From an optimization exercise on the open Yosys and OpenROAD flow, aimed at small area and few clock cycles per item; shortcuts taken in it are not production practice. Only simulation tests tie the RTL to the original design; equivalence was not proved. Not every run is shown, and edits may drop behaviour that the tests do not exercise.

<file path="config.mk">
export PLATFORM = sky130hd
export DESIGN_NAME = calculator
export DESIGN_NICKNAME = calculator
export VERILOG_FILES = /design/flow/design.v
export SDC_FILE = /design/flow/constraint.sdc
export NUM_CORES = 4
export LEC_CHECK = 0
export CAP_MARGIN = 20
export CORE_MARGIN = 2
export CORE_UTILIZATION = 40
export SLEW_MARGIN = 20
</file>
<file path="constraint.sdc">
create_clock -name core_clock -period 9.0 [get_ports {clk}]
set_input_delay 1.8000 -clock core_clock [delete_from_list [all_inputs] [get_ports {clk}]]
set_output_delay 1.8000 -clock core_clock [all_outputs]
set_load 0.01 [all_outputs]
</file>
<file path="design.v">
module add#(
WIDTH=64
) 
(
    input  logic clk,
    input  logic rst_n,
    input  logic add_valid,
	output logic add_ack,
    input  logic [WIDTH-1:0] add_a,
    input  logic [WIDTH-1:0] add_b,
	output logic [WIDTH-1:0] add_result,
	output logic add_res_valid,
	input  logic add_res_ready
);
always_ff @(posedge clk or negedge rst_n)
if (!rst_n) begin
	add_result<=0;
	add_res_valid<=0;
end else begin
	if (add_ack) begin
		add_res_valid<=1'b1;
		add_result<=add_a+add_b;
	end else if (add_res_ready)
		add_res_valid<=1'b0;
end
assign add_ack=add_valid && ((~add_res_valid) || add_res_ready);
endmodule
module sub#(
WIDTH=64
) 
(
    input  logic clk,
    input  logic rst_n,
    input  logic sub_valid,
	output logic sub_ack,
    input  logic [WIDTH-1:0] sub_a,
    input  logic [WIDTH-1:0] sub_b,
	output logic [WIDTH-1:0] sub_result,
	output logic sub_res_valid,
	input  logic sub_res_ready
);
always_ff @(posedge clk or negedge rst_n)
if (!rst_n) begin
	sub_result<=0;
	sub_res_valid<=0;
end else begin
	if (sub_ack) begin
		sub_res_valid<=1'b1;
		sub_result<=sub_a-sub_b;
	end else if (sub_res_ready)
		sub_res_valid<=1'b0;
end
assign sub_ack=sub_valid && ((~sub_res_valid) || sub_res_ready);
endmodule
module mul#(
WIDTH=64
) 
(
    input  logic clk,
    input  logic rst_n,
    input  logic mul_valid,
	output logic mul_ack,
    input  logic [WIDTH-1:0] mul_a,
    input  logic [WIDTH-1:0] mul_b,
	output logic [WIDTH-1:0] mul_result,
	output logic mul_res_valid,
	input  logic mul_res_ready
);
/*verilator lint_off UNUSED*/
localparam SIZE=64;
localparam DSIZE=SIZE*2;
localparam HSIZE=SIZE/2;
localparam b2b=HSIZE*HSIZE+HSIZE;
localparam b=HSIZE;
localparam b1=HSIZE+1;
logic [HSIZE-1:0] a_high;
logic [HSIZE-1:0] a_low;
logic [HSIZE-1:0] a_high_;
logic [HSIZE-1:0] a_low_;
logic [HSIZE-1:0] b_high;
logic [HSIZE-1:0] b_low;
logic [HSIZE-1:0] b_high_;
logic [HSIZE-1:0] b_low_;
logic [DSIZE-1:0] mul_res1;
logic [DSIZE-1:0] mul_res2;
logic [DSIZE-1:0] mul_res3;
logic [DSIZE-1:0] mul_res4;
logic [DSIZE-1:0] mul_res5;
logic [DSIZE-1:0] mul_res6;
logic [DSIZE-1:0] mul_res7;
logic [DSIZE-1:0]  keep_res;
logic [DSIZE-1:0] add_result;
logic [HSIZE-1:0] sub_res1;
logic [HSIZE-1:0] sub_res2;
logic [3:0] valid_pipe;
logic run_pipeline;
assign a_high_	=mul_a[SIZE-1:HSIZE];
assign a_low_	=mul_a[HSIZE-1:0];
assign b_high_	=mul_b[SIZE-1:HSIZE];
assign b_low_	=mul_b[HSIZE-1:0];
assign mul_res_valid = valid_pipe[3];
assign mul_result 	 = add_result[SIZE-1:0];
assign mul_ack=mul_valid && (run_pipeline);
assign run_pipeline= (mul_res_ready || (~valid_pipe[3]));	
always_ff @(posedge clk or negedge rst_n)
	if (!rst_n) begin
		mul_res1<=0;
		mul_res2<=0;
		mul_res3<=0;
		mul_res4<=0;
		mul_res5<=0;
		mul_res6<=0;
		mul_res7<=0;
		keep_res<=0;
		sub_res1<=0;
		sub_res2<=0;
		valid_pipe<=0;
		add_result<=0;
	end else begin
	if (run_pipeline)
	begin
			sub_res1<=a_high_-a_low_;
			sub_res2<=b_high_-b_low_;
			a_high<=a_high_;
			a_low<=a_low_;
			b_high<=b_high_;
			b_low<=b_low_;
		valid_pipe[0]<=mul_valid;
			mul_res1<=a_high*b_high;
			mul_res2<=sub_res1*sub_res2;
			mul_res3<=a_low*b_low;
		valid_pipe[1]<=valid_pipe[0];
			mul_res4<=mul_res1<<HSIZE;
			mul_res5<=mul_res1<<SIZE;	
			mul_res6<=mul_res2<<HSIZE;
			mul_res7<=mul_res3<<HSIZE;
			keep_res<=mul_res3;
		valid_pipe[2]<=valid_pipe[1];
			add_result<=mul_res4+mul_res5-mul_res6+mul_res7+keep_res;
		valid_pipe[3]<=valid_pipe[2];
	end
	end
endmodule
module arbiter_engine
(
input rst_n,
input clk,
input [2:0] req,
output[2:0]	grant
);
logic [3-1:0] grant_q ;
logic [3-1:0] pre_req  ;
logic [3-1:0] sel_gnt  ;
logic [3-1:0] isol_lsb ;
logic [3-1:0] mask_pre ;
logic [3-1:0] win      ;
always_ff @(posedge clk, negedge rst_n)
begin
if (!rst_n) begin
    pre_req <= 0;
end    
else begin
        if (win != 0) pre_req <= win;
end
end
assign grant_q = win;
assign grant    = grant_q;
assign mask_pre = req & ~(((pre_req) - 1) | pre_req);  
assign sel_gnt  = mask_pre  & ((~(mask_pre)) + 1);        
assign isol_lsb = req &  ((~(req)) + 1);             
always_comb begin 
	if (mask_pre !=0)
		win      = sel_gnt;
	else 
		win      = isol_lsb;
end
endmodule
module arbiter #(
WIDTH=64
)
(
input rst_n,
input clk,
input [WIDTH-1:0] a,
input a_valid,
output a_ready,
input [WIDTH-1:0] b,
input b_valid,
output b_ready,
input [WIDTH-1:0] c,
input c_valid,
output c_ready,
output [WIDTH-1:0] result,
output result_valid,
output [2:0] result_unit,
input result_ack
);
logic [2:0] req, grant;
logic [2:0] arbiter_ready;
logic [WIDTH-1:0] result_;
always_comb begin
            case (grant)
            3'b001 : result_=a[WIDTH-1:0];
            3'b010 : result_=b[WIDTH-1:0];
            3'b100 : result_=c[WIDTH-1:0];
            default: result_=0;
            endcase
            end
            assign req={c_valid,b_valid,a_valid};
            assign a_ready = arbiter_ready[0];
            assign b_ready = arbiter_ready[1];
            assign c_ready = arbiter_ready[2];
            arbiter_engine arbiter_engine_inst (
                .clk(clk),
                .rst_n(rst_n),
                .req(req),
                .grant(grant)
            );
            assign arbiter_ready= ((grant)&{result_ack,result_ack,result_ack});  
            assign			result_valid =grant[0]||grant[1]||grant[2];
            assign			result_unit =grant;
            assign 			result =result_;			
endmodule
/*verilator lint_off UNUSED*/
module calculator (
    input  logic clk,
    input  logic rst_n,
    input  logic add_valid,
    output logic add_ack,
    input  logic [WIDTH-1:0] add_a,
    input  logic [WIDTH-1:0] add_b,
    input  logic sub_valid,
    output logic sub_ack,
    input  logic [WIDTH-1:0] sub_a,
    input  logic [WIDTH-1:0] sub_b,
    input  logic mul_valid,
    output logic mul_ack,
    input  logic [WIDTH-1:0] mul_a,
    input  logic [WIDTH-1:0] mul_b,
    output logic result_valid,
    input  logic result_ack,
    output logic [2:0] result_unit,
    output logic [WIDTH-1:0] result
);
parameter WIDTH = 64;  
logic  add_res_ready;
logic [WIDTH-1:0] add_result;
logic add_res_valid;
logic sub_res_ready;
logic [WIDTH-1:0] sub_result;
logic sub_res_valid;
logic mul_res_ready;
logic [WIDTH-1:0] mul_result;
logic mul_res_valid;
add#(
    .WIDTH(WIDTH)
) add_inst (
	.rst_n(rst_n),
	.clk(clk),
	.add_valid(add_valid),
	.add_ack(add_ack),
	.add_a(add_a),
	.add_b(add_b),
	.add_result(add_result),
	.add_res_valid(add_res_valid),
	.add_res_ready(add_res_ready)
);
sub#(
    .WIDTH(WIDTH)
) sub_inst (
	.rst_n(rst_n),
	.clk(clk),
	.sub_valid(sub_valid),
	.sub_ack(sub_ack),
	.sub_a(sub_a),
	.sub_b(sub_b),
	.sub_result(sub_result),
	.sub_res_valid(sub_res_valid),
	.sub_res_ready(sub_res_ready)
);
mul#(
    .WIDTH(WIDTH)
) mul_inst (
	.rst_n(rst_n),
	.clk(clk),
	.mul_valid(mul_valid),
	.mul_ack(mul_ack),
	.mul_a(mul_a),
	.mul_b(mul_b),
	.mul_result(mul_result),
	.mul_res_valid(mul_res_valid),
	.mul_res_ready(mul_res_ready)
);
arbiter#(
    .WIDTH(WIDTH)
) arbiter_inst (
	.rst_n(rst_n),
	.clk(clk),
	.a(add_result[WIDTH-1:0]),
	.a_valid(add_res_valid),
	.a_ready(add_res_ready),
	.b(sub_result[WIDTH-1:0]),
	.b_valid(sub_res_valid),
	.b_ready(sub_res_ready),	
	.c(mul_result[WIDTH-1:0]),
	.c_valid(mul_res_valid),
	.c_ready(mul_res_ready),
	.result(result),
	.result_valid(result_valid),
	.result_unit(result_unit),	
	.result_ack(result_ack)
);
endmodule
</file>
<file path="run.sh">
#!/bin/bash
# synth_recipe.tcl (not shown) runs the flow's synth.tcl, then flattens the netlist and writes it again
# the make line also repeats each setting of config.mk as NAME=value (left out here)
make -C /OpenROAD-flow-scripts/flow DESIGN_CONFIG=/design/flow/config.mk WORK_HOME=/design/flow/orfs CLKGATE_MAP_FILE= SYNTH_SCRIPT=/design/flow/synth_recipe.tcl finish
</file>
**Run 1: routed clock nets over the placement**

Drawn at 1 px/um.
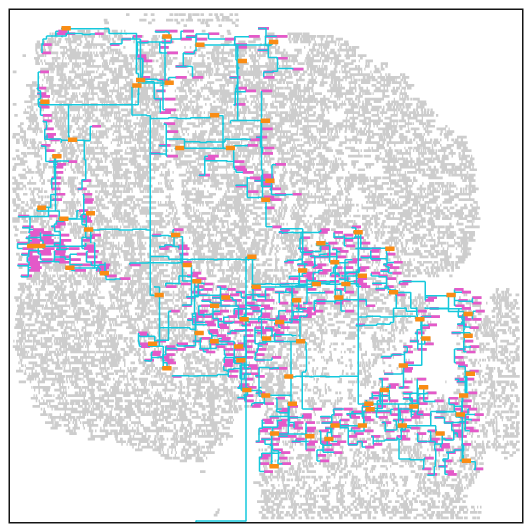
[orange] cells driving clock nets | count: 81
[magenta] flip-flops | count: 649
[cyan] clock wires | length: 11,100 um
routed clock nets: 82

**Run 1: routing congestion**

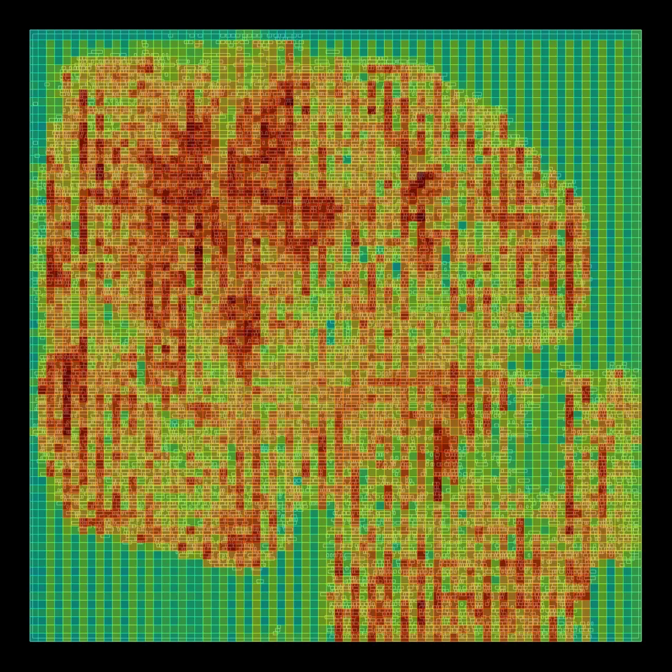
met2 Use GR: 41.9%
GRT met1 Usage: 31.8%
GRT Total Usage: 25.2%

==> results.cfg, run 1 <==
[outcome]
status = complete, no violations

[route]
drt-total-wl_um = 330000
wl_per_cell_um = 21.7
m1WireLength_um = 133000
first_pass_iters = 8
routed.top_layer = met5
first_iter_violations = 6106
vias_per_cell = 5.23
dr_total_vias = 79800
dr_wl_met3_um = 21100
antenna_left = 0
drc = 0
wl_met2_um = 157000

[logic_synthesis]
synthArstFlopShare_pct = 80.3
avgSynthCellArea_sq_um = 8.90
synthXorXnorAreaFrac_pct = 3.83
synth_compound_area_share_pct = 9.54
synthCells = 11600
synth_seq_cells = 649
yosys.area_share.adder_pct = 44.1
yosys_warnings = 5
synth_top_family_by_area = adder cells
ys_types = 88
muxShareOfSynthArea_pct = 0.0848
synth-edff-count = 128
synth-simple-area-share_pct = 15.7
ys_seq_area_share_pct = 16.4
synth_flop_cell = dfrtp_1
synth_area_sq_mm = 0.103

[finish]
layout.nets = 14800
drive_gt1_share_pct = 3.53
stdcell_count = 15300
area_growth_pct = 10.9
layout_common_cells = inv_1, nand2_1, fa_1
design_area_sq_mm = 0.115
final_common_cell = inv_1

[sta]
fin_crit_ps = 8510
hold_viol = 0
maxSlewHeadroom_pct = 26.9
skew_ps = 69.2
fin_tns_setup_ps = 0
clock.fmax_ghz = 0.118
fin_ws_ps = 489
setup_viol_count_final = 0
tightest_slew_ps = 1100
slew_violations = 0
rsz0062_at_grt = false
final.period_utilization_pct = 94.6

[clock_tree]
clk_latency_ps = 740
ctsHtreeMaxLevel = 3
clockBufferDepth = 3
tritoncts = yes
cts.sink_count = 649
post_cts_buffers = 0
cts_made_buffers = 81
path_clk_slew_ps = 60
cts_resized = 0
cts_root_buf = clkbuf_16
cts_hold_buf = 0

[critical_path]
crit_path_start = mul_inst.b_low[13]
crit_fanout = 23
critPathKind = flop to flop
r2r-start = mul_inst.b_low[13]
rrSetupSlack_ps = 490
crit_slowest_cell = edfxtp_1
crit_end = mul_inst.mul_res3[63]
crit_required_ps = 9590
reg2reg_to = mul_inst.mul_res3[63]
cp_slowest_stage_delay_ps = 880
reg2reg_depth = 27
startpoint_type = flop
endpoint_kind = flop
cp.arrival_ps = 9100
worst_path_most_repeated_cell = fa_1

[global_routing]
grt_overflow = 0
grt_pass1_vias = 85400
antenna_found_initial = 22
grt_pass1_wl_um = 506000
grt_use_met3_pct = 3.93
top_usage_layer = met2
grt_max_degree = 162

[floorplan]
die_y_um = 512
core_area_sq_mm = 0.257
ioPinCount = 461
rows = 186
dieArea_sq_mm = 0.262
dieWidth_um = 512
start_util_pct = 40.2

[placement]
post-dp-hpwl_um = 278000
gp_congestion = 0.935
place_worst_setup_slack_ps = 347
dp_cells = 15100
placed_cell_area_sq_mm = 0.111
portBuffers = 460

[min_path]
whs_path_depth = 2
hold_path_end = mul_inst.valid_pipe[2]
min_from = mul_inst.valid_pipe[2]
hold_path_class = flop to flop

[job]
maxCapViolCount = 0
Testbench counts for the RTL of run 1, summed over its fixed seeds: cycles 4,267, items 4,259.
**Run 1: cell classes on the final placement**

Drawn at 1 px/um.
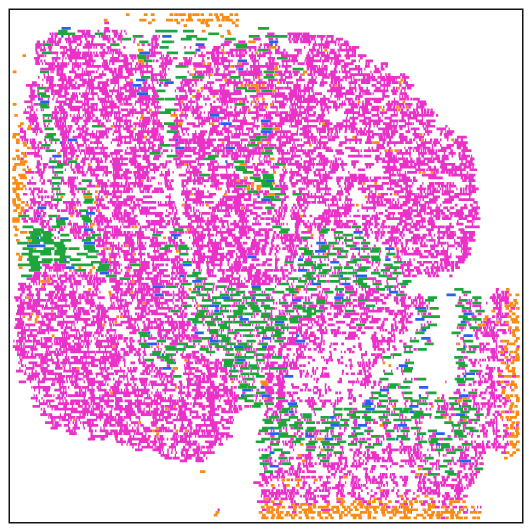
[green] flip-flops | cells: 649
[magenta] all other logic | cells: 10,383
[orange] other buffers and delay cells | cells: 681
[blue] clock drivers and dummy loads | cells: 148

-- run 1: layout make-up --
| cell class | instances | area (sq um) |
|---|---|---|
| timing repair buffer | 681 | 6420 |
| fill | 24800 | 142000 |
| sequential | 649 | 16900 |
| clock buffer | 111 | 2300 |
| multi-input combinational | 8098 | 75700 |
| inverter | 2285 | 8580 |
| clock inverter | 37 | 412 |
| antenna | 10 | 25.0 |
| tap | 3384 | 4230 |
-- run 1: kinds of logic after synthesis --
group,count (synthesis)
AOI/OAI and AO/OA,1555
adders and majority gates,2569
buffers and inverters,2855
and+or+nand+nor,3515
xor gates and xnor gates,451
DFF,649
muxes,8
-- run 1: synth_stat cells, types with 37 or more instances --
| master | number | area [sq um] |
|---|---|---|
| a21oi_1 | 456 | 2280 |
| o21a_1 | 43 | 323 |
| nand2b_1 | 71 | 444 |
| o31ai_1 | 38 | 285 |
| a21o_1 | 220 | 1650 |
| inv_1 | 2285 | 8580 |
| o21bai_1 | 69 | 518 |
| nor3_1 | 52 | 260 |
| edfxtp_1 | 128 | 3840 |
| xnor2_1 | 296 | 2590 |
| and2_1 | 886 | 5540 |
| nor2b_1 | 37 | 231 |
| ha_1 | 791 | 9900 |
| nor2_1 | 311 | 1170 |
| clkbuf_1 | 544 | 2040 |
| fa_1 | 1778 | 35600 |
| xor2_1 | 155 | 1360 |
| nand4_1 | 37 | 231 |
| nand3_1 | 56 | 280 |
| o21ai_0 | 434 | 2170 |
| dfrtp_1 | 521 | 13000 |
| nand2_1 | 1956 | 7340 |
| a222oi_1 | 64 | 641 |
-- run 1: state kept, by name, summed over array words and instances, names as in the netlist, 64 cells and up --
| name | cells |
|---|---|
| sub_inst.sub_result | 64 |
| mul_inst.mul_res3 | 64 |
| mul_inst.keep_res | 64 |
| add_inst.add_result | 64 |
| mul_inst.add_result | 64 |
-- run 1: per-stage QoR --
step,hold WS (ps),util [%]
2_1_floorplan,430,-
3_3_place_gp,454,43.4
3_5_place_dp,458,43.4
4_1_cts,450,44.5
5_1_grt,464,44.6
6_report,464,44.6
-- run 1: critical path: cells and delay by family (launching register included) --
kind,cells,cell delay [ps]
flops,1,880
fa+ha+maj,9,4330
compound gates,11,2350
xor+xnor,1,160
buf+inv,4,230
simple gates,2,430
**Run 1: layout detail**

Window x 246 to 266, y 144 to 164 um. Cells in gray, sequential cells in the stronger gray; small squares are vias.
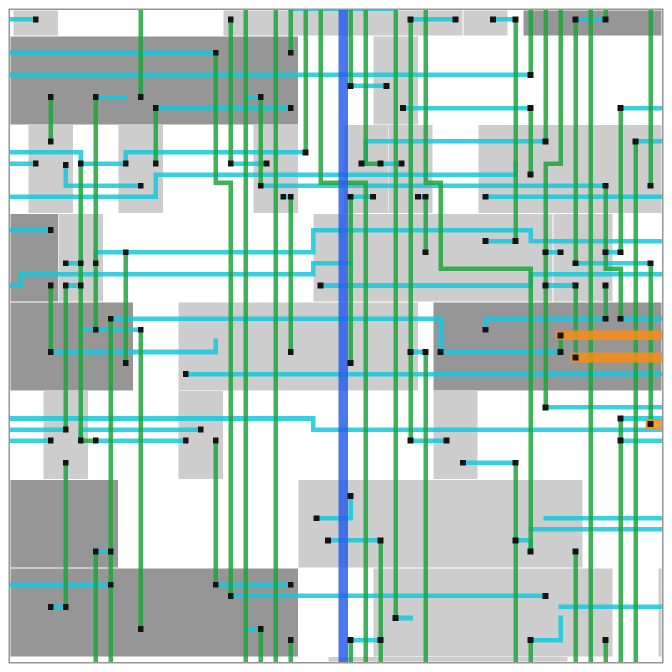

--- run 2: outline of the changes from run 1 ---
design.v: 313 -> 1739 lines; modules unchanged: 0
  addsub: new, 251 lines
  fa: new, 10 lines
  mul: edited, 89 -> 1399 lines
  arbiter: edited, 46 -> 21 lines
  calculator: edited, 89 -> 58 lines
  removed: add, sub, arbiter_engine
==> module arbiter as of run 2 <==
module arbiter (
    input  logic clk,
    input  logic rst_n,
    input  logic add_valid,
    input  logic sub_valid,
    input  logic mul_valid,
    input  logic result_ack,
    output logic g_add,
    output logic g_sub,
    output logic g_mul
);
logic sub_first;
assign g_mul = mul_valid;
assign g_add = ~mul_valid & add_valid & (~sub_valid | ~sub_first);
assign g_sub = ~mul_valid & sub_valid & (~add_valid | sub_first);
always_ff @(posedge clk or negedge rst_n)
    if (!rst_n)
        sub_first <= 1'b0;
    else if (result_ack & (g_add | g_sub))
        sub_first <= g_add;
endmodule
==> module calculator as of run 2 <==
module calculator (
    input  logic clk,
    input  logic rst_n,
    input  logic add_valid,
    output logic add_ack,
    input  logic [WIDTH-1:0] add_a,
    input  logic [WIDTH-1:0] add_b,
    input  logic sub_valid,
    output logic sub_ack,
    input  logic [WIDTH-1:0] sub_a,
    input  logic [WIDTH-1:0] sub_b,
    input  logic mul_valid,
    output logic mul_ack,
    input  logic [WIDTH-1:0] mul_a,
    input  logic [WIDTH-1:0] mul_b,
    output logic result_valid,
    input  logic result_ack,
    output logic [2:0] result_unit,
    output logic [WIDTH-1:0] result
);
parameter WIDTH = 64;  
logic [63:0] mul_s, mul_c;
logic mul_res_valid;
logic g_add, g_sub, g_mul;
mul mul_inst (
    .clk(clk),
    .rst_n(rst_n),
    .mul_valid(mul_valid),
    .mul_ack(mul_ack),
    .mul_a(mul_a),
    .mul_b(mul_b),
    .mul_s(mul_s),
    .mul_c(mul_c),
    .mul_res_valid(mul_res_valid),
    .mul_res_ready(result_ack)
);
arbiter arbiter_inst (
    .clk(clk),
    .rst_n(rst_n),
    .add_valid(add_valid),
    .sub_valid(sub_valid),
    .mul_valid(mul_res_valid),
    .result_ack(result_ack),
    .g_add(g_add),
    .g_sub(g_sub),
    .g_mul(g_mul)
);
assign add_ack = g_add & result_ack;
assign sub_ack = g_sub & result_ack;
assign result_valid = g_mul | ((g_add | g_sub) & result_ack);
assign result_unit = {g_mul, g_sub, g_add};
addsub addsub_inst (
    .x(({64{g_mul}} & mul_s) | ({64{g_add}} & add_a) | ({64{g_sub}} & sub_a)),
    .y(({64{g_mul}} & mul_c) | ({64{g_add}} & add_b) | ({64{g_sub}} & ~sub_b)),
    .cin(g_sub),
    .sum(result)
);
endmodule
==> module addsub as of run 2 <==
module addsub (
    input  logic [63:0] x,
    input  logic [63:0] y,
    input  logic cin,
    output logic [63:0] sum
);
  wire [63:0] p = x ^ y;
  wire [63:0] g = x & y;
  wire gc0 = g[0] | (p[0] & cin);
  wire G1 = g[1] | (p[1] & gc0);
  wire G2 = g[3] | (p[3] & g[2]);
  wire P2 = p[3] & p[2];
  wire G3 = g[5] | (p[5] & g[4]);
  wire P3 = p[5] & p[4];
  wire G4 = g[7] | (p[7] & g[6]);
  wire P4 = p[7] & p[6];
  wire G5 = g[9] | (p[9] & g[8]);
  wire P5 = p[9] & p[8];
  wire G6 = g[11] | (p[11] & g[10]);
  wire P6 = p[11] & p[10];
  wire G7 = g[13] | (p[13] & g[12]);
  wire P7 = p[13] & p[12];
  wire G8 = g[15] | (p[15] & g[14]);
  wire P8 = p[15] & p[14];
  wire G9 = g[17] | (p[17] & g[16]);
  wire P9 = p[17] & p[16];
  wire G10 = g[19] | (p[19] & g[18]);
  wire P10 = p[19] & p[18];
  wire G11 = g[21] | (p[21] & g[20]);
  wire P11 = p[21] & p[20];
  wire G12 = g[23] | (p[23] & g[22]);
  wire P12 = p[23] & p[22];
  wire G13 = g[25] | (p[25] & g[24]);
  wire P13 = p[25] & p[24];
  wire G14 = g[27] | (p[27] & g[26]);
  wire P14 = p[27] & p[26];
  wire G15 = g[29] | (p[29] & g[28]);
  wire P15 = p[29] & p[28];
  wire G16 = g[31] | (p[31] & g[30]);
  wire P16 = p[31] & p[30];
  wire G17 = g[33] | (p[33] & g[32]);
  wire P17 = p[33] & p[32];
  wire G18 = g[35] | (p[35] & g[34]);
  wire P18 = p[35] & p[34];
  wire G19 = g[37] | (p[37] & g[36]);
  wire P19 = p[37] & p[36];
  wire G20 = g[39] | (p[39] & g[38]);
  wire P20 = p[39] & p[38];
  wire G21 = g[41] | (p[41] & g[40]);
  wire P21 = p[41] & p[40];
  wire G22 = g[43] | (p[43] & g[42]);
  wire P22 = p[43] & p[42];
  wire G23 = g[45] | (p[45] & g[44]);
  wire P23 = p[45] & p[44];
  wire G24 = g[47] | (p[47] & g[46]);
  wire P24 = p[47] & p[46];
  wire G25 = g[49] | (p[49] & g[48]);
  wire P25 = p[49] & p[48];
  wire G26 = g[51] | (p[51] & g[50]);
  wire P26 = p[51] & p[50];
  wire G27 = g[53] | (p[53] & g[52]);
  wire P27 = p[53] & p[52];
  wire G28 = g[55] | (p[55] & g[54]);
  wire P28 = p[55] & p[54];
  wire G29 = g[57] | (p[57] & g[56]);
  wire P29 = p[57] & p[56];
  wire G30 = g[59] | (p[59] & g[58]);
  wire P30 = p[59] & p[58];
  wire G31 = g[61] | (p[61] & g[60]);
  wire P31 = p[61] & p[60];
  wire G32 = g[63] | (p[63] & g[62]);
  wire P32 = p[63] & p[62];
  wire G33 = G2 | (P2 & G1);
  wire G34 = G4 | (P4 & G3);
  wire P34 = P4 & P3;
  wire G35 = G6 | (P6 & G5);
  wire P35 = P6 & P5;
  wire G36 = G8 | (P8 & G7);
  wire P36 = P8 & P7;
  wire G37 = G10 | (P10 & G9);
  wire P37 = P10 & P9;
  wire G38 = G12 | (P12 & G11);
  wire P38 = P12 & P11;
  wire G39 = G14 | (P14 & G13);
  wire P39 = P14 & P13;
  wire G40 = G16 | (P16 & G15);
  wire P40 = P16 & P15;
  wire G41 = G18 | (P18 & G17);
  wire P41 = P18 & P17;
  wire G42 = G20 | (P20 & G19);
  wire P42 = P20 & P19;
  wire G43 = G22 | (P22 & G21);
  wire P43 = P22 & P21;
  wire G44 = G24 | (P24 & G23);
  wire P44 = P24 & P23;
  wire G45 = G26 | (P26 & G25);
  wire P45 = P26 & P25;
  wire G46 = G28 | (P28 & G27);
  wire P46 = P28 & P27;
  wire G47 = G30 | (P30 & G29);
  wire P47 = P30 & P29;
  wire G48 = G32 | (P32 & G31);
  wire P48 = P32 & P31;
  wire G49 = G34 | (P34 & G33);
  wire G50 = G36 | (P36 & G35);
  wire P50 = P36 & P35;
  wire G51 = G38 | (P38 & G37);
  wire P51 = P38 & P37;
  wire G52 = G40 | (P40 & G39);
  wire P52 = P40 & P39;
  wire G53 = G42 | (P42 & G41);
  wire P53 = P42 & P41;
  wire G54 = G44 | (P44 & G43);
  wire P54 = P44 & P43;
  wire G55 = G46 | (P46 & G45);
  wire P55 = P46 & P45;
  wire G56 = G48 | (P48 & G47);
  wire P56 = P48 & P47;
  wire G57 = G50 | (P50 & G49);
  wire G58 = G52 | (P52 & G51);
  wire P58 = P52 & P51;
  wire G59 = G54 | (P54 & G53);
  wire P59 = P54 & P53;
  wire G60 = G56 | (P56 & G55);
  wire P60 = P56 & P55;
  wire G61 = G58 | (P58 & G57);
  wire G62 = G60 | (P60 & G59);
  wire P62 = P60 & P59;
  wire G63 = G62 | (P62 & G61);
  wire G64 = G59 | (P59 & G61);
  wire G65 = G51 | (P51 & G57);
  wire G66 = G53 | (P53 & G61);
  wire G67 = G55 | (P55 & G64);
  wire G68 = G35 | (P35 & G49);
  wire G69 = G37 | (P37 & G57);
  wire G70 = G39 | (P39 & G65);
  wire G71 = G41 | (P41 & G61);
  wire G72 = G43 | (P43 & G66);
  wire G73 = G45 | (P45 & G64);
  wire G74 = G47 | (P47 & G67);
  wire G75 = G3 | (P3 & G33);
  wire G76 = G5 | (P5 & G49);
  wire G77 = G7 | (P7 & G68);
  wire G78 = G9 | (P9 & G57);
  wire G79 = G11 | (P11 & G69);
  wire G80 = G13 | (P13 & G65);
  wire G81 = G15 | (P15 & G70);
  wire G82 = G17 | (P17 & G61);
  wire G83 = G19 | (P19 & G71);
  wire G84 = G21 | (P21 & G66);
  wire G85 = G23 | (P23 & G72);
  wire G86 = G25 | (P25 & G64);
  wire G87 = G27 | (P27 & G73);
  wire G88 = G29 | (P29 & G67);
  wire G89 = G31 | (P31 & G74);
  wire G90 = g[2] | (p[2] & G1);
  wire G91 = g[4] | (p[4] & G33);
  wire G92 = g[6] | (p[6] & G75);
  wire G93 = g[8] | (p[8] & G49);
  wire G94 = g[10] | (p[10] & G76);
  wire G95 = g[12] | (p[12] & G68);
  wire G96 = g[14] | (p[14] & G77);
  wire G97 = g[16] | (p[16] & G57);
  wire G98 = g[18] | (p[18] & G78);
  wire G99 = g[20] | (p[20] & G69);
  wire G100 = g[22] | (p[22] & G79);
  wire G101 = g[24] | (p[24] & G65);
  wire G102 = g[26] | (p[26] & G80);
  wire G103 = g[28] | (p[28] & G70);
  wire G104 = g[30] | (p[30] & G81);
  wire G105 = g[32] | (p[32] & G61);
  wire G106 = g[34] | (p[34] & G82);
  wire G107 = g[36] | (p[36] & G71);
  wire G108 = g[38] | (p[38] & G83);
  wire G109 = g[40] | (p[40] & G66);
  wire G110 = g[42] | (p[42] & G84);
  wire G111 = g[44] | (p[44] & G72);
  wire G112 = g[46] | (p[46] & G85);
  wire G113 = g[48] | (p[48] & G64);
  wire G114 = g[50] | (p[50] & G86);
  wire G115 = g[52] | (p[52] & G73);
  wire G116 = g[54] | (p[54] & G87);
  wire G117 = g[56] | (p[56] & G67);
  wire G118 = g[58] | (p[58] & G88);
  wire G119 = g[60] | (p[60] & G74);
  wire G120 = g[62] | (p[62] & G89);
  assign sum[0] = p[0] ^ cin;
  assign sum[1] = p[1] ^ gc0;
  assign sum[2] = p[2] ^ G1;
  assign sum[3] = p[3] ^ G90;
  assign sum[4] = p[4] ^ G33;
  assign sum[5] = p[5] ^ G91;
  assign sum[6] = p[6] ^ G75;
  assign sum[7] = p[7] ^ G92;
  assign sum[8] = p[8] ^ G49;
  assign sum[9] = p[9] ^ G93;
  assign sum[10] = p[10] ^ G76;
  assign sum[11] = p[11] ^ G94;
  assign sum[12] = p[12] ^ G68;
  assign sum[13] = p[13] ^ G95;
  assign sum[14] = p[14] ^ G77;
  assign sum[15] = p[15] ^ G96;
  assign sum[16] = p[16] ^ G57;
  assign sum[17] = p[17] ^ G97;
  assign sum[18] = p[18] ^ G78;
  assign sum[19] = p[19] ^ G98;
  assign sum[20] = p[20] ^ G69;
  assign sum[21] = p[21] ^ G99;
  assign sum[22] = p[22] ^ G79;
  assign sum[23] = p[23] ^ G100;
  assign sum[24] = p[24] ^ G65;
  assign sum[25] = p[25] ^ G101;
  assign sum[26] = p[26] ^ G80;
  assign sum[27] = p[27] ^ G102;
  assign sum[28] = p[28] ^ G70;
  assign sum[29] = p[29] ^ G103;
  assign sum[30] = p[30] ^ G81;
  assign sum[31] = p[31] ^ G104;
  assign sum[32] = p[32] ^ G61;
  assign sum[33] = p[33] ^ G105;
  assign sum[34] = p[34] ^ G82;
  assign sum[35] = p[35] ^ G106;
  assign sum[36] = p[36] ^ G71;
  assign sum[37] = p[37] ^ G107;
  assign sum[38] = p[38] ^ G83;
  assign sum[39] = p[39] ^ G108;
  assign sum[40] = p[40] ^ G66;
  assign sum[41] = p[41] ^ G109;
  assign sum[42] = p[42] ^ G84;
  assign sum[43] = p[43] ^ G110;
  assign sum[44] = p[44] ^ G72;
  assign sum[45] = p[45] ^ G111;
  assign sum[46] = p[46] ^ G85;
  assign sum[47] = p[47] ^ G112;
  assign sum[48] = p[48] ^ G64;
  assign sum[49] = p[49] ^ G113;
  assign sum[50] = p[50] ^ G86;
  assign sum[51] = p[51] ^ G114;
  assign sum[52] = p[52] ^ G73;
  assign sum[53] = p[53] ^ G115;
  assign sum[54] = p[54] ^ G87;
  assign sum[55] = p[55] ^ G116;
  assign sum[56] = p[56] ^ G67;
  assign sum[57] = p[57] ^ G117;
  assign sum[58] = p[58] ^ G88;
  assign sum[59] = p[59] ^ G118;
  assign sum[60] = p[60] ^ G74;
  assign sum[61] = p[61] ^ G119;
  assign sum[62] = p[62] ^ G89;
  assign sum[63] = p[63] ^ G120;
endmodule
==> module fa as of run 2 <==
module fa (
    input  logic a,
    input  logic b,
    input  logic c,
    output logic s,
    output logic co
);
assign s = a ^ b ^ c;
assign co = (a & b) | (a & c) | (b & c);
endmodule
==> flow/run.sh (new file) <==
#!/bin/bash
# The standard flow, with the port buffers that placement inserts made of
# the smallest buffer cell (every input and output port still gets one).
set -uo pipefail
bash standard.sh synth > synth.log 2>&1 || exit 1
export BUFFER_PORTS_ARGS="-buffer_cell sky130_fd_sc_hd__buf_1"
bash standard.sh finish > layout.log 2>&1 || exit 1
==> standard.sh (new file) <==
#!/bin/bash
# synth_recipe.tcl (not shown) runs the flow's synth.tcl, then flattens the netlist and writes it again
# the make line also repeats each setting of config.mk as NAME=value (left out here)
make -C /OpenROAD-flow-scripts/flow DESIGN_CONFIG=/design/flow/config.mk WORK_HOME=/design/flow/orfs CLKGATE_MAP_FILE= SYNTH_SCRIPT=/design/flow/synth_recipe.tcl "${@:-finish}"
--- a/config.mk
+++ b/config.mk
@@ -10,2 +10,4 @@
 export CORE_UTILIZATION = 40
 export SLEW_MARGIN = 20
+export SYNTH_HIERARCHICAL = 1
+export SYNTH_MINIMUM_KEEP_SIZE = 0
removed: run.sh
**Run 2: layout detail**

Window x 116 to 136, y 65 to 85 um. Cells in gray, sequential cells in the stronger gray; small squares are vias.
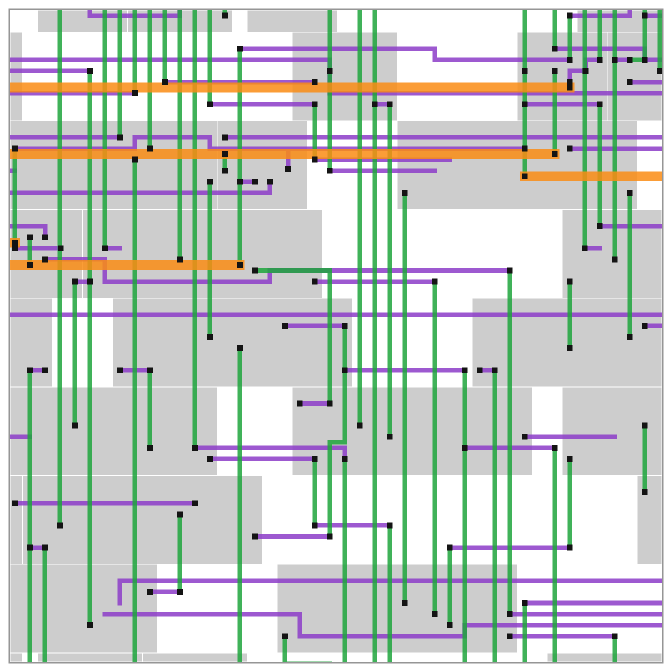
[orange] met3
[purple] met1
[green] met2
most frequent: fa_1 (10), a22oi_1 (4), xnor2_1 (1)
cells with their middle in the window: 15
sequential cells in the window: 0

**Run 2: routing congestion**

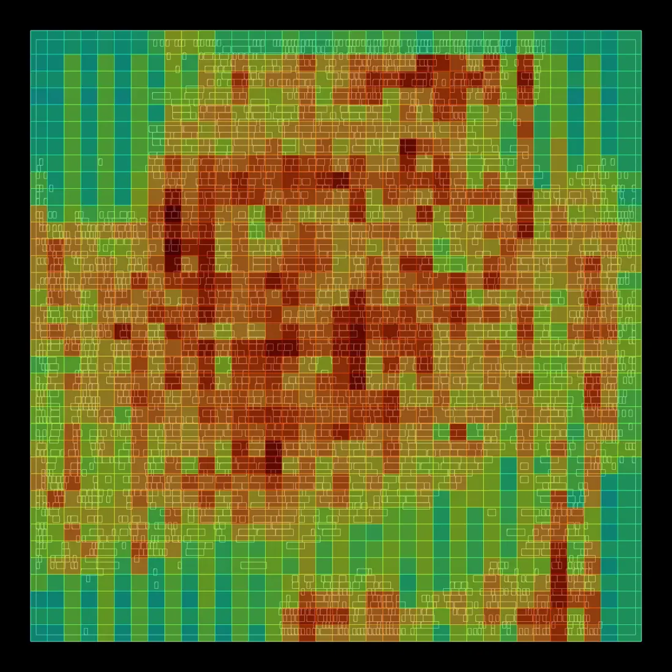
met2 Use GR: 45.8%
final core occ: 45.7%
GRT busiest layer: met2
WL per Instance: 25.7 um

**Run 2: sizing map**

Drawn at 2 px/um.
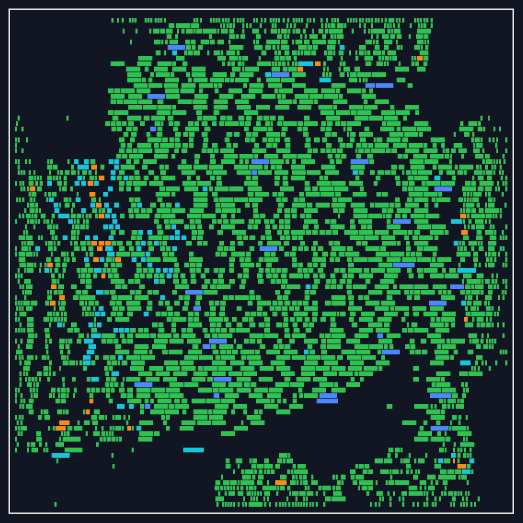
[orange] drive 2 | cells: 32 | share: 1.1%
[cyan] drive 3 to 4 | cells: 111 | share: 3.9%
[blue] drive 6 and up | cells: 29 | share: 1.0%
[green] drive 1 or less | cells: 2,706 | share: 94%
setup ws final: 699 ps
Repair and plain buffers: 545

**Run 2: cell classes on the final placement**

Drawn at 2 px/um.
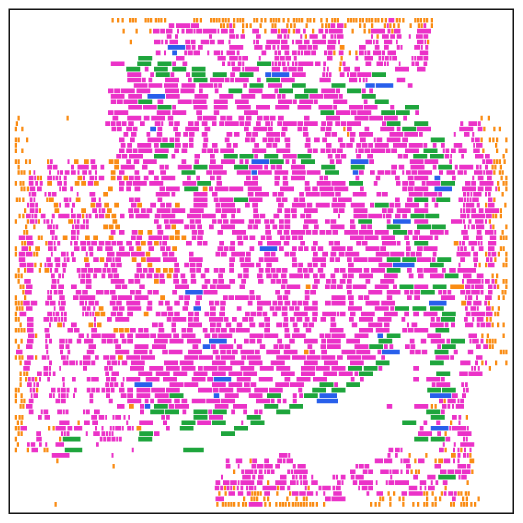
[blue] clock drivers and dummy loads | cells: 32
[orange] other buffers and delay cells | cells: 545
[magenta] all other logic | cells: 2,169
[green] flip-flops | cells: 132
sequential share of cell area: 9.66%
core area: 0.0604 sq mm

==> run 2 against run 1 <==
  * Global-route usage increased by 4.4 points
  * Clock skew is 56 ps lower
  * Wire length decreased by 72%
  * Worst hold slack improved by 85 ps
  * Critical endpoint is now result[43]
  * Synthesized area is 76% lower
  * Non-clock buffer count shrank 136
  * Sequential share of layout area fell by 5.1 points
  * Setup slack better by 210 ps
==> results.cfg, run 2 <==
[critical_path]
path_cells = buf_1 > nand2_1 > and3b_4 > buf_4 > a22oi_1 > o21ai_0 > ha_1 > nand2_1 > o21ai_1 > a221o_1 > a21oi_1 > o21ai_1 > a31oi_4 > nor3_1 > nor2_1 > o21bai_1 > fa_1 > xor2_1 > buf_1
cp.arrival_ps = 6500
path_buf_inv = 3
cp_slowest_stage_delay_ps = 580
crit_slowest_cell = buf_4
endpoint_kind = output pin
r2r-start = mul_inst.cnt[0]
critPathKind = primary input to output pin
rrSetupSlack_ps = 2000
cp_top_family = compound AO/OA/AOI/OAI gates
crit_path_start = sub_valid
startpoint_type = primary input
crit_required_ps = 7200
crit_fanout = 51

[clock_tree]
cts_resized = 0
post_cts_buffers = 0
path_clk_slew_ps = 60
cts_made_buffers = 17
tritoncts = yes
cts.sink_count = 132
clockBufferDepth = 2
cts_root_buf = clkbuf_16
cts_hold_buf = 0
clk_latency_ps = 490
ctsHtreeMaxLevel = 4

[finish]
design_area_sq_mm = 0.0276
antennaDiodeCount = 0
area_growth_pct = 12.9
fillers = 5837
biggestRegsByFlops = mul_inst.rc x64, mul_inst.rs x64, mul_inst.cnt x2
multiInputGateArea_sq_mm = 0.0205
seq_area_sq_mm = 0.00267
layout.nets = 3716
final_common_cell = a22oi_1
drive_gt1_share_pct = 5.98
layout_common_cells = a22oi_1, buf_1, fa_1
stdcell_count = 3660

[global_routing]
grt_usage_pct = 29.6
grt_pass1_wl_um = 141000
grt_pass1_vias = 23200
grt_max_degree = 119
grt_overflow = 0
antenna_found_initial = 0

[logic_synthesis]
synthArstFlopShare_pct = 3.03
synth_top_area_share_pct = 32.4
yosysTopAreaCell = fa_1
synth-edff-count = 0
ys_top_cells_by_count = a22oi_1, fa_1, xnor2_1
ys_types = 59
synthCells = 2549
synth_seq_cells = 132
yosys_warnings = 8
synth_top_cells_by_area = fa_1, a22oi_1, xnor2_1, dfxtp_1, a222oi_1
ys_seq_area_share_pct = 10.9
yosysMostFrequentCell = a22oi_1
synth_area_sq_mm = 0.0245
synth_flop_cell = dfxtp_1
avgSynthCellArea_sq_um = 9.59

[route]
antenna_left = 0
dr_total_vias = 22500
drt-total-wl_um = 93900
vias_per_cell = 6.14
drc = 0
first_pass_iters = 10
first_iter_violations = 2968

[sta]
rsz0062_at_grt = false
final.period_utilization_pct = 92.2
slew_violations = 0
maxSlewHeadroom_pct = 20.5
clock.fmax_ghz = 0.120
setup_viol_count_final = 0
fin_tns_setup_ps = 0
tightest_slew_ps = 1190
fin_crit_ps = 8300
hold_viol = 0
skew_ps = 12.8

[placement]
placed_cell_area_sq_mm = 0.0270
dp_cells = 3628
portBuffers = 460
post-dp-hpwl_um = 70600
gp_congestion = 0.986

[outcome]
status = complete, no violations

[floorplan]
die_y_um = 251
start_util_pct = 40.5
rows = 90
ioPinCount = 461
dieWidth_um = 251
dieArea_sq_mm = 0.0631

[min_path]
hold_path_class = flop to flop
min_from = arbiter_inst.sub_first

[job]
maxCapViolCount = 0
Testbench counts for the RTL of run 2, summed over its fixed seeds: cycles 4,633, items 4,259.
==> run 2: worst register-to-register path, delay by kind of cell (launching register included) <==
kind | cells | cell delay (ps)
xor+xnor | 9 | 1610
flops | 1 | 440
fa+ha+maj | 5 | 2680
buf+inv | 3 | 1060
compound gates | 3 | 610
simple gates | 2 | 540
==> run 2: cell type report <==
class,instances,share of cell area (%)
multi-input cells,2057,74.4
flip-flops and latches,132,9.66
repair buffers,545,8.61
well taps,782,3.54
clock buffers,18,1.59
inverters,112,1.52
clock inverters,14,0.689
==> run 2: layer usage <==
| layer | up-vias | global-route usage (%) | part of all wire [%] |
|---|---|---|---|
| met1 | 11200 | 40.1 | 40 |
| met4 | 0 | 10.3 | 3.5 |
| met3 | 200 | 7.58 | 11 |
| met5 | - | 0 | 0 |
| li1 | 9692 | - | - |
| met2 | 1406 | 45.8 | 45 |
==> run 2: logic make-up after synthesis <==
family | Yosys count | share of synthesized area (%)
fa+ha+maj | 461 | 35.7
flops | 132 | 10.9
mux | 1 | 0.0409
xor+xnor | 435 | 15.6
buf+inv | 360 | 5.97
compound gates | 813 | 24.4
simple gates | 347 | 7.36
==> run 2: final timing paths <==
kind,end,depth (start not counted)
worst max-delay path,result[43],19
max in group asynchronous,mul_inst.full,1
min in group asynchronous,mul_inst.cnt[1],1
worst min register to register,arbiter_inst.sub_first,1
worst min-delay path,arbiter_inst.sub_first,1
worst max register to register,mul_inst.rc[63],22
==> run 2: through the flow <==
step                util, %  hold slack, ps  setup slack [ps]
global placement       44.7             530               762
CTS                    45.7             543               699
global route           45.7             565               419
detailed placement     44.7             532               703
finish                 45.7             549               699
floorplan                 -             494              1570
==> run 2: per-module statistics from Yosys, one instance, submodules excluded <==
| module | cells | flip-flops and latches | times used | cell area (sq um) |
|---|---|---|---|---|
| addsub | 300 | 0 | 1 | 2720 |
| fa | 1 | 0 | 363 | 20.0 |
| mul | 1571 | 131 | 1 | 12500 |
| calculator | 306 | 0 | 1 | 1930 |
| arbiter | 9 | 1 | 1 | 82.6 |
**Run 2: routed clock nets over the placement**

Drawn at 2 px/um.
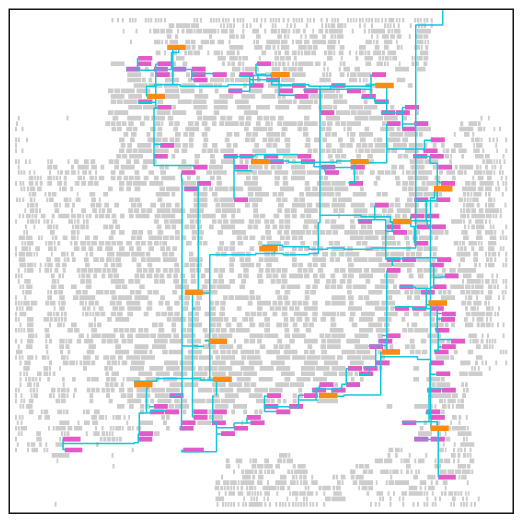

==> run 3: changes to the inputs <==
==> run.sh (new file) <==
#!/bin/bash
# synth_recipe.tcl (not shown) runs the flow's synth.tcl, then flattens the netlist and writes it again
# the make line also repeats each setting of config.mk as NAME=value (left out here)
make -C /OpenROAD-flow-scripts/flow DESIGN_CONFIG=/design/flow/config.mk WORK_HOME=/design/flow/orfs CLKGATE_MAP_FILE= SYNTH_SCRIPT=/design/flow/synth_recipe.tcl finish
removed: flow/run.sh
removed: standard.sh
**Run 3: routed clock nets over the placement**

Drawn at 2 px/um.
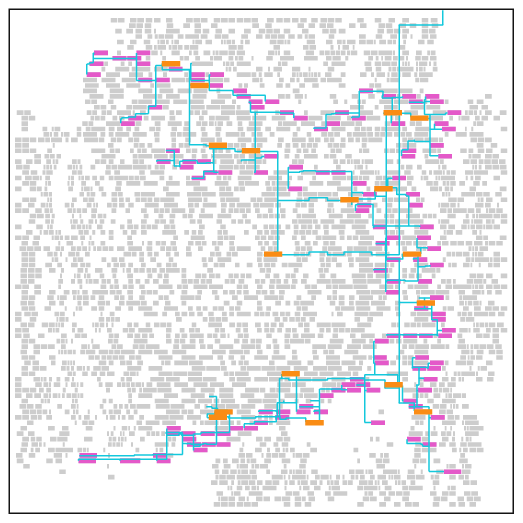
clk_skew: 14.2 ps
clk latency of the worst-skew pair: 470 ps

**Run 3: sizing map**

Drawn at 2 px/um.
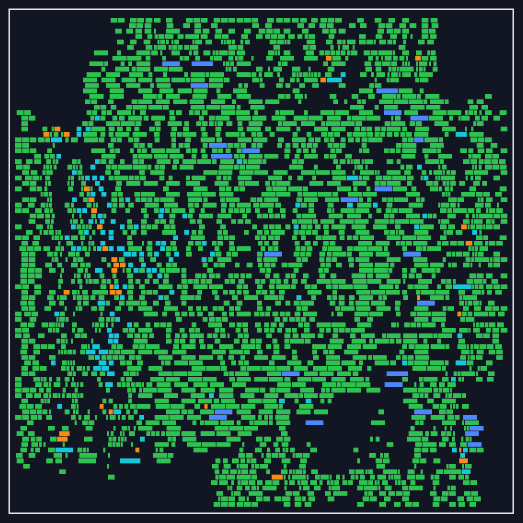
[orange] drive 2 | cells: 32 | share: 1.1%
[green] drive 1 or less | cells: 2,711 | share: 94%
[cyan] drive 3 to 4 | cells: 122 | share: 4.2%
[blue] drive 6 and up | cells: 26 | share: 0.90%
Area Growth Syn to Fin: 25.2%
Repair and plain buffers: 558
Final Cell Area: 0.0306 sq mm

==> run 3 against run 2 <==
  * Still clean
  * Synthesized area unchanged
  * Clock-buffer cell count up 2
  * Cell area up 11%
  * Register-to-register slack better by 80 ps
  * First-iteration DRC count down 5.1%
  * Global-route usage up 0.79 points
  * Critical path depth unchanged
  * Utilization up 5.0 points
  * Synthesized cell count unchanged
  * Fmax down 4.1%
  * Critical path type unchanged
==> results.cfg, run 3 <==
[outcome]
status = complete, no violations

[logic_synthesis]
avgSynthCellArea_sq_um = 9.59
synth-edff-count = 0
synthCells = 2549
yosysTopAreaCell = fa_1
ys_seq_area_share_pct = 10.9
synth_flop_cell = dfxtp_1
yosysMostFrequentCell = a22oi_1
synth_top_cells_by_area = fa_1, a22oi_1, xnor2_1, dfxtp_1, a222oi_1
yosys_warnings = 8
synth_seq_cells = 132
ys_types = 59
synth_top_area_share_pct = 32.4
ys_top_cells_by_count = a22oi_1, fa_1, xnor2_1
synthArstFlopShare_pct = 3.03
synth_area_sq_mm = 0.0245

[global_routing]
grt_max_degree = 119
grt_overflow = 0
grt_pass1_vias = 23500
grt_pass1_wl_um = 146000
met1_usage_pct = 41.2
top_usage_layer = met2
antenna_found_initial = 3

[placement]
portBuffers = 460
post-dp-hpwl_um = 74200
dp_cells = 3641
gp_congestion = 0.923
placed_cell_area_sq_mm = 0.0300
place_worst_setup_slack_ps = 301

[critical_path]
cp.arrival_ps = 6860
endpoint_kind = output pin
worst_path_most_repeated_cell = fa_1
crit_required_ps = 7200
path_cells = clkdlybuf4s50_1 > nor2b_1 > nor3b_2 > buf_4 > buf_12 > inv_1 > fa_1 > fa_1 > nand2b_1 > a21oi_1 > o21a_4 > o311ai_4 > a21oi_4 > a31oi_4 > o21ai_4 > a41oi_2 > o31ai_1 > fa_1 > clkdlybuf4s50_1
cp_slowest_stage_delay_ps = 490
crit_fanout = 29
startpoint_type = primary input
crit_slowest_cell = clkdlybuf4s50_1
critPathKind = primary input to output pin

[sta]
slew_violations = 0
final.period_utilization_pct = 96.2
hold_viol = 0
fin_crit_ps = 8660
clock.fmax_ghz = 0.116
fin_ws_ps = 344
fin_tns_setup_ps = 0
setup_viol_count_final = 0
rsz0062_at_grt = false
whs_ps = 535
maxSlewHeadroom_pct = 16.1
tightest_slew_ps = 1260

[clock_tree]
cts_resized = 0
cts.sink_count = 132
ctsHtreeMaxLevel = 4
clockBufferDepth = 2
cts_made_buffers = 17
cts_root_buf = clkbuf_16
cts_hold_buf = 0
post_cts_buffers = 0
tritoncts = yes
path_clk_slew_ps = 60

[finish]
biggestRegsByFlops = mul_inst.rc x64, mul_inst.rs x64, mul_inst.cnt x2
final_common_cell = a22oi_1
layout_common_cells = a22oi_1, clkdlybuf4s50_1, fa_1
stdcell_count = 3676
fillers = 5538
drive_gt1_share_pct = 6.23
layout.nets = 3729

[job]
maxCapViolCount = 0

[route]
drc = 0
first_pass_iters = 9
antenna_left = 0
drt-total-wl_um = 97200
vias_per_cell = 6.16
first_iter_violations = 2818
dr_total_vias = 22600

[floorplan]
dieWidth_um = 251
rows = 90
ioPinCount = 461
die_y_um = 251
dieArea_sq_mm = 0.0631
start_util_pct = 40.5
core_area_sq_mm = 0.0604

[min_path]
hold_path_class = flop to flop
**Run 3: routing congestion**

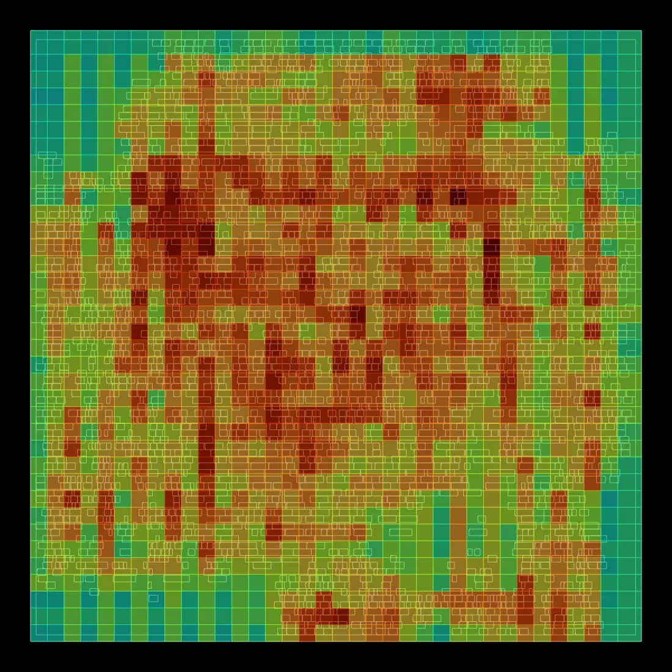
WL per Instance: 26.5 um
GRT Total Usage: 30.4%
final core occ: 50.7%
met3 usage: 6.16%
met2 Use GR: 48.5%

**Run 3: cell classes on the final placement**

Drawn at 2 px/um.
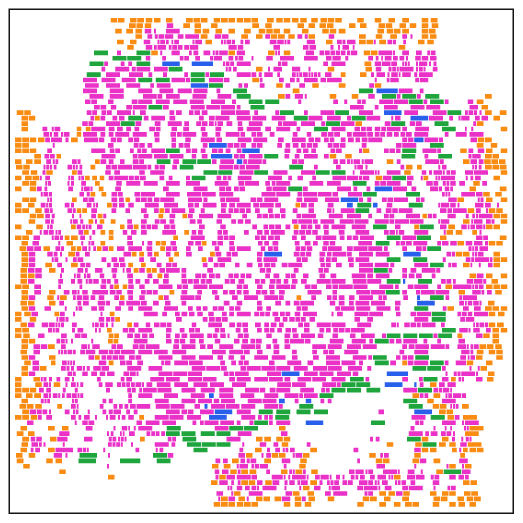
[orange] other buffers and delay cells | cells: 558
[magenta] all other logic | cells: 2,169
[blue] clock drivers and dummy loads | cells: 32
[green] flip-flops | cells: 132

[run 3: cell families (layout without fill, tap and decap cells)]
family	count (synthesis)	after routing	synth area share, %
other	0	3	0
AO/OA/AOI/OAI	813	813	24.4
adder cells (fa/ha/maj)	461	461	35.7
multiplexers	1	1	0.0409
buffers and inverters	360	702	5.97
flip-flops	132	132	10.9
AND/OR/NAND/NOR	347	347	7.36
XOR/XNOR	435	435	15.6
[run 3: cell type report]
type	count	area, sq um	share of cell area, %
Antenna cell	3	7.51	0.0245
Clock buffer	20	447	1.46
Clock inverter	12	180	0.589
Inverter	112	420	1.37
Multi-Input combinational cell	2057	20500	67.0
Sequential cell	132	2670	8.71
Tap cell	782	978	3.20
Timing Repair Buffer	558	5390	17.6
[run 3: path summary, 6_finish.rpt]
kind | cells after the start | to | slack (ps) | from
max in group asynchronous | 1 | mul_inst.full | 7030 | rst_n
min | 1 | arbiter_inst.sub_first | 540 | arbiter_inst.sub_first
min reg2reg | 1 | arbiter_inst.sub_first | 540 | arbiter_inst.sub_first
max | 19 | result[62] | 340 | add_valid
max reg2reg | 19 | mul_inst.rc[63] | 2080 | mul_inst.cnt[0]
min in group asynchronous | 1 | mul_inst.cnt[1] | 1630 | rst_n
[run 3: modules after synthesis (local to each module, per instance)]
module	flip-flops and latches	cells inside
mul	131	1571
addsub	0	300
calculator	0	306
arbiter	1	9
fa	0	1
[run 3: routing by layer]
metal,up-vias,part of all wire (%)
met2,1329,46
met1,11400,41
met3,185,9.6
met4,0,3.5
met5,-,0
li1,9708,-
[run 3: critical path, delay by kind of cell]
kind | cells | cell delay (ps)
buf+inv | 5 | 1370
fa+ha+maj | 3 | 1250
compound gates | 8 | 1820
simple gates | 3 | 580
**Run 3: layout detail**

Window x 116 to 136, y 65 to 85 um. Cells in gray, sequential cells in the stronger gray; small squares are vias.
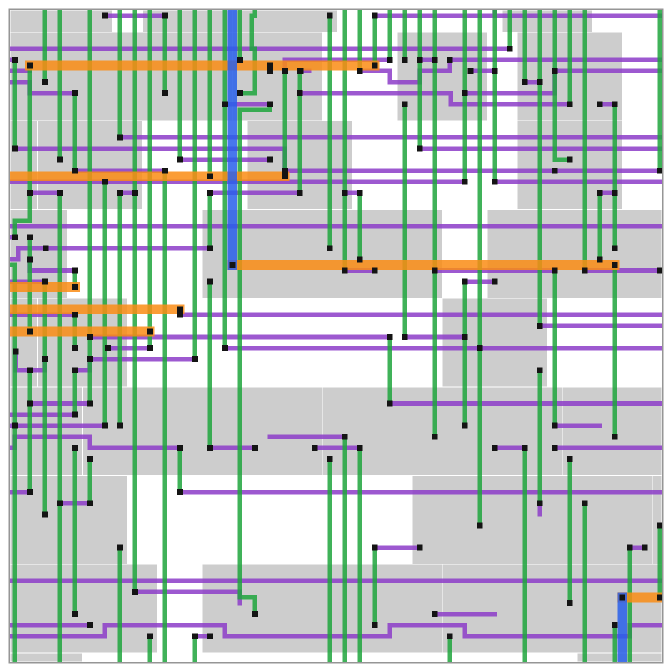

==> run 4: too many edits to list; what changed since run 3 <==
design.v: 1739 -> 1886 lines; modules unchanged: 3
  addsub: edited, 251 -> 395 lines
  bpp: new, 10 lines
  ha: new, 9 lines
  mul: edited, 1399 -> 1383 lines
==> module ha as of run 4 <==
module ha (
    input  logic a,
    input  logic b,
    output logic s,
    output logic co
);
assign s = a ^ b;
assign co = a & b;
endmodule
==> module bpp as of run 4 <==
module bpp (
    input  logic xn0,
    input  logic xn1,
    input  logic on,
    input  logic wn,
    input  logic n,
    output logic p
);
assign p = ~((xn0 | on) & (xn1 | wn)) ^ n;
endmodule
==> module addsub as of run 4 <==
module addsub (
    input  logic [63:0] x,
    input  logic [63:0] y,
    input  logic cin,
    output logic [63:0] sum
);
  wire [63:0] p = x ^ y;
  wire [63:0] g = x & y;
  wire gc0 = g[0] | (p[0] & cin);
  wire G1 = g[1] | (p[1] & gc0);
  wire G2 = g[3] | (p[3] & g[2]);
  wire P2 = p[3] & p[2];
  wire G3 = g[5] | (p[5] & g[4]);
  wire P3 = p[5] & p[4];
  wire G4 = g[7] | (p[7] & g[6]);
  wire P4 = p[7] & p[6];
  wire G5 = g[9] | (p[9] & g[8]);
  wire P5 = p[9] & p[8];
  wire G6 = g[11] | (p[11] & g[10]);
  wire P6 = p[11] & p[10];
  wire G7 = g[13] | (p[13] & g[12]);
  wire P7 = p[13] & p[12];
  wire G8 = g[15] | (p[15] & g[14]);
  wire P8 = p[15] & p[14];
  wire G9 = g[17] | (p[17] & g[16]);
  wire P9 = p[17] & p[16];
  wire G10 = g[19] | (p[19] & g[18]);
  wire P10 = p[19] & p[18];
  wire G11 = g[21] | (p[21] & g[20]);
  wire P11 = p[21] & p[20];
  wire G12 = g[23] | (p[23] & g[22]);
  wire P12 = p[23] & p[22];
  wire G13 = g[25] | (p[25] & g[24]);
  wire P13 = p[25] & p[24];
  wire G14 = g[27] | (p[27] & g[26]);
  wire P14 = p[27] & p[26];
  wire G15 = g[29] | (p[29] & g[28]);
  wire P15 = p[29] & p[28];
  wire G16 = g[31] | (p[31] & g[30]);
  wire P16 = p[31] & p[30];
  wire G17 = g[33] | (p[33] & g[32]);
  wire P17 = p[33] & p[32];
  wire G18 = g[35] | (p[35] & g[34]);
  wire P18 = p[35] & p[34];
  wire G19 = g[37] | (p[37] & g[36]);
  wire P19 = p[37] & p[36];
  wire G20 = g[39] | (p[39] & g[38]);
  wire P20 = p[39] & p[38];
  wire G21 = g[41] | (p[41] & g[40]);
  wire P21 = p[41] & p[40];
  wire G22 = g[43] | (p[43] & g[42]);
  wire P22 = p[43] & p[42];
  wire G23 = g[45] | (p[45] & g[44]);
  wire P23 = p[45] & p[44];
  wire G24 = g[47] | (p[47] & g[46]);
  wire P24 = p[47] & p[46];
  wire G25 = g[49] | (p[49] & g[48]);
  wire P25 = p[49] & p[48];
  wire G26 = g[51] | (p[51] & g[50]);
  wire P26 = p[51] & p[50];
  wire G27 = g[53] | (p[53] & g[52]);
  wire P27 = p[53] & p[52];
  wire G28 = g[55] | (p[55] & g[54]);
  wire P28 = p[55] & p[54];
  wire G29 = g[57] | (p[57] & g[56]);
  wire P29 = p[57] & p[56];
  wire G30 = g[59] | (p[59] & g[58]);
  wire P30 = p[59] & p[58];
  wire G31 = g[61] | (p[61] & g[60]);
  wire P31 = p[61] & p[60];
  wire G32 = g[63] | (p[63] & g[62]);
  wire P32 = p[63] & p[62];
  wire G33 = g[2] | (p[2] & G1);
  wire G34 = G2 | (P2 & G1);
  wire G35 = g[6] | (p[6] & G3);
  wire P35 = p[6] & P3;
  wire G36 = G4 | (P4 & G3);
  wire P36 = P4 & P3;
  wire G37 = g[10] | (p[10] & G5);
  wire P37 = p[10] & P5;
  wire G38 = G6 | (P6 & G5);
  wire P38 = P6 & P5;
  wire G39 = g[14] | (p[14] & G7);
  wire P39 = p[14] & P7;
  wire G40 = G8 | (P8 & G7);
  wire P40 = P8 & P7;
  wire G41 = g[18] | (p[18] & G9);
  wire P41 = p[18] & P9;
  wire G42 = G10 | (P10 & G9);
  wire P42 = P10 & P9;
  wire G43 = g[22] | (p[22] & G11);
  wire P43 = p[22] & P11;
  wire G44 = G12 | (P12 & G11);
  wire P44 = P12 & P11;
  wire G45 = g[26] | (p[26] & G13);
  wire P45 = p[26] & P13;
  wire G46 = G14 | (P14 & G13);
  wire P46 = P14 & P13;
  wire G47 = g[30] | (p[30] & G15);
  wire P47 = p[30] & P15;
  wire G48 = G16 | (P16 & G15);
  wire P48 = P16 & P15;
  wire G49 = g[34] | (p[34] & G17);
  wire P49 = p[34] & P17;
  wire G50 = G18 | (P18 & G17);
  wire P50 = P18 & P17;
  wire G51 = g[38] | (p[38] & G19);
  wire P51 = p[38] & P19;
  wire G52 = G20 | (P20 & G19);
  wire P52 = P20 & P19;
  wire G53 = g[42] | (p[42] & G21);
  wire P53 = p[42] & P21;
  wire G54 = G22 | (P22 & G21);
  wire P54 = P22 & P21;
  wire G55 = g[46] | (p[46] & G23);
  wire P55 = p[46] & P23;
  wire G56 = G24 | (P24 & G23);
  wire P56 = P24 & P23;
  wire G57 = g[50] | (p[50] & G25);
  wire P57 = p[50] & P25;
  wire G58 = G26 | (P26 & G25);
  wire P58 = P26 & P25;
  wire G59 = g[54] | (p[54] & G27);
  wire P59 = p[54] & P27;
  wire G60 = G28 | (P28 & G27);
  wire P60 = P28 & P27;
  wire G61 = g[58] | (p[58] & G29);
  wire P61 = p[58] & P29;
  wire G62 = G30 | (P30 & G29);
  wire P62 = P30 & P29;
  wire G63 = g[62] | (p[62] & G31);
  wire P63 = p[62] & P31;
  wire G64 = G32 | (P32 & G31);
  wire P64 = P32 & P31;
  wire G65 = g[4] | (p[4] & G34);
  wire G66 = G3 | (P3 & G34);
  wire G67 = G35 | (P35 & G34);
  wire G68 = G36 | (P36 & G34);
  wire G69 = g[12] | (p[12] & G38);
  wire P69 = p[12] & P38;
  wire G70 = G7 | (P7 & G38);
  wire P70 = P7 & P38;
  wire G71 = G39 | (P39 & G38);
  wire P71 = P39 & P38;
  wire G72 = G40 | (P40 & G38);
  wire P72 = P40 & P38;
  wire G73 = g[20] | (p[20] & G42);
  wire P73 = p[20] & P42;
  wire G74 = G11 | (P11 & G42);
  wire P74 = P11 & P42;
  wire G75 = G43 | (P43 & G42);
  wire P75 = P43 & P42;
  wire G76 = G44 | (P44 & G42);
  wire P76 = P44 & P42;
  wire G77 = g[28] | (p[28] & G46);
  wire P77 = p[28] & P46;
  wire G78 = G15 | (P15 & G46);
  wire P78 = P15 & P46;
  wire G79 = G47 | (P47 & G46);
  wire P79 = P47 & P46;
  wire G80 = G48 | (P48 & G46);
  wire P80 = P48 & P46;
  wire G81 = g[36] | (p[36] & G50);
  wire P81 = p[36] & P50;
  wire G82 = G19 | (P19 & G50);
  wire P82 = P19 & P50;
  wire G83 = G51 | (P51 & G50);
  wire P83 = P51 & P50;
  wire G84 = G52 | (P52 & G50);
  wire P84 = P52 & P50;
  wire G85 = g[44] | (p[44] & G54);
  wire P85 = p[44] & P54;
  wire G86 = G23 | (P23 & G54);
  wire P86 = P23 & P54;
  wire G87 = G55 | (P55 & G54);
  wire P87 = P55 & P54;
  wire G88 = G56 | (P56 & G54);
  wire P88 = P56 & P54;
  wire G89 = g[52] | (p[52] & G58);
  wire P89 = p[52] & P58;
  wire G90 = G27 | (P27 & G58);
  wire P90 = P27 & P58;
  wire G91 = G59 | (P59 & G58);
  wire P91 = P59 & P58;
  wire G92 = G60 | (P60 & G58);
  wire P92 = P60 & P58;
  wire G93 = g[60] | (p[60] & G62);
  wire P93 = p[60] & P62;
  wire G94 = G31 | (P31 & G62);
  wire P94 = P31 & P62;
  wire G95 = G63 | (P63 & G62);
  wire P95 = P63 & P62;
  wire G96 = G64 | (P64 & G62);
  wire P96 = P64 & P62;
  wire G97 = g[8] | (p[8] & G68);
  wire G98 = G5 | (P5 & G68);
  wire G99 = G37 | (P37 & G68);
  wire G100 = G38 | (P38 & G68);
  wire G101 = G69 | (P69 & G68);
  wire G102 = G70 | (P70 & G68);
  wire G103 = G71 | (P71 & G68);
  wire G104 = G72 | (P72 & G68);
  wire G105 = g[24] | (p[24] & G76);
  wire P105 = p[24] & P76;
  wire G106 = G13 | (P13 & G76);
  wire P106 = P13 & P76;
  wire G107 = G45 | (P45 & G76);
  wire P107 = P45 & P76;
  wire G108 = G46 | (P46 & G76);
  wire P108 = P46 & P76;
  wire G109 = G77 | (P77 & G76);
  wire P109 = P77 & P76;
  wire G110 = G78 | (P78 & G76);
  wire P110 = P78 & P76;
  wire G111 = G79 | (P79 & G76);
  wire P111 = P79 & P76;
  wire G112 = G80 | (P80 & G76);
  wire P112 = P80 & P76;
  wire G113 = g[40] | (p[40] & G84);
  wire P113 = p[40] & P84;
  wire G114 = G21 | (P21 & G84);
  wire P114 = P21 & P84;
  wire G115 = G53 | (P53 & G84);
  wire P115 = P53 & P84;
  wire G116 = G54 | (P54 & G84);
  wire P116 = P54 & P84;
  wire G117 = G85 | (P85 & G84);
  wire P117 = P85 & P84;
  wire G118 = G86 | (P86 & G84);
  wire P118 = P86 & P84;
  wire G119 = G87 | (P87 & G84);
  wire P119 = P87 & P84;
  wire G120 = G88 | (P88 & G84);
  wire P120 = P88 & P84;
  wire G121 = g[56] | (p[56] & G92);
  wire P121 = p[56] & P92;
  wire G122 = G29 | (P29 & G92);
  wire P122 = P29 & P92;
  wire G123 = G61 | (P61 & G92);
  wire P123 = P61 & P92;
  wire G124 = G62 | (P62 & G92);
  wire P124 = P62 & P92;
  wire G125 = G93 | (P93 & G92);
  wire P125 = P93 & P92;
  wire G126 = G94 | (P94 & G92);
  wire P126 = P94 & P92;
  wire G127 = G95 | (P95 & G92);
  wire P127 = P95 & P92;
  wire G128 = G96 | (P96 & G92);
  wire P128 = P96 & P92;
  wire G129 = g[16] | (p[16] & G104);
  wire G130 = G9 | (P9 & G104);
  wire G131 = G41 | (P41 & G104);
  wire G132 = G42 | (P42 & G104);
  wire G133 = G73 | (P73 & G104);
  wire G134 = G74 | (P74 & G104);
  wire G135 = G75 | (P75 & G104);
  wire G136 = G76 | (P76 & G104);
  wire G137 = G105 | (P105 & G104);
  wire G138 = G106 | (P106 & G104);
  wire G139 = G107 | (P107 & G104);
  wire G140 = G108 | (P108 & G104);
  wire G141 = G109 | (P109 & G104);
  wire G142 = G110 | (P110 & G104);
  wire G143 = G111 | (P111 & G104);
  wire G144 = G112 | (P112 & G104);
  wire G145 = g[48] | (p[48] & G120);
  wire P145 = p[48] & P120;
  wire G146 = G25 | (P25 & G120);
  wire P146 = P25 & P120;
  wire G147 = G57 | (P57 & G120);
  wire P147 = P57 & P120;
  wire G148 = G58 | (P58 & G120);
  wire P148 = P58 & P120;
  wire G149 = G89 | (P89 & G120);
  wire P149 = P89 & P120;
  wire G150 = G90 | (P90 & G120);
  wire P150 = P90 & P120;
  wire G151 = G91 | (P91 & G120);
  wire P151 = P91 & P120;
  wire G152 = G92 | (P92 & G120);
  wire P152 = P92 & P120;
  wire G153 = G121 | (P121 & G120);
  wire P153 = P121 & P120;
  wire G154 = G122 | (P122 & G120);
  wire P154 = P122 & P120;
  wire G155 = G123 | (P123 & G120);
  wire P155 = P123 & P120;
  wire G156 = G124 | (P124 & G120);
  wire P156 = P124 & P120;
  wire G157 = G125 | (P125 & G120);
  wire P157 = P125 & P120;
  wire G158 = G126 | (P126 & G120);
  wire P158 = P126 & P120;
  wire G159 = G127 | (P127 & G120);
  wire P159 = P127 & P120;
  wire G160 = G128 | (P128 & G120);
  wire P160 = P128 & P120;
  wire G161 = g[32] | (p[32] & G144);
  wire G162 = G17 | (P17 & G144);
  wire G163 = G49 | (P49 & G144);
  wire G164 = G50 | (P50 & G144);
  wire G165 = G81 | (P81 & G144);
  wire G166 = G82 | (P82 & G144);
  wire G167 = G83 | (P83 & G144);
  wire G168 = G84 | (P84 & G144);
  wire G169 = G113 | (P113 & G144);
  wire G170 = G114 | (P114 & G144);
  wire G171 = G115 | (P115 & G144);
  wire G172 = G116 | (P116 & G144);
  wire G173 = G117 | (P117 & G144);
  wire G174 = G118 | (P118 & G144);
  wire G175 = G119 | (P119 & G144);
  wire G176 = G120 | (P120 & G144);
  wire G177 = G145 | (P145 & G144);
  wire G178 = G146 | (P146 & G144);
  wire G179 = G147 | (P147 & G144);
  wire G180 = G148 | (P148 & G144);
  wire G181 = G149 | (P149 & G144);
  wire G182 = G150 | (P150 & G144);
  wire G183 = G151 | (P151 & G144);
  wire G184 = G152 | (P152 & G144);
  wire G185 = G153 | (P153 & G144);
  wire G186 = G154 | (P154 & G144);
  wire G187 = G155 | (P155 & G144);
  wire G188 = G156 | (P156 & G144);
  wire G189 = G157 | (P157 & G144);
  wire G190 = G158 | (P158 & G144);
  wire G191 = G159 | (P159 & G144);
  wire G192 = G160 | (P160 & G144);
  assign sum[0] = p[0] ^ cin;
  assign sum[1] = p[1] ^ gc0;
  assign sum[2] = p[2] ^ G1;
  assign sum[3] = p[3] ^ G33;
  assign sum[4] = p[4] ^ G34;
  assign sum[5] = p[5] ^ G65;
  assign sum[6] = p[6] ^ G66;
  assign sum[7] = p[7] ^ G67;
  assign sum[8] = p[8] ^ G68;
  assign sum[9] = p[9] ^ G97;
  assign sum[10] = p[10] ^ G98;
  assign sum[11] = p[11] ^ G99;
  assign sum[12] = p[12] ^ G100;
  assign sum[13] = p[13] ^ G101;
  assign sum[14] = p[14] ^ G102;
  assign sum[15] = p[15] ^ G103;
  assign sum[16] = p[16] ^ G104;
  assign sum[17] = p[17] ^ G129;
  assign sum[18] = p[18] ^ G130;
  assign sum[19] = p[19] ^ G131;
  assign sum[20] = p[20] ^ G132;
  assign sum[21] = p[21] ^ G133;
  assign sum[22] = p[22] ^ G134;
  assign sum[23] = p[23] ^ G135;
  assign sum[24] = p[24] ^ G136;
  assign sum[25] = p[25] ^ G137;
  assign sum[26] = p[26] ^ G138;
  assign sum[27] = p[27] ^ G139;
  assign sum[28] = p[28] ^ G140;
  assign sum[29] = p[29] ^ G141;
  assign sum[30] = p[30] ^ G142;
  assign sum[31] = p[31] ^ G143;
  assign sum[32] = p[32] ^ G144;
  assign sum[33] = p[33] ^ G161;
  assign sum[34] = p[34] ^ G162;
  assign sum[35] = p[35] ^ G163;
  assign sum[36] = p[36] ^ G164;
  assign sum[37] = p[37] ^ G165;
  assign sum[38] = p[38] ^ G166;
  assign sum[39] = p[39] ^ G167;
  assign sum[40] = p[40] ^ G168;
  assign sum[41] = p[41] ^ G169;
  assign sum[42] = p[42] ^ G170;
  assign sum[43] = p[43] ^ G171;
  assign sum[44] = p[44] ^ G172;
  assign sum[45] = p[45] ^ G173;
  assign sum[46] = p[46] ^ G174;
  assign sum[47] = p[47] ^ G175;
  assign sum[48] = p[48] ^ G176;
  assign sum[49] = p[49] ^ G177;
  assign sum[50] = p[50] ^ G178;
  assign sum[51] = p[51] ^ G179;
  assign sum[52] = p[52] ^ G180;
  assign sum[53] = p[53] ^ G181;
  assign sum[54] = p[54] ^ G182;
  assign sum[55] = p[55] ^ G183;
  assign sum[56] = p[56] ^ G184;
  assign sum[57] = p[57] ^ G185;
  assign sum[58] = p[58] ^ G186;
  assign sum[59] = p[59] ^ G187;
  assign sum[60] = p[60] ^ G188;
  assign sum[61] = p[61] ^ G189;
  assign sum[62] = p[62] ^ G190;
  assign sum[63] = p[63] ^ G191;
endmodule
==> flow/run.sh (new file) <==
#!/bin/bash
# The standard flow, with the port buffers that placement inserts made of
# the smallest buffer cell (every input and output port still gets one),
# and a clock tree of smaller buffers without dummy loads.
set -uo pipefail
bash standard.sh synth > synth.log 2>&1 || exit 1
export BUFFER_PORTS_ARGS="-buffer_cell sky130_fd_sc_hd__buf_1"
export CTS_ARGS="-sink_clustering_enable -repair_clock_nets -sink_clustering_size 30 -sink_clustering_max_diameter 100 -buf_list sky130_fd_sc_hd__clkbuf_8 -dont_use_dummy_load"
bash standard.sh finish > layout.log 2>&1 || exit 1
==> standard.sh (new file) <==
#!/bin/bash
# synth_recipe.tcl (not shown) runs the flow's synth.tcl, then flattens the netlist and writes it again
# the make line also repeats each setting of config.mk as NAME=value (left out here)
make -C /OpenROAD-flow-scripts/flow DESIGN_CONFIG=/design/flow/config.mk WORK_HOME=/design/flow/orfs CLKGATE_MAP_FILE= SYNTH_SCRIPT=/design/flow/synth_recipe.tcl "${@:-finish}"
--- a/config.mk
+++ b/config.mk
@@ -6,8 +6,8 @@
 export NUM_CORES = 4
 export LEC_CHECK = 0
-export CAP_MARGIN = 20
+export CAP_MARGIN = 0
 export CORE_MARGIN = 2
 export CORE_UTILIZATION = 40
-export SLEW_MARGIN = 20
+export SLEW_MARGIN = 0
 export SYNTH_HIERARCHICAL = 1
 export SYNTH_MINIMUM_KEEP_SIZE = 0
removed: run.sh
**Run 4: layout detail**

Window x 113 to 133, y 64 to 84 um. Cells in gray, sequential cells in the stronger gray; small squares are vias.
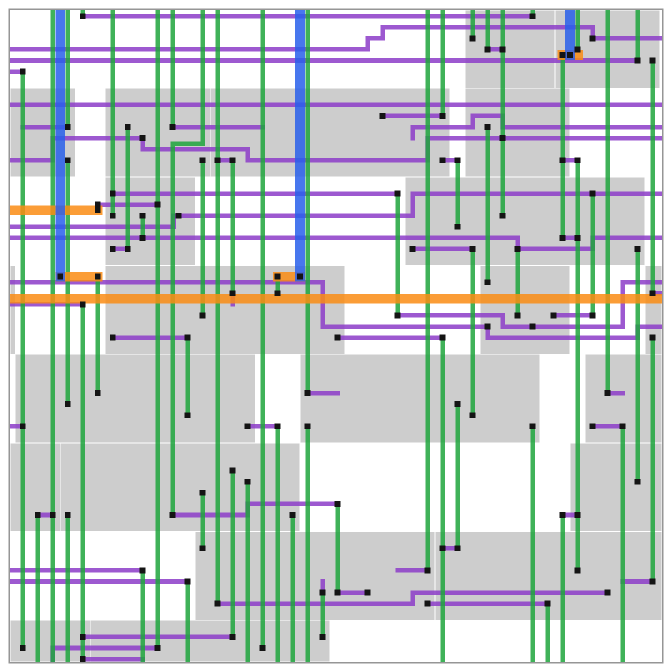

**Run 4: cell classes on the final placement**

Drawn at 2 px/um.
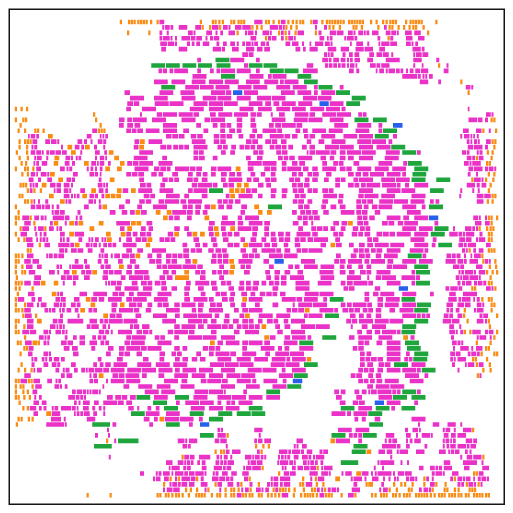
[blue] cells driving clock nets | cells: 9
[green] flip-flops | cells: 89
[orange] other buffers and delay cells | cells: 564
[magenta] all other logic | cells: 2,214
Final Cell Area: 0.0262 sq mm
sequential share of cell area: 6.90%
core area: 0.0579 sq mm
row cnt: 88

==> run 4 against run 3 <==
  * Global-route usage decreased by 2.0 points
  * Fmax increased by 5.5%
  * Synthesized area decreased by 3.6%
  * Sequential cell count decreased by 43
  * Worst hold slack improved by 7.2 ps
  * Via count decreased by 2.5%
  * Clock-buffer cell count decreased by 11
  * Still clean
  * Wire length decreased by 10%
==> results.cfg, run 4 <==
[critical_path]
path_buf_inv = 3
crit_required_ps = 7200
crit_slowest_cell = buf_4
startpoint_type = primary input
crit_fanout = 66
cp.arrival_ps = 6400
critPathKind = primary input to output pin
path_cells = buf_1 > nand2_1 > and3b_4 > buf_4 > a22oi_1 > o21ai_0 > ha_1 > and4_4 > and2_0 > o311a_1 > a221oi_2 > nand2_2 > a41o_4 > a31oi_4 > nor4_1 > or3_1 > xor2_1 > buf_1
cp_top_family = compound AO/OA/AOI/OAI gates
worst_path_most_repeated_cell = buf_1
cp_slowest_stage_delay_ps = 610
endpoint_kind = output pin

[finish]
largest_reg_flops = 64
drive_gt1_share_pct = 6.02
final_common_cell = buf_1
layout.nets = 3704
biggestRegsByFlops = mul_inst.rs x64, mul_inst.rcs x21, mul_inst.cnt x2
area_growth_pct = 11.1
stdcell_count = 3642
top_register = mul_inst.rs
layout_common_cells = buf_1, a22oi_1, xnor2_1

[logic_synthesis]
yosys_warnings = 8
synth_flop_cell = dfxtp_1
synth-edff-count = 0
synth_seq_cells = 89
synth_top_cells_by_area = fa_1, xnor2_1, a22oi_1, dfxtp_1, a222oi_1
avgSynthCellArea_sq_um = 9.24
synth_area_sq_mm = 0.0236
synthCells = 2549
yosysTopAreaCell = fa_1
ys_top_cells_by_count = a22oi_1, xnor2_1, fa_1
yosysMostFrequentCell = a22oi_1
ys_seq_area_share_pct = 7.65
ys_types = 74
synthArstFlopShare_pct = 4.49
synth_top_area_share_pct = 31.4

[floorplan]
ioPinCount = 461
die_y_um = 247
dieWidth_um = 247
start_util_pct = 40.7
dieArea_sq_mm = 0.0609

[clock_tree]
clockBufferDepth = 2
tritoncts = yes
cts_resized = 0
path_clk_slew_ps = 80
cts.sink_count = 89
cts_root_buf = clkbuf_8
post_cts_buffers = 0
cts_hold_buf = 0
cts_made_buffers = 9
ctsHtreeMaxLevel = 3

[route]
vias_per_cell = 6.06
first_iter_violations = 2602
first_pass_iters = 9
drc = 0
antenna_left = 0
drt-total-wl_um = 87300
dr_total_vias = 22100

[sta]
clock.fmax_ghz = 0.122
rsz0062_at_grt = false
slew_violations = 0
fin_tns_setup_ps = 0
tightest_slew_ps = 1300
fin_ws_ps = 798
maxSlewHeadroom_pct = 13.2
fin_crit_ps = 8200
final.period_utilization_pct = 91.1
setup_viol_count_final = 0
hold_viol = 0
whs_ps = 543

[placement]
gp_congestion = 0.995
portBuffers = 460
placed_cell_area_sq_mm = 0.0261
dp_cells = 3632
post-dp-hpwl_um = 67700
place_worst_setup_slack_ps = 755

[global_routing]
grt_pass1_vias = 22400
grt_max_degree = 86
grt_overflow = 0
antenna_found_initial = 1
grt_pass1_wl_um = 132000

[min_path]
hold_path_class = flop to flop

[outcome]
status = complete, no violations

[job]
maxCapViolCount = 0
Testbench counts for the RTL of run 4, summed over its fixed seeds: cycles 4,633, items 4,259.
**Run 4: routed clock nets over the placement**

Drawn at 2 px/um.
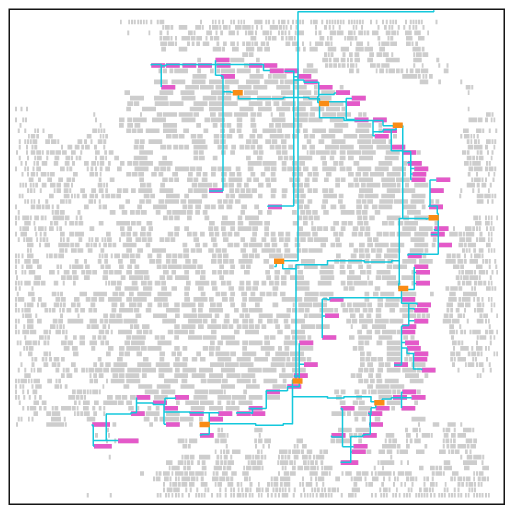
[magenta] flip-flops | count: 89
[orange] cells driving clock nets | count: 9
[cyan] clock wires | length: 1,580 um
routed clock nets: 10
clk_skew: 43.6 ps
clk latency of the worst-skew pair: 440 ps

**Run 4: routing congestion**

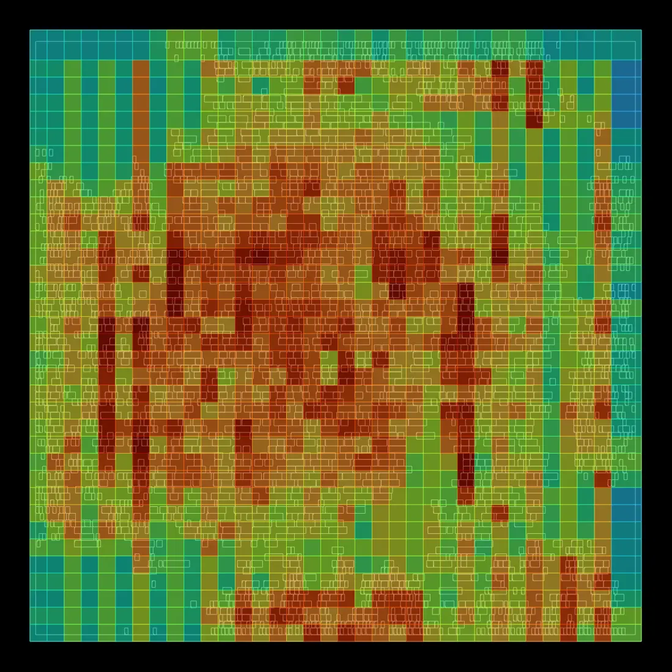
met3 usage: 5.72%
GRT Total Usage: 28.4%
WL per Instance: 24.0 um
met2 Use GR: 46.1%
final core occ: 45.2%

## run 4: cell count changes after synthesis, moves of 8 or more
cell and delta:
inv_1 -15, a21oi_1 +11, buf_4 +42, o21a_1 +11, and2_1 -37, xnor2_1 +15
o21ai_0 +11, a21o_1 -21, buf_2 -8, dfxtp_1 -43, nor3_1 +12, nor2_1 +20
buf_1 +13, fa_1 -26
## run 4: modules after synthesis (local to each module, per instance)
module / cells inside / flip-flops and latches / times used / area (sq um)
addsub: 338 / 0 / 1 / 2640
arbiter: 9 / 1 / 1 / 82.6
calculator: 306 / 0 / 1 / 1930
fa: 1 / 0 / 363 / 20.0
mul: 1533 / 88 / 1 / 11600
## run 4: path summary, 6_finish.rpt
check                                             from                endpoint  slack [ps]  depth (start not counted)
worst max-delay path                         sub_valid              result[58]         800                         18
worst min-delay path            arbiter_inst.sub_first  arbiter_inst.sub_first         540                          1
worst max register to register         mul_inst.cnt[1]         mul_inst.rs[62]        1740                         18
worst min register to register  arbiter_inst.sub_first  arbiter_inst.sub_first         540                          1
max in group asynchronous                        rst_n           mul_inst.full        7330                          1
min in group asynchronous                        rst_n         mul_inst.cnt[0]        1300                          1
## run 4: cells by family (layout without fill, tap and decap cells)
family | count (synthesis) | after routing | share of synthesized area [%]
adders and majority gates | 436 | 436 | 34.9
xor gates and xnor gates | 448 | 448 | 16.7
muxes | 2 | 2 | 0.0850
and+or+nand+nor | 351 | 351 | 7.50
AOI/OAI and AO/OA | 836 | 836 | 25.9
buffers and inverters | 386 | 671 | 7.23
other | 1 | 44 | 0.0159
DFF | 89 | 89 | 7.65
## run 4: cell type report
class	count	area [sq um]
clock buffers	9	124
multi-input cells	2116	20400
repair buffers	564	2520
diodes	1	2.50
inverters	98	368
fillers	5767	31700
well taps	765	957
flip-flops and latches	89	1810
## run 4: routing by layer
metal	up-vias	part of all wire [%]	global-route usage (%)
li1	9697	-	-
met1	10900	39	37.4
met2	1262	46	46.1
met3	226	9.9	5.72
met4	0	4.3	10.8
met5	-	0	0
**Run 4: sizing map**

Drawn at 2 px/um.
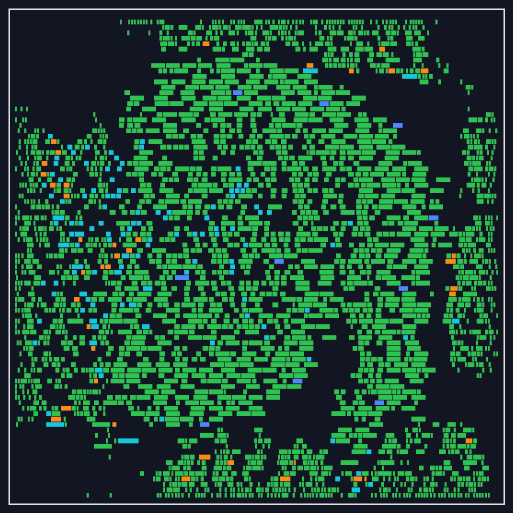

==> run 5: changes to the inputs <==
==> flow/run.sh (replaced) <==
#!/bin/bash
# The standard flow, with the port buffers that placement inserts made of
# the smallest buffer cell (every input and output port still gets one),
# and a clock tree of smaller buffers without dummy loads.
set -uo pipefail
bash standard.sh synth > synth.log 2>&1 || exit 1
export BUFFER_PORTS_ARGS="-buffer_cell sky130_fd_sc_hd__buf_1"
export CTS_ARGS="-sink_clustering_enable -repair_clock_nets -sink_clustering_size 20 -sink_clustering_max_diameter 60 -buf_list sky130_fd_sc_hd__clkbuf_8 -dont_use_dummy_load"
bash standard.sh finish > layout.log 2>&1 || exit 1
--- a/config.mk
+++ b/config.mk
@@ -7,7 +7,7 @@
 export LEC_CHECK = 0
 export CAP_MARGIN = 0
 export CORE_MARGIN = 2
-export CORE_UTILIZATION = 40
+export CORE_UTILIZATION = 60
 export SLEW_MARGIN = 0
 export SYNTH_HIERARCHICAL = 1
 export SYNTH_MINIMUM_KEEP_SIZE = 0
**Run 5: sizing map**

Drawn at 2 px/um.
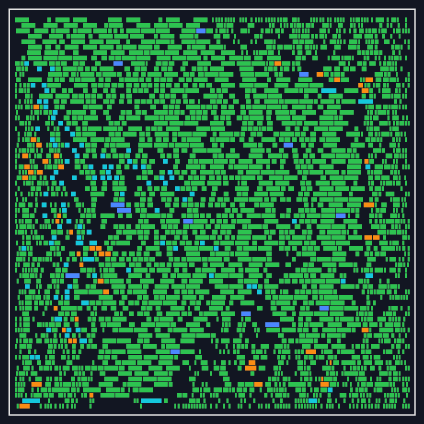
[green] drive 1 or less | cells: 2,703 | share: 94%
[blue] drive 6 and up | cells: 13 | share: 0.45%
[orange] drive 2 | cells: 48 | share: 1.7%
[cyan] drive 3 to 4 | cells: 102 | share: 3.6%
Repair and plain buffers: 554
Area Growth Syn to Fin: 9.46%
Final Cell Area: 0.0258 sq mm

**Run 5: routing congestion**

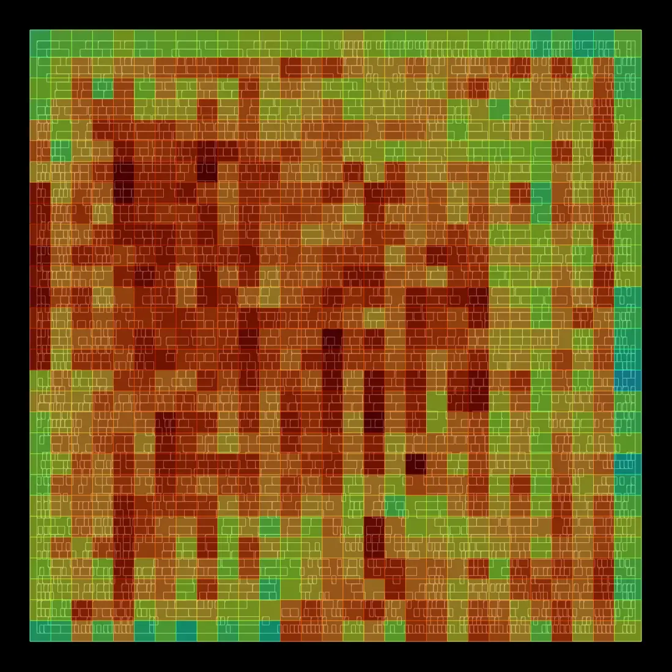
GRT Total Usage: 42.2%
met3 usage: 11.3%
GRT met1 Usage: 54.9%
WL per Instance: 25.5 um

==> run 5 against run 4 <==
  * Still clean
  * Register-to-register slack worse by 40 ps
  * Non-clock buffer count shrank 10
  * Synthesized area is the same
  * Critical endpoint is now result[62]
  * Largest cell class unchanged
==> results.cfg, run 5 <==
[placement]
placed_cell_area_sq_mm = 0.0257
portBuffers = 460
post-dp-hpwl_um = 66000
dp_cells = 3375

[logic_synthesis]
yosys_warnings = 8
synth-edff-count = 0
synthArstFlopShare_pct = 4.49
synth_flop_cell = dfxtp_1
yosysTopAreaCell = fa_1
ys_top_cells_by_count = a22oi_1, xnor2_1, fa_1
synth_area_sq_mm = 0.0236
synth_seq_cells = 89
ys_seq_area_share_pct = 7.65
synth_top_area_share_pct = 31.4
synth_top_cells_by_area = fa_1, xnor2_1, a22oi_1, dfxtp_1, a222oi_1

[floorplan]
dieWidth_um = 202
start_util_pct = 60.8
ioPinCount = 461
core_area_sq_mm = 0.0387
dieArea_sq_mm = 0.0409
rows = 72

[clock_tree]
cts.sink_count = 89
clockBufferDepth = 2
clk_latency_ps = 450
path_clk_slew_ps = 80
cts_root_buf = clkbuf_8
cts_resized = 0
cts_made_buffers = 9
cts_hold_buf = 0
ctsHtreeMaxLevel = 3

[sta]
hold_viol = 0
final.period_utilization_pct = 91.1
fin_tns_setup_ps = 0
skew_ps = 31.1
fin_crit_ps = 8200
clock.fmax_ghz = 0.122

[global_routing]
grt.met2_usage_pct = 65.1
grt_pass1_vias = 23000
top_usage_layer = met2
grt_pass1_wl_um = 132000
grt_max_degree = 99

[route]
drc = 0
vias_per_cell = 6.65
dr_total_vias = 22500
first_iter_violations = 3562

[critical_path]
crit_fanout = 67
startpoint_type = primary input
reg2reg_depth = 18
crit_required_ps = 7200
critPathKind = primary input to output pin

[finish]
biggestRegsByFlops = mul_inst.rs x64, mul_inst.rcs x21, mul_inst.cnt x2
layout_common_cells = buf_1, a22oi_1, xnor2_1
antennaDiodeCount = 0
drive_gt1_share_pct = 5.69
largest_reg_flops = 64
stdcell_count = 3384
layout.nets = 3694
final_common_cell = buf_1
top_register = mul_inst.rs

[min_path]
whs_path_depth = 1

[outcome]
status = complete, no violations

[job]
maxCapViolCount = 0
**Run 5: layout detail**

Window x 91 to 111, y 51 to 71 um. Cells in gray, sequential cells in the stronger gray; small squares are vias.
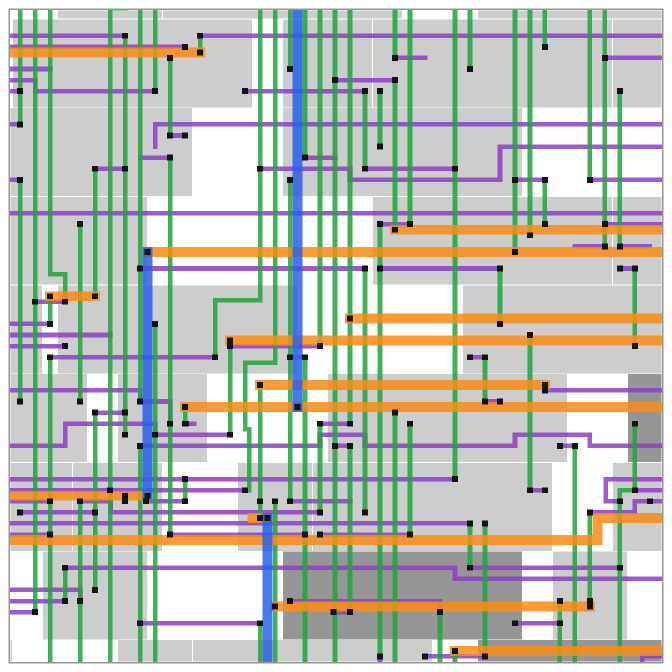
[purple] met1
[blue] met4
[green] met2
[orange] met3
cells with their middle in the window: 19
sequential cells in the window: 1
most frequent: fa_1 (10), and2_1 (3)
netlist names of flops here include: mul_inst.rs (1)

**Run 5: cell classes on the final placement**

Drawn at 3 px/um.
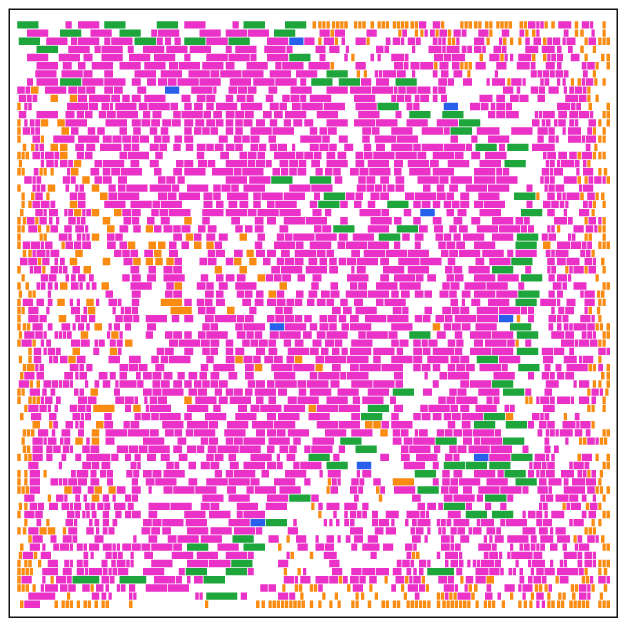
final core occ: 66.6%
sequential share of cell area: 7.00%

run 5: cell counts after synthesis:
No cell type changed its count.
run 5: cells by family after synthesis:
group	after synthesis	synth area share, %
compound gates	836	25.9
other cells	1	0.0159
buf+inv	386	7.23
mux	2	0.0850
flops	89	7.65
simple gates	351	7.50
fa+ha+maj	436	34.9
xor+xnor	448	16.7
run 5: metal layers:
layer	up-vias	wire (um)
met4	0	5300
li1	9668	-
met5	-	0
met1	10800	32400
met2	1674	37600
met3	353	11100
run 5: metrics by stage:
step	worst slack [ps]	hold slack [ps]
floorplan	1450	494
global placement	893	517
detailed placement	829	524
CTS	824	541
global route	550	561
finish	799	542
run 5: final timing paths:
check / start / slack (ps) / to
max: add_valid / 800 / result[62]
min: arbiter_inst.sub_first / 540 / arbiter_inst.sub_first
max reg2reg: mul_inst.cnt[1] / 1700 / mul_inst.rs[53]
min reg2reg: arbiter_inst.sub_first / 540 / arbiter_inst.sub_first
max in group asynchronous: rst_n / 7350 / mul_inst.full
min in group asynchronous: rst_n / 1290 / mul_inst.cnt[1]
run 5: cell type report:
class,instances,area [sq um]
Multi-Input combinational cell,2116,20400
Fill cell,3298,12900
Timing Repair Buffer,554,2480
Sequential cell,89,1810
Tap cell,518,648
Inverter,98,368
Clock buffer,9,124
run 5: per-module statistics from Yosys, one instance, submodules excluded:
module | cells | area (sq um) | flops+latches
mul | 1533 | 11600 | 88
addsub | 338 | 2640 | 0
calculator | 306 | 1930 | 0
arbiter | 9 | 82.6 | 1
fa | 1 | 20.0 | 0
run 5: worst max-delay path, cell delays in order:
cell and delay, ps:
buf_1 90, nor2b_1 140, nor3b_2 240, buf_4 640
inv_1 150, fa_1 420, fa_1 410, nand2b_1 170
a21oi_1 260, o21a_1 190, o21ai_1 160, nand2_2 160
a41o_4 280, a31oi_4 200, o41ai_2 530, a31oi_1 140
a211oi_1 220, buf_1 170
**Run 5: routed clock nets over the placement**

Drawn at 3 px/um.
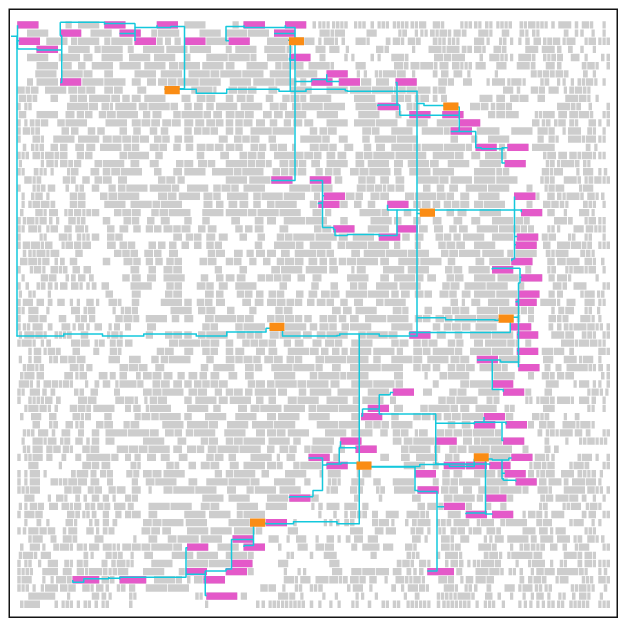

==> run 6: changes to the inputs <==
==> flow/run.sh (replaced) <==
#!/bin/bash
# The standard flow, with the port buffers that placement inserts made of
# the smallest buffer cell (every input and output port still gets one).
set -uo pipefail
bash standard.sh synth > synth.log 2>&1 || exit 1
export BUFFER_PORTS_ARGS="-buffer_cell sky130_fd_sc_hd__buf_1"
bash standard.sh finish > layout.log 2>&1 || exit 1
--- a/config.mk
+++ b/config.mk
@@ -5,9 +5,9 @@
 export SDC_FILE = /design/flow/constraint.sdc
 export NUM_CORES = 4
 export LEC_CHECK = 0
-export CAP_MARGIN = 0
+export CAP_MARGIN = 20
 export CORE_MARGIN = 2
-export CORE_UTILIZATION = 60
-export SLEW_MARGIN = 0
+export CORE_UTILIZATION = 40
+export SLEW_MARGIN = 20
 export SYNTH_HIERARCHICAL = 1
 export SYNTH_MINIMUM_KEEP_SIZE = 0
**Run 6: routed clock nets over the placement**

Drawn at 2 px/um.
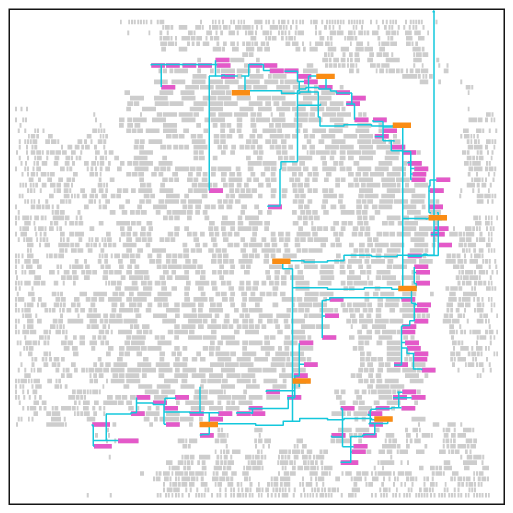
[cyan] clock wires | length: 1,640 um
[orange] cells driving clock nets | count: 9
[magenta] flip-flops | count: 89
routed clock nets: 10
clk latency of the worst-skew pair: 390 ps
clk_skew: 12.5 ps

**Run 6: layout detail**

Window x 113 to 133, y 64 to 84 um. Cells in gray, sequential cells in the stronger gray; small squares are vias.
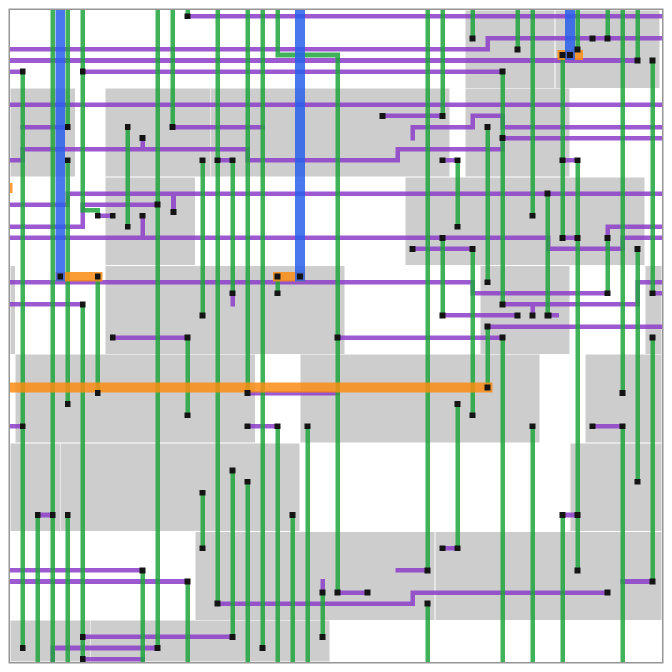
[orange] met3
[green] met2
[blue] met4
[purple] met1
cells with their middle in the window: 14
most frequent: fa_1 (8), xnor2_1 (3), a22oi_1 (2)
sequential cells in the window: 0

==> run 6 against run 5 <==
  * Wire length increased by 1.1%
  * Global-route usage is 14 points lower
  * Synthesized area unchanged
  * Setup slack worse by 29 ps
  * Largest cell class unchanged
  * Cell area increased by 2.3%
  * Die area is 49% higher
  * First-iteration DRC count fell by 28%
  * Still clean
==> results.cfg, run 6 <==
[floorplan]
ioPinCount = 461
dieArea_sq_mm = 0.0609
start_util_pct = 40.7
rows = 88
dieWidth_um = 247
core_area_sq_mm = 0.0579
die_y_um = 247

[clock_tree]
path_clk_slew_ps = 70
cts_hold_buf = 0
cts_resized = 0
cts_made_buffers = 9
ctsHtreeMaxLevel = 3
cts.sink_count = 89
tritoncts = yes
post_cts_buffers = 0
cts_root_buf = clkbuf_16
clockBufferDepth = 2

[finish]
drive_gt1_share_pct = 6.31
antennaDiodeCount = 0
fillers = 5759
fin_util_pct = 45.5
largest_reg_flops = 64
layout_common_cells = buf_1, a22oi_1, xnor2_1
top_register = mul_inst.rs
layout.nets = 3705
biggestRegsByFlops = mul_inst.rs x64, mul_inst.rcs x21, mul_inst.cnt x2
final_common_cell = buf_1

[critical_path]
path_buf_inv = 3
critPathKind = primary input to output pin
path_cells = buf_1 > nand2_1 > and3b_4 > buf_4 > a22oi_1 > o21ai_0 > ha_1 > and4_4 > and2_0 > o311a_1 > a221oi_2 > nand2_2 > a41o_4 > a31oi_4 > nor4_1 > or3_1 > xor2_1 > buf_1
cp_slowest_stage_delay_ps = 630
crit_fanout = 66
startpoint_type = primary input
crit_required_ps = 7200
crit_slowest_cell = buf_4
cp.arrival_ps = 6430
endpoint_kind = output pin
cp_top_family = compound AO/OA/AOI/OAI gates
worst_path_most_repeated_cell = buf_1

[logic_synthesis]
synth_top_area_share_pct = 31.4
yosys_warnings = 8
ys_seq_area_share_pct = 7.65
yosysMostFrequentCell = a22oi_1
synth_area_sq_mm = 0.0236
synthCells = 2549
avgSynthCellArea_sq_um = 9.24
synthArstFlopShare_pct = 4.49
synth_flop_cell = dfxtp_1
ys_top_cells_by_count = a22oi_1, xnor2_1, fa_1
yosysTopAreaCell = fa_1
synth-edff-count = 0
synth_seq_cells = 89
synth_top_cells_by_area = fa_1, xnor2_1, a22oi_1, dfxtp_1, a222oi_1
ys_types = 74

[global_routing]
grt_pass1_wl_um = 132000
antenna_found_initial = 0
grt_overflow = 0
grt_pass1_vias = 22400
grt_max_degree = 86
grt_usage_pct = 28.5

[outcome]
status = complete, no violations

[route]
antenna_left = 0
vias_per_cell = 6.05
routed.top_layer = met4
m1WireLength_um = 34900
drt-total-wl_um = 87400
wl_per_cell_um = 23.9
dr_wl_met3_um = 8340
first_pass_iters = 10
wl_met2_um = 40700
dr_total_vias = 22100
first_iter_violations = 2565
drc = 0

[placement]
portBuffers = 460
post-dp-hpwl_um = 67700
gp_congestion = 0.995
place_worst_setup_slack_ps = 755

[sta]
rsz0062_at_grt = false
fin_tns_setup_ps = 0
maxSlewHeadroom_pct = 11.1
tightest_slew_ps = 1330
final.period_utilization_pct = 91.4
clock.fmax_ghz = 0.122
hold_viol = 0
setup_viol_count_final = 0
slew_violations = 0
fin_crit_ps = 8230

[job]
maxCapViolCount = 0

[min_path]
hold_path_class = flop to flop
**Run 6: sizing map**

Drawn at 2 px/um.
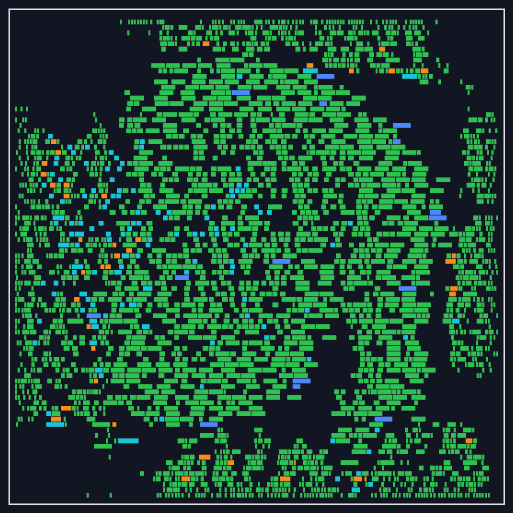
[blue] drive 6 and up | cells: 15 | share: 0.52%
[green] drive 1 or less | cells: 2,702 | share: 94%
[cyan] drive 3 to 4 | cells: 126 | share: 4.4%
[orange] drive 2 | cells: 41 | share: 1.4%
Repair and plain buffers: 565
setup ws final: 770 ps
Area Growth Syn to Fin: 12.0%
Final Cell Area: 0.0264 sq mm

**Run 6: cell classes on the final placement**

Drawn at 2 px/um.
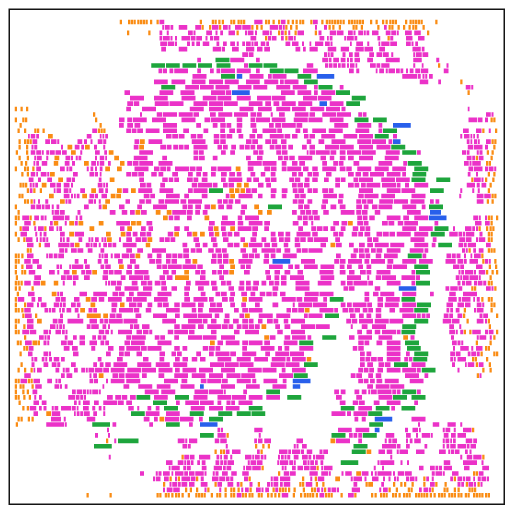
[green] flip-flops | cells: 89
[magenta] all other logic | cells: 2,214
[blue] clock drivers and dummy loads | cells: 16
[orange] other buffers and delay cells | cells: 565

[run 6: cell counts after synthesis]
No cell type changed its count.
[run 6: per-module statistics from Yosys, one instance, submodules excluded]
module | copies in the design | cell area, sq um | flops+latches
addsub | 1 | 2640 | 0
mul | 1 | 11600 | 88
fa | 363 | 20.0 | 0
calculator | 1 | 1930 | 0
arbiter | 1 | 82.6 | 1
[run 6: cell families after synthesis]
logic type | count (synthesis) | share of synthesized area (%)
compound gates | 836 | 25.9
flops | 89 | 7.65
mux | 2 | 0.0850
other cells | 1 | 0.0159
xor+xnor | 448 | 16.7
buf+inv | 386 | 7.23
simple gates | 351 | 7.50
fa+ha+maj | 436 | 34.9
[run 6: final cells by class]
type	count	area [sq um]	share of cell area, %
Clock buffer	9	225	0.854
Clock inverter	7	72.6	0.275
Inverter	98	368	1.39
Multi-Input combinational cell	2116	20400	77.4
Sequential cell	89	1810	6.84
Tap cell	765	957	3.63
Timing Repair Buffer	565	2540	9.63
[run 6: layer usage]
layer / global-route usage, % / up-vias
met4: 10.4 / 0
met3: 5.77 / 224
li1: - / 9706
met2: 46.3 / 1274
met5: 0 / -
met1: 37.3 / 10900
[run 6: final timing paths]
check                                              end  slack [ps]              startpoint  cells after the start
worst max register to register         mul_inst.rs[53]        1720         mul_inst.cnt[0]                     17
worst min-delay path            arbiter_inst.sub_first         540  arbiter_inst.sub_first                      1
min in group asynchronous              mul_inst.cnt[0]        1320                   rst_n                      1
worst min register to register  arbiter_inst.sub_first         540  arbiter_inst.sub_first                      1
max in group asynchronous                mul_inst.full        7350                   rst_n                      1
worst max-delay path                        result[58]         770               sub_valid                     18
[run 6: per-stage QoR]
step	area, sq um	cells	hold WS, ps
floorplan	23700	2591	494
global placement	26100	3632	536
detailed placement	26100	3632	532
CTS	26400	3648	548
global route	26400	3649	580
finish	26400	3649	542
**Run 6: routing congestion**

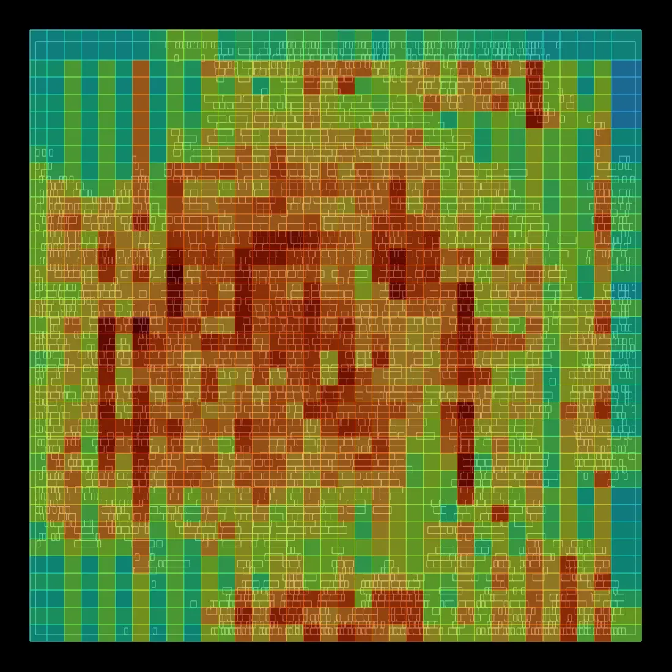

==> run 7: changes to the inputs <==
--- a/design.v
+++ b/design.v
@@ -430,7 +430,7 @@
   input  logic [63:0] mul_a,
   input  logic [63:0] mul_b,
   output logic [63:0] mul_s,
-  output logic [63:0] mul_c,
+  output logic [20:0] mul_cs,
   output logic mul_res_valid,
   input  logic mul_res_ready
 );
@@ -444,7 +444,7 @@
   assign mul_ack = mul_valid & last;
   assign mul_res_valid = full;
   assign mul_s = rs;
-  assign mul_c = rc;
+  assign mul_cs = rcs;
   wire accen = (cnt != 2'd0) | hold;
   always_ff @(posedge clk or negedge rst_n)
     if (!rst_n) begin
@@ -1847,7 +1847,15 @@
     output logic [WIDTH-1:0] result
 );
 parameter WIDTH = 64;  
+localparam CSB = 3;
+localparam NC = 63 / CSB;
 logic [63:0] mul_s, mul_c;
+logic [NC-1:0] mul_cs;
+always_comb begin
+    mul_c = 64'd0;
+    for (int i = 0; i < NC; i++)
+        mul_c[CSB * (i + 1)] = mul_cs[i];
+end
 logic mul_res_valid;
 logic g_add, g_sub, g_mul;
 mul mul_inst (
@@ -1858,7 +1866,7 @@
     .mul_a(mul_a),
     .mul_b(mul_b),
     .mul_s(mul_s),
-    .mul_c(mul_c),
+    .mul_cs(mul_cs),
     .mul_res_valid(mul_res_valid),
     .mul_res_ready(result_ack)
 );
**Run 7: routing congestion**

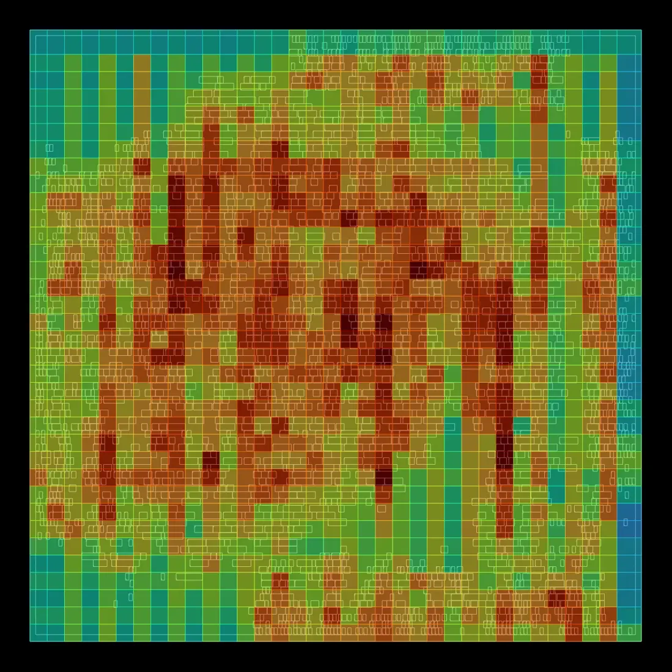
GRT met1 Usage: 37.9%
met3 usage: 5.10%
WL per Instance: 24.0 um
final core occ: 45.4%

**Run 7: sizing map**

Drawn at 2 px/um.
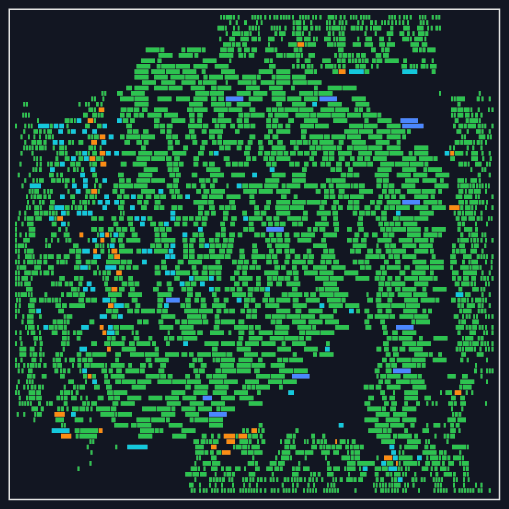
[blue] drive 6 and up | cells: 12 | share: 0.42%
[orange] drive 2 | cells: 39 | share: 1.4%
[green] drive 1 or less | cells: 2,664 | share: 94%
[cyan] drive 3 to 4 | cells: 123 | share: 4.3%
setup ws final: 778 ps
Final Cell Area: 0.0260 sq mm

**Run 7: routed clock nets over the placement**

Drawn at 2 px/um.
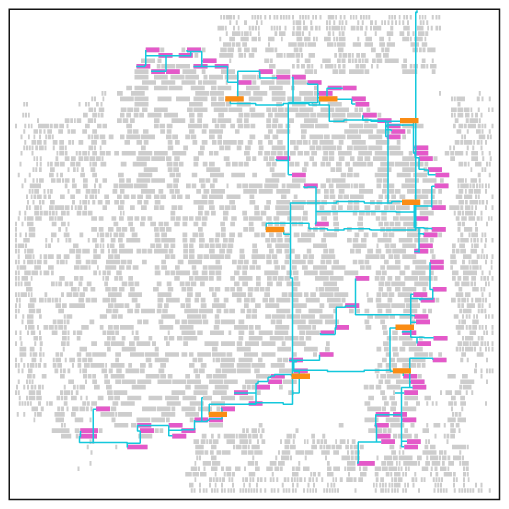
[orange] cells driving clock nets | count: 9
[cyan] clock wires | length: 1,620 um
[magenta] flip-flops | count: 89
routed clock nets: 10

**Run 7: layout detail**

Window x 112 to 132, y 63 to 83 um. Cells in gray, sequential cells in the stronger gray; small squares are vias.
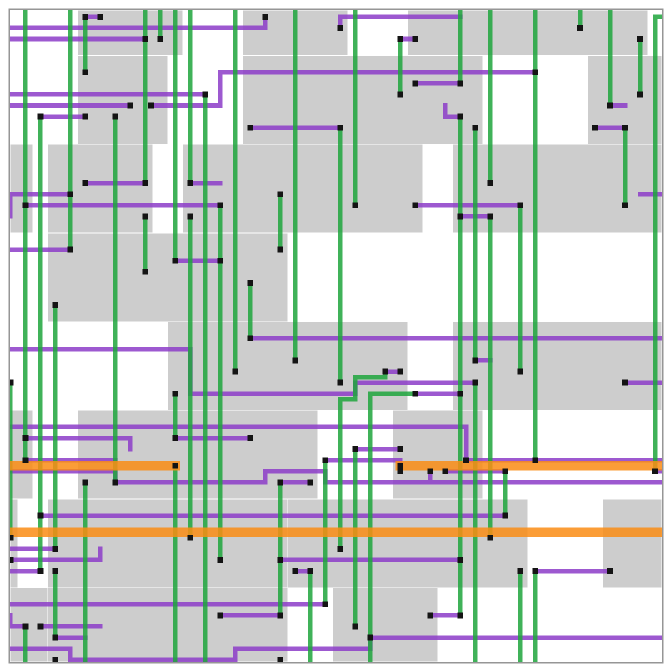
[green] met2
[purple] met1
[orange] met3
sequential cells in the window: 0
most frequent: fa_1 (11), xnor2_1 (3), a22oi_1 (2)
cells with their middle in the window: 17

==> run 7 against run 6 <==
  * Setup slack better by 8.0 ps
  * Die area shrank 1.9%
  * Still clean on timing, DRC and antenna
  * Via count shrank 1.6%
==> results.cfg, run 7 <==
[finish]
stdcell_count = 3603
seq_area_sq_mm = 0.00181
largest_reg_flops = 64
drive_gt1_share_pct = 6.13
antennaDiodeCount = 0
fillers = 5669
area_growth_pct = 12.6
multiInputGateArea_sq_mm = 0.0201
layout_common_cells = buf_1, a22oi_1, xnor2_1
final_common_cell = buf_1
biggestRegsByFlops = mul_inst.rs x64, mul_inst.rcs x21, mul_inst.cnt x2
layout.nets = 3659
top_register = mul_inst.rs

[logic_synthesis]
synth-edff-count = 0
synth_flop_cell = dfxtp_1
synth_top_cells_by_area = fa_1, xnor2_1, a22oi_1, dfxtp_1, a222oi_1
ys_seq_area_share_pct = 7.80
synthCells = 2501
ys_top_cells_by_count = a22oi_1, xnor2_1, fa_1
yosysMostFrequentCell = a22oi_1
yosysTopAreaCell = fa_1
synth_seq_cells = 89
yosys_warnings = 9
synth_top_area_share_pct = 32.1
avgSynthCellArea_sq_um = 9.24
ys_types = 71
synth_area_sq_mm = 0.0231
synthArstFlopShare_pct = 4.49

[clock_tree]
cts_hold_buf = 0
post_cts_buffers = 0
cts_root_buf = clkbuf_16
cts.sink_count = 89
clk_latency_ps = 380
cts_resized = 0
tritoncts = yes
path_clk_slew_ps = 70
clockBufferDepth = 2
ctsHtreeMaxLevel = 3
cts_made_buffers = 9

[critical_path]
crit_fanout = 9
critPathKind = primary input to output pin
path_cells = buf_1 > nor2b_1 > nor3b_2 > inv_2 > o21ai_0 > inv_1 > fa_1 > fa_1 > nand2b_1 > a21oi_1 > o21a_1 > o21ai_0 > nand2_2 > a41o_4 > a31oi_4 > o41ai_2 > a31oi_1 > a211oi_1 > buf_1
cp_top_family = compound AO/OA/AOI/OAI gates
endpoint_kind = output pin
cp_slowest_stage_delay_ps = 590
path_buf_inv = 4
cp.arrival_ps = 6420
startpoint_type = primary input
crit_required_ps = 7200
crit_slowest_cell = o41ai_2

[global_routing]
grt_max_degree = 69
grt_overflow = 0
grt_pass1_vias = 22100
grt_pass1_wl_um = 131000
grt_usage_pct = 28.6
antenna_found_initial = 0

[min_path]
hold_path_class = flop to flop

[sta]
final.period_utilization_pct = 91.4
whs_ps = 540
fin_tns_setup_ps = 0
rsz0062_at_grt = false
hold_viol = 0
slew_violations = 0
clock.fmax_ghz = 0.122
maxSlewHeadroom_pct = 17.0
skew_ps = 9.32
setup_viol_count_final = 0
tightest_slew_ps = 1250
fin_crit_ps = 8220

[route]
first_iter_violations = 2418
antenna_left = 0
vias_per_cell = 6.03
first_pass_iters = 8
drc = 0
dr_total_vias = 21700
drt-total-wl_um = 86500

[floorplan]
dieArea_sq_mm = 0.0597
rows = 88
die_y_um = 244
core_area_sq_mm = 0.0574
start_util_pct = 40.3
dieWidth_um = 244
ioPinCount = 461

[placement]
post-dp-hpwl_um = 67400
portBuffers = 460
placed_cell_area_sq_mm = 0.0257
gp_congestion = 0.965
dp_cells = 3587
place_worst_setup_slack_ps = 790

[outcome]
status = complete, no violations

[job]
maxCapViolCount = 0
Testbench counts for the RTL of run 7, summed over its fixed seeds: cycles 4,633, items 4,259.
[run 7: worst reg2reg max path: cells and delay by family (launching register included)]
kind / cells / cell delay, ps
adder cells (fa/ha/maj): 9 / 4240
AO/OA/AOI/OAI: 3 / 1420
buffers and inverters: 2 / 690
flip-flops: 1 / 430
XOR/XNOR: 1 / 280
[run 7: routing by layer]
| layer | vias up | track usage [%] | wire length [um] |
|---|---|---|---|
| met4 | 0 | 11.4 | 3780 |
| li1 | 9576 | - | - |
| met5 | - | 0 | 0 |
| met2 | 1260 | 46.5 | 40000 |
| met1 | 10700 | 37.9 | 34500 |
| met3 | 212 | 5.10 | 8150 |
[run 7: worst paths after layout]
check                                  startpoint                     end  cells past startpoint  slack, ps
max reg2reg                       mul_inst.cnt[0]         mul_inst.rs[62]                     15       1820
max                                     add_valid              result[62]                     19        780
min                        arbiter_inst.sub_first  arbiter_inst.sub_first                      1        540
min in group asynchronous                   rst_n         mul_inst.cnt[0]                      1       1330
min reg2reg                arbiter_inst.sub_first  arbiter_inst.sub_first                      1        540
max in group asynchronous                   rst_n           mul_inst.full                      1       7330
[run 7: kinds of logic (layout without fill, tap and decap cells)]
kind of cell             after synthesis  after routing  share of synthesized area, %
adder cells (fa/ha/maj)              436            436                          35.6
AO/OA/AOI/OAI                        795            795                          25.0
multiplexers                           2              2                        0.0866
flip-flops                            89             89                          7.80
buffers and inverters                338            675                          6.09
XOR/XNOR                             448            448                          17.0
AND/OR/NAND/NOR                      393            393                          8.34
[run 7: area by class of cell]
cell class | instances | area share, %
clock inverter | 4 | 0.207
timing repair buffer | 562 | 9.63
multi-input combinational | 2074 | 77.2
tap | 765 | 3.68
inverter | 97 | 1.40
clock buffer | 12 | 0.947
sequential | 89 | 6.94
[run 7: modules after synthesis (local to each module, per instance)]
| module | cells | flip-flops and latches |
|---|---|---|
| mul | 1489 | 88 |
| addsub | 339 | 0 |
| calculator | 301 | 0 |
| arbiter | 9 | 1 |
| fa | 1 | 0 |

-- port drivers added, routing unchanged --
The flow's constraints put no driver on any port. The routed layouts listed below were extracted and timed again, unchanged, in two steps.
Step 1: set_driving_cell puts a clkbuf_16 on clk and a buf_2 on each other input, an assumption about the parent block.
Step 2 adds t to the input delays and takes it off the output delays; t is the mean of the earliest and latest rising clock arrival at the registers after step 1. Input paths then give back, and output paths get back, about the clock's delay inside the block.
a / b / c = no drivers / after step 1 / after step 2; a / b = the first two.
run	t, ns	setup slack, ns	worst data-port slew with drivers (ns)
run 1	0.776	0.489 / 0.489 / 0.489	0.10
run 2	0.546	0.699 / 0.658 / 0.658	0.08
run 3	0.522	0.344 / 0.312 / 0.312	0.10
run 4	0.473	0.798 / 0.772 / 0.772	0.08
run 5	0.485	0.799 / 0.777 / 0.777	0.09
run 6	0.440	0.770 / 0.745 / 0.745	0.07
run 7	0.432	0.778 / 0.758 / 0.758	0.06
After both steps every run listed still meets setup and hold. For run 2, which loses most, drivers alone change the setup slack by -0.041 ns; drivers and shift together by -0.041 ns.
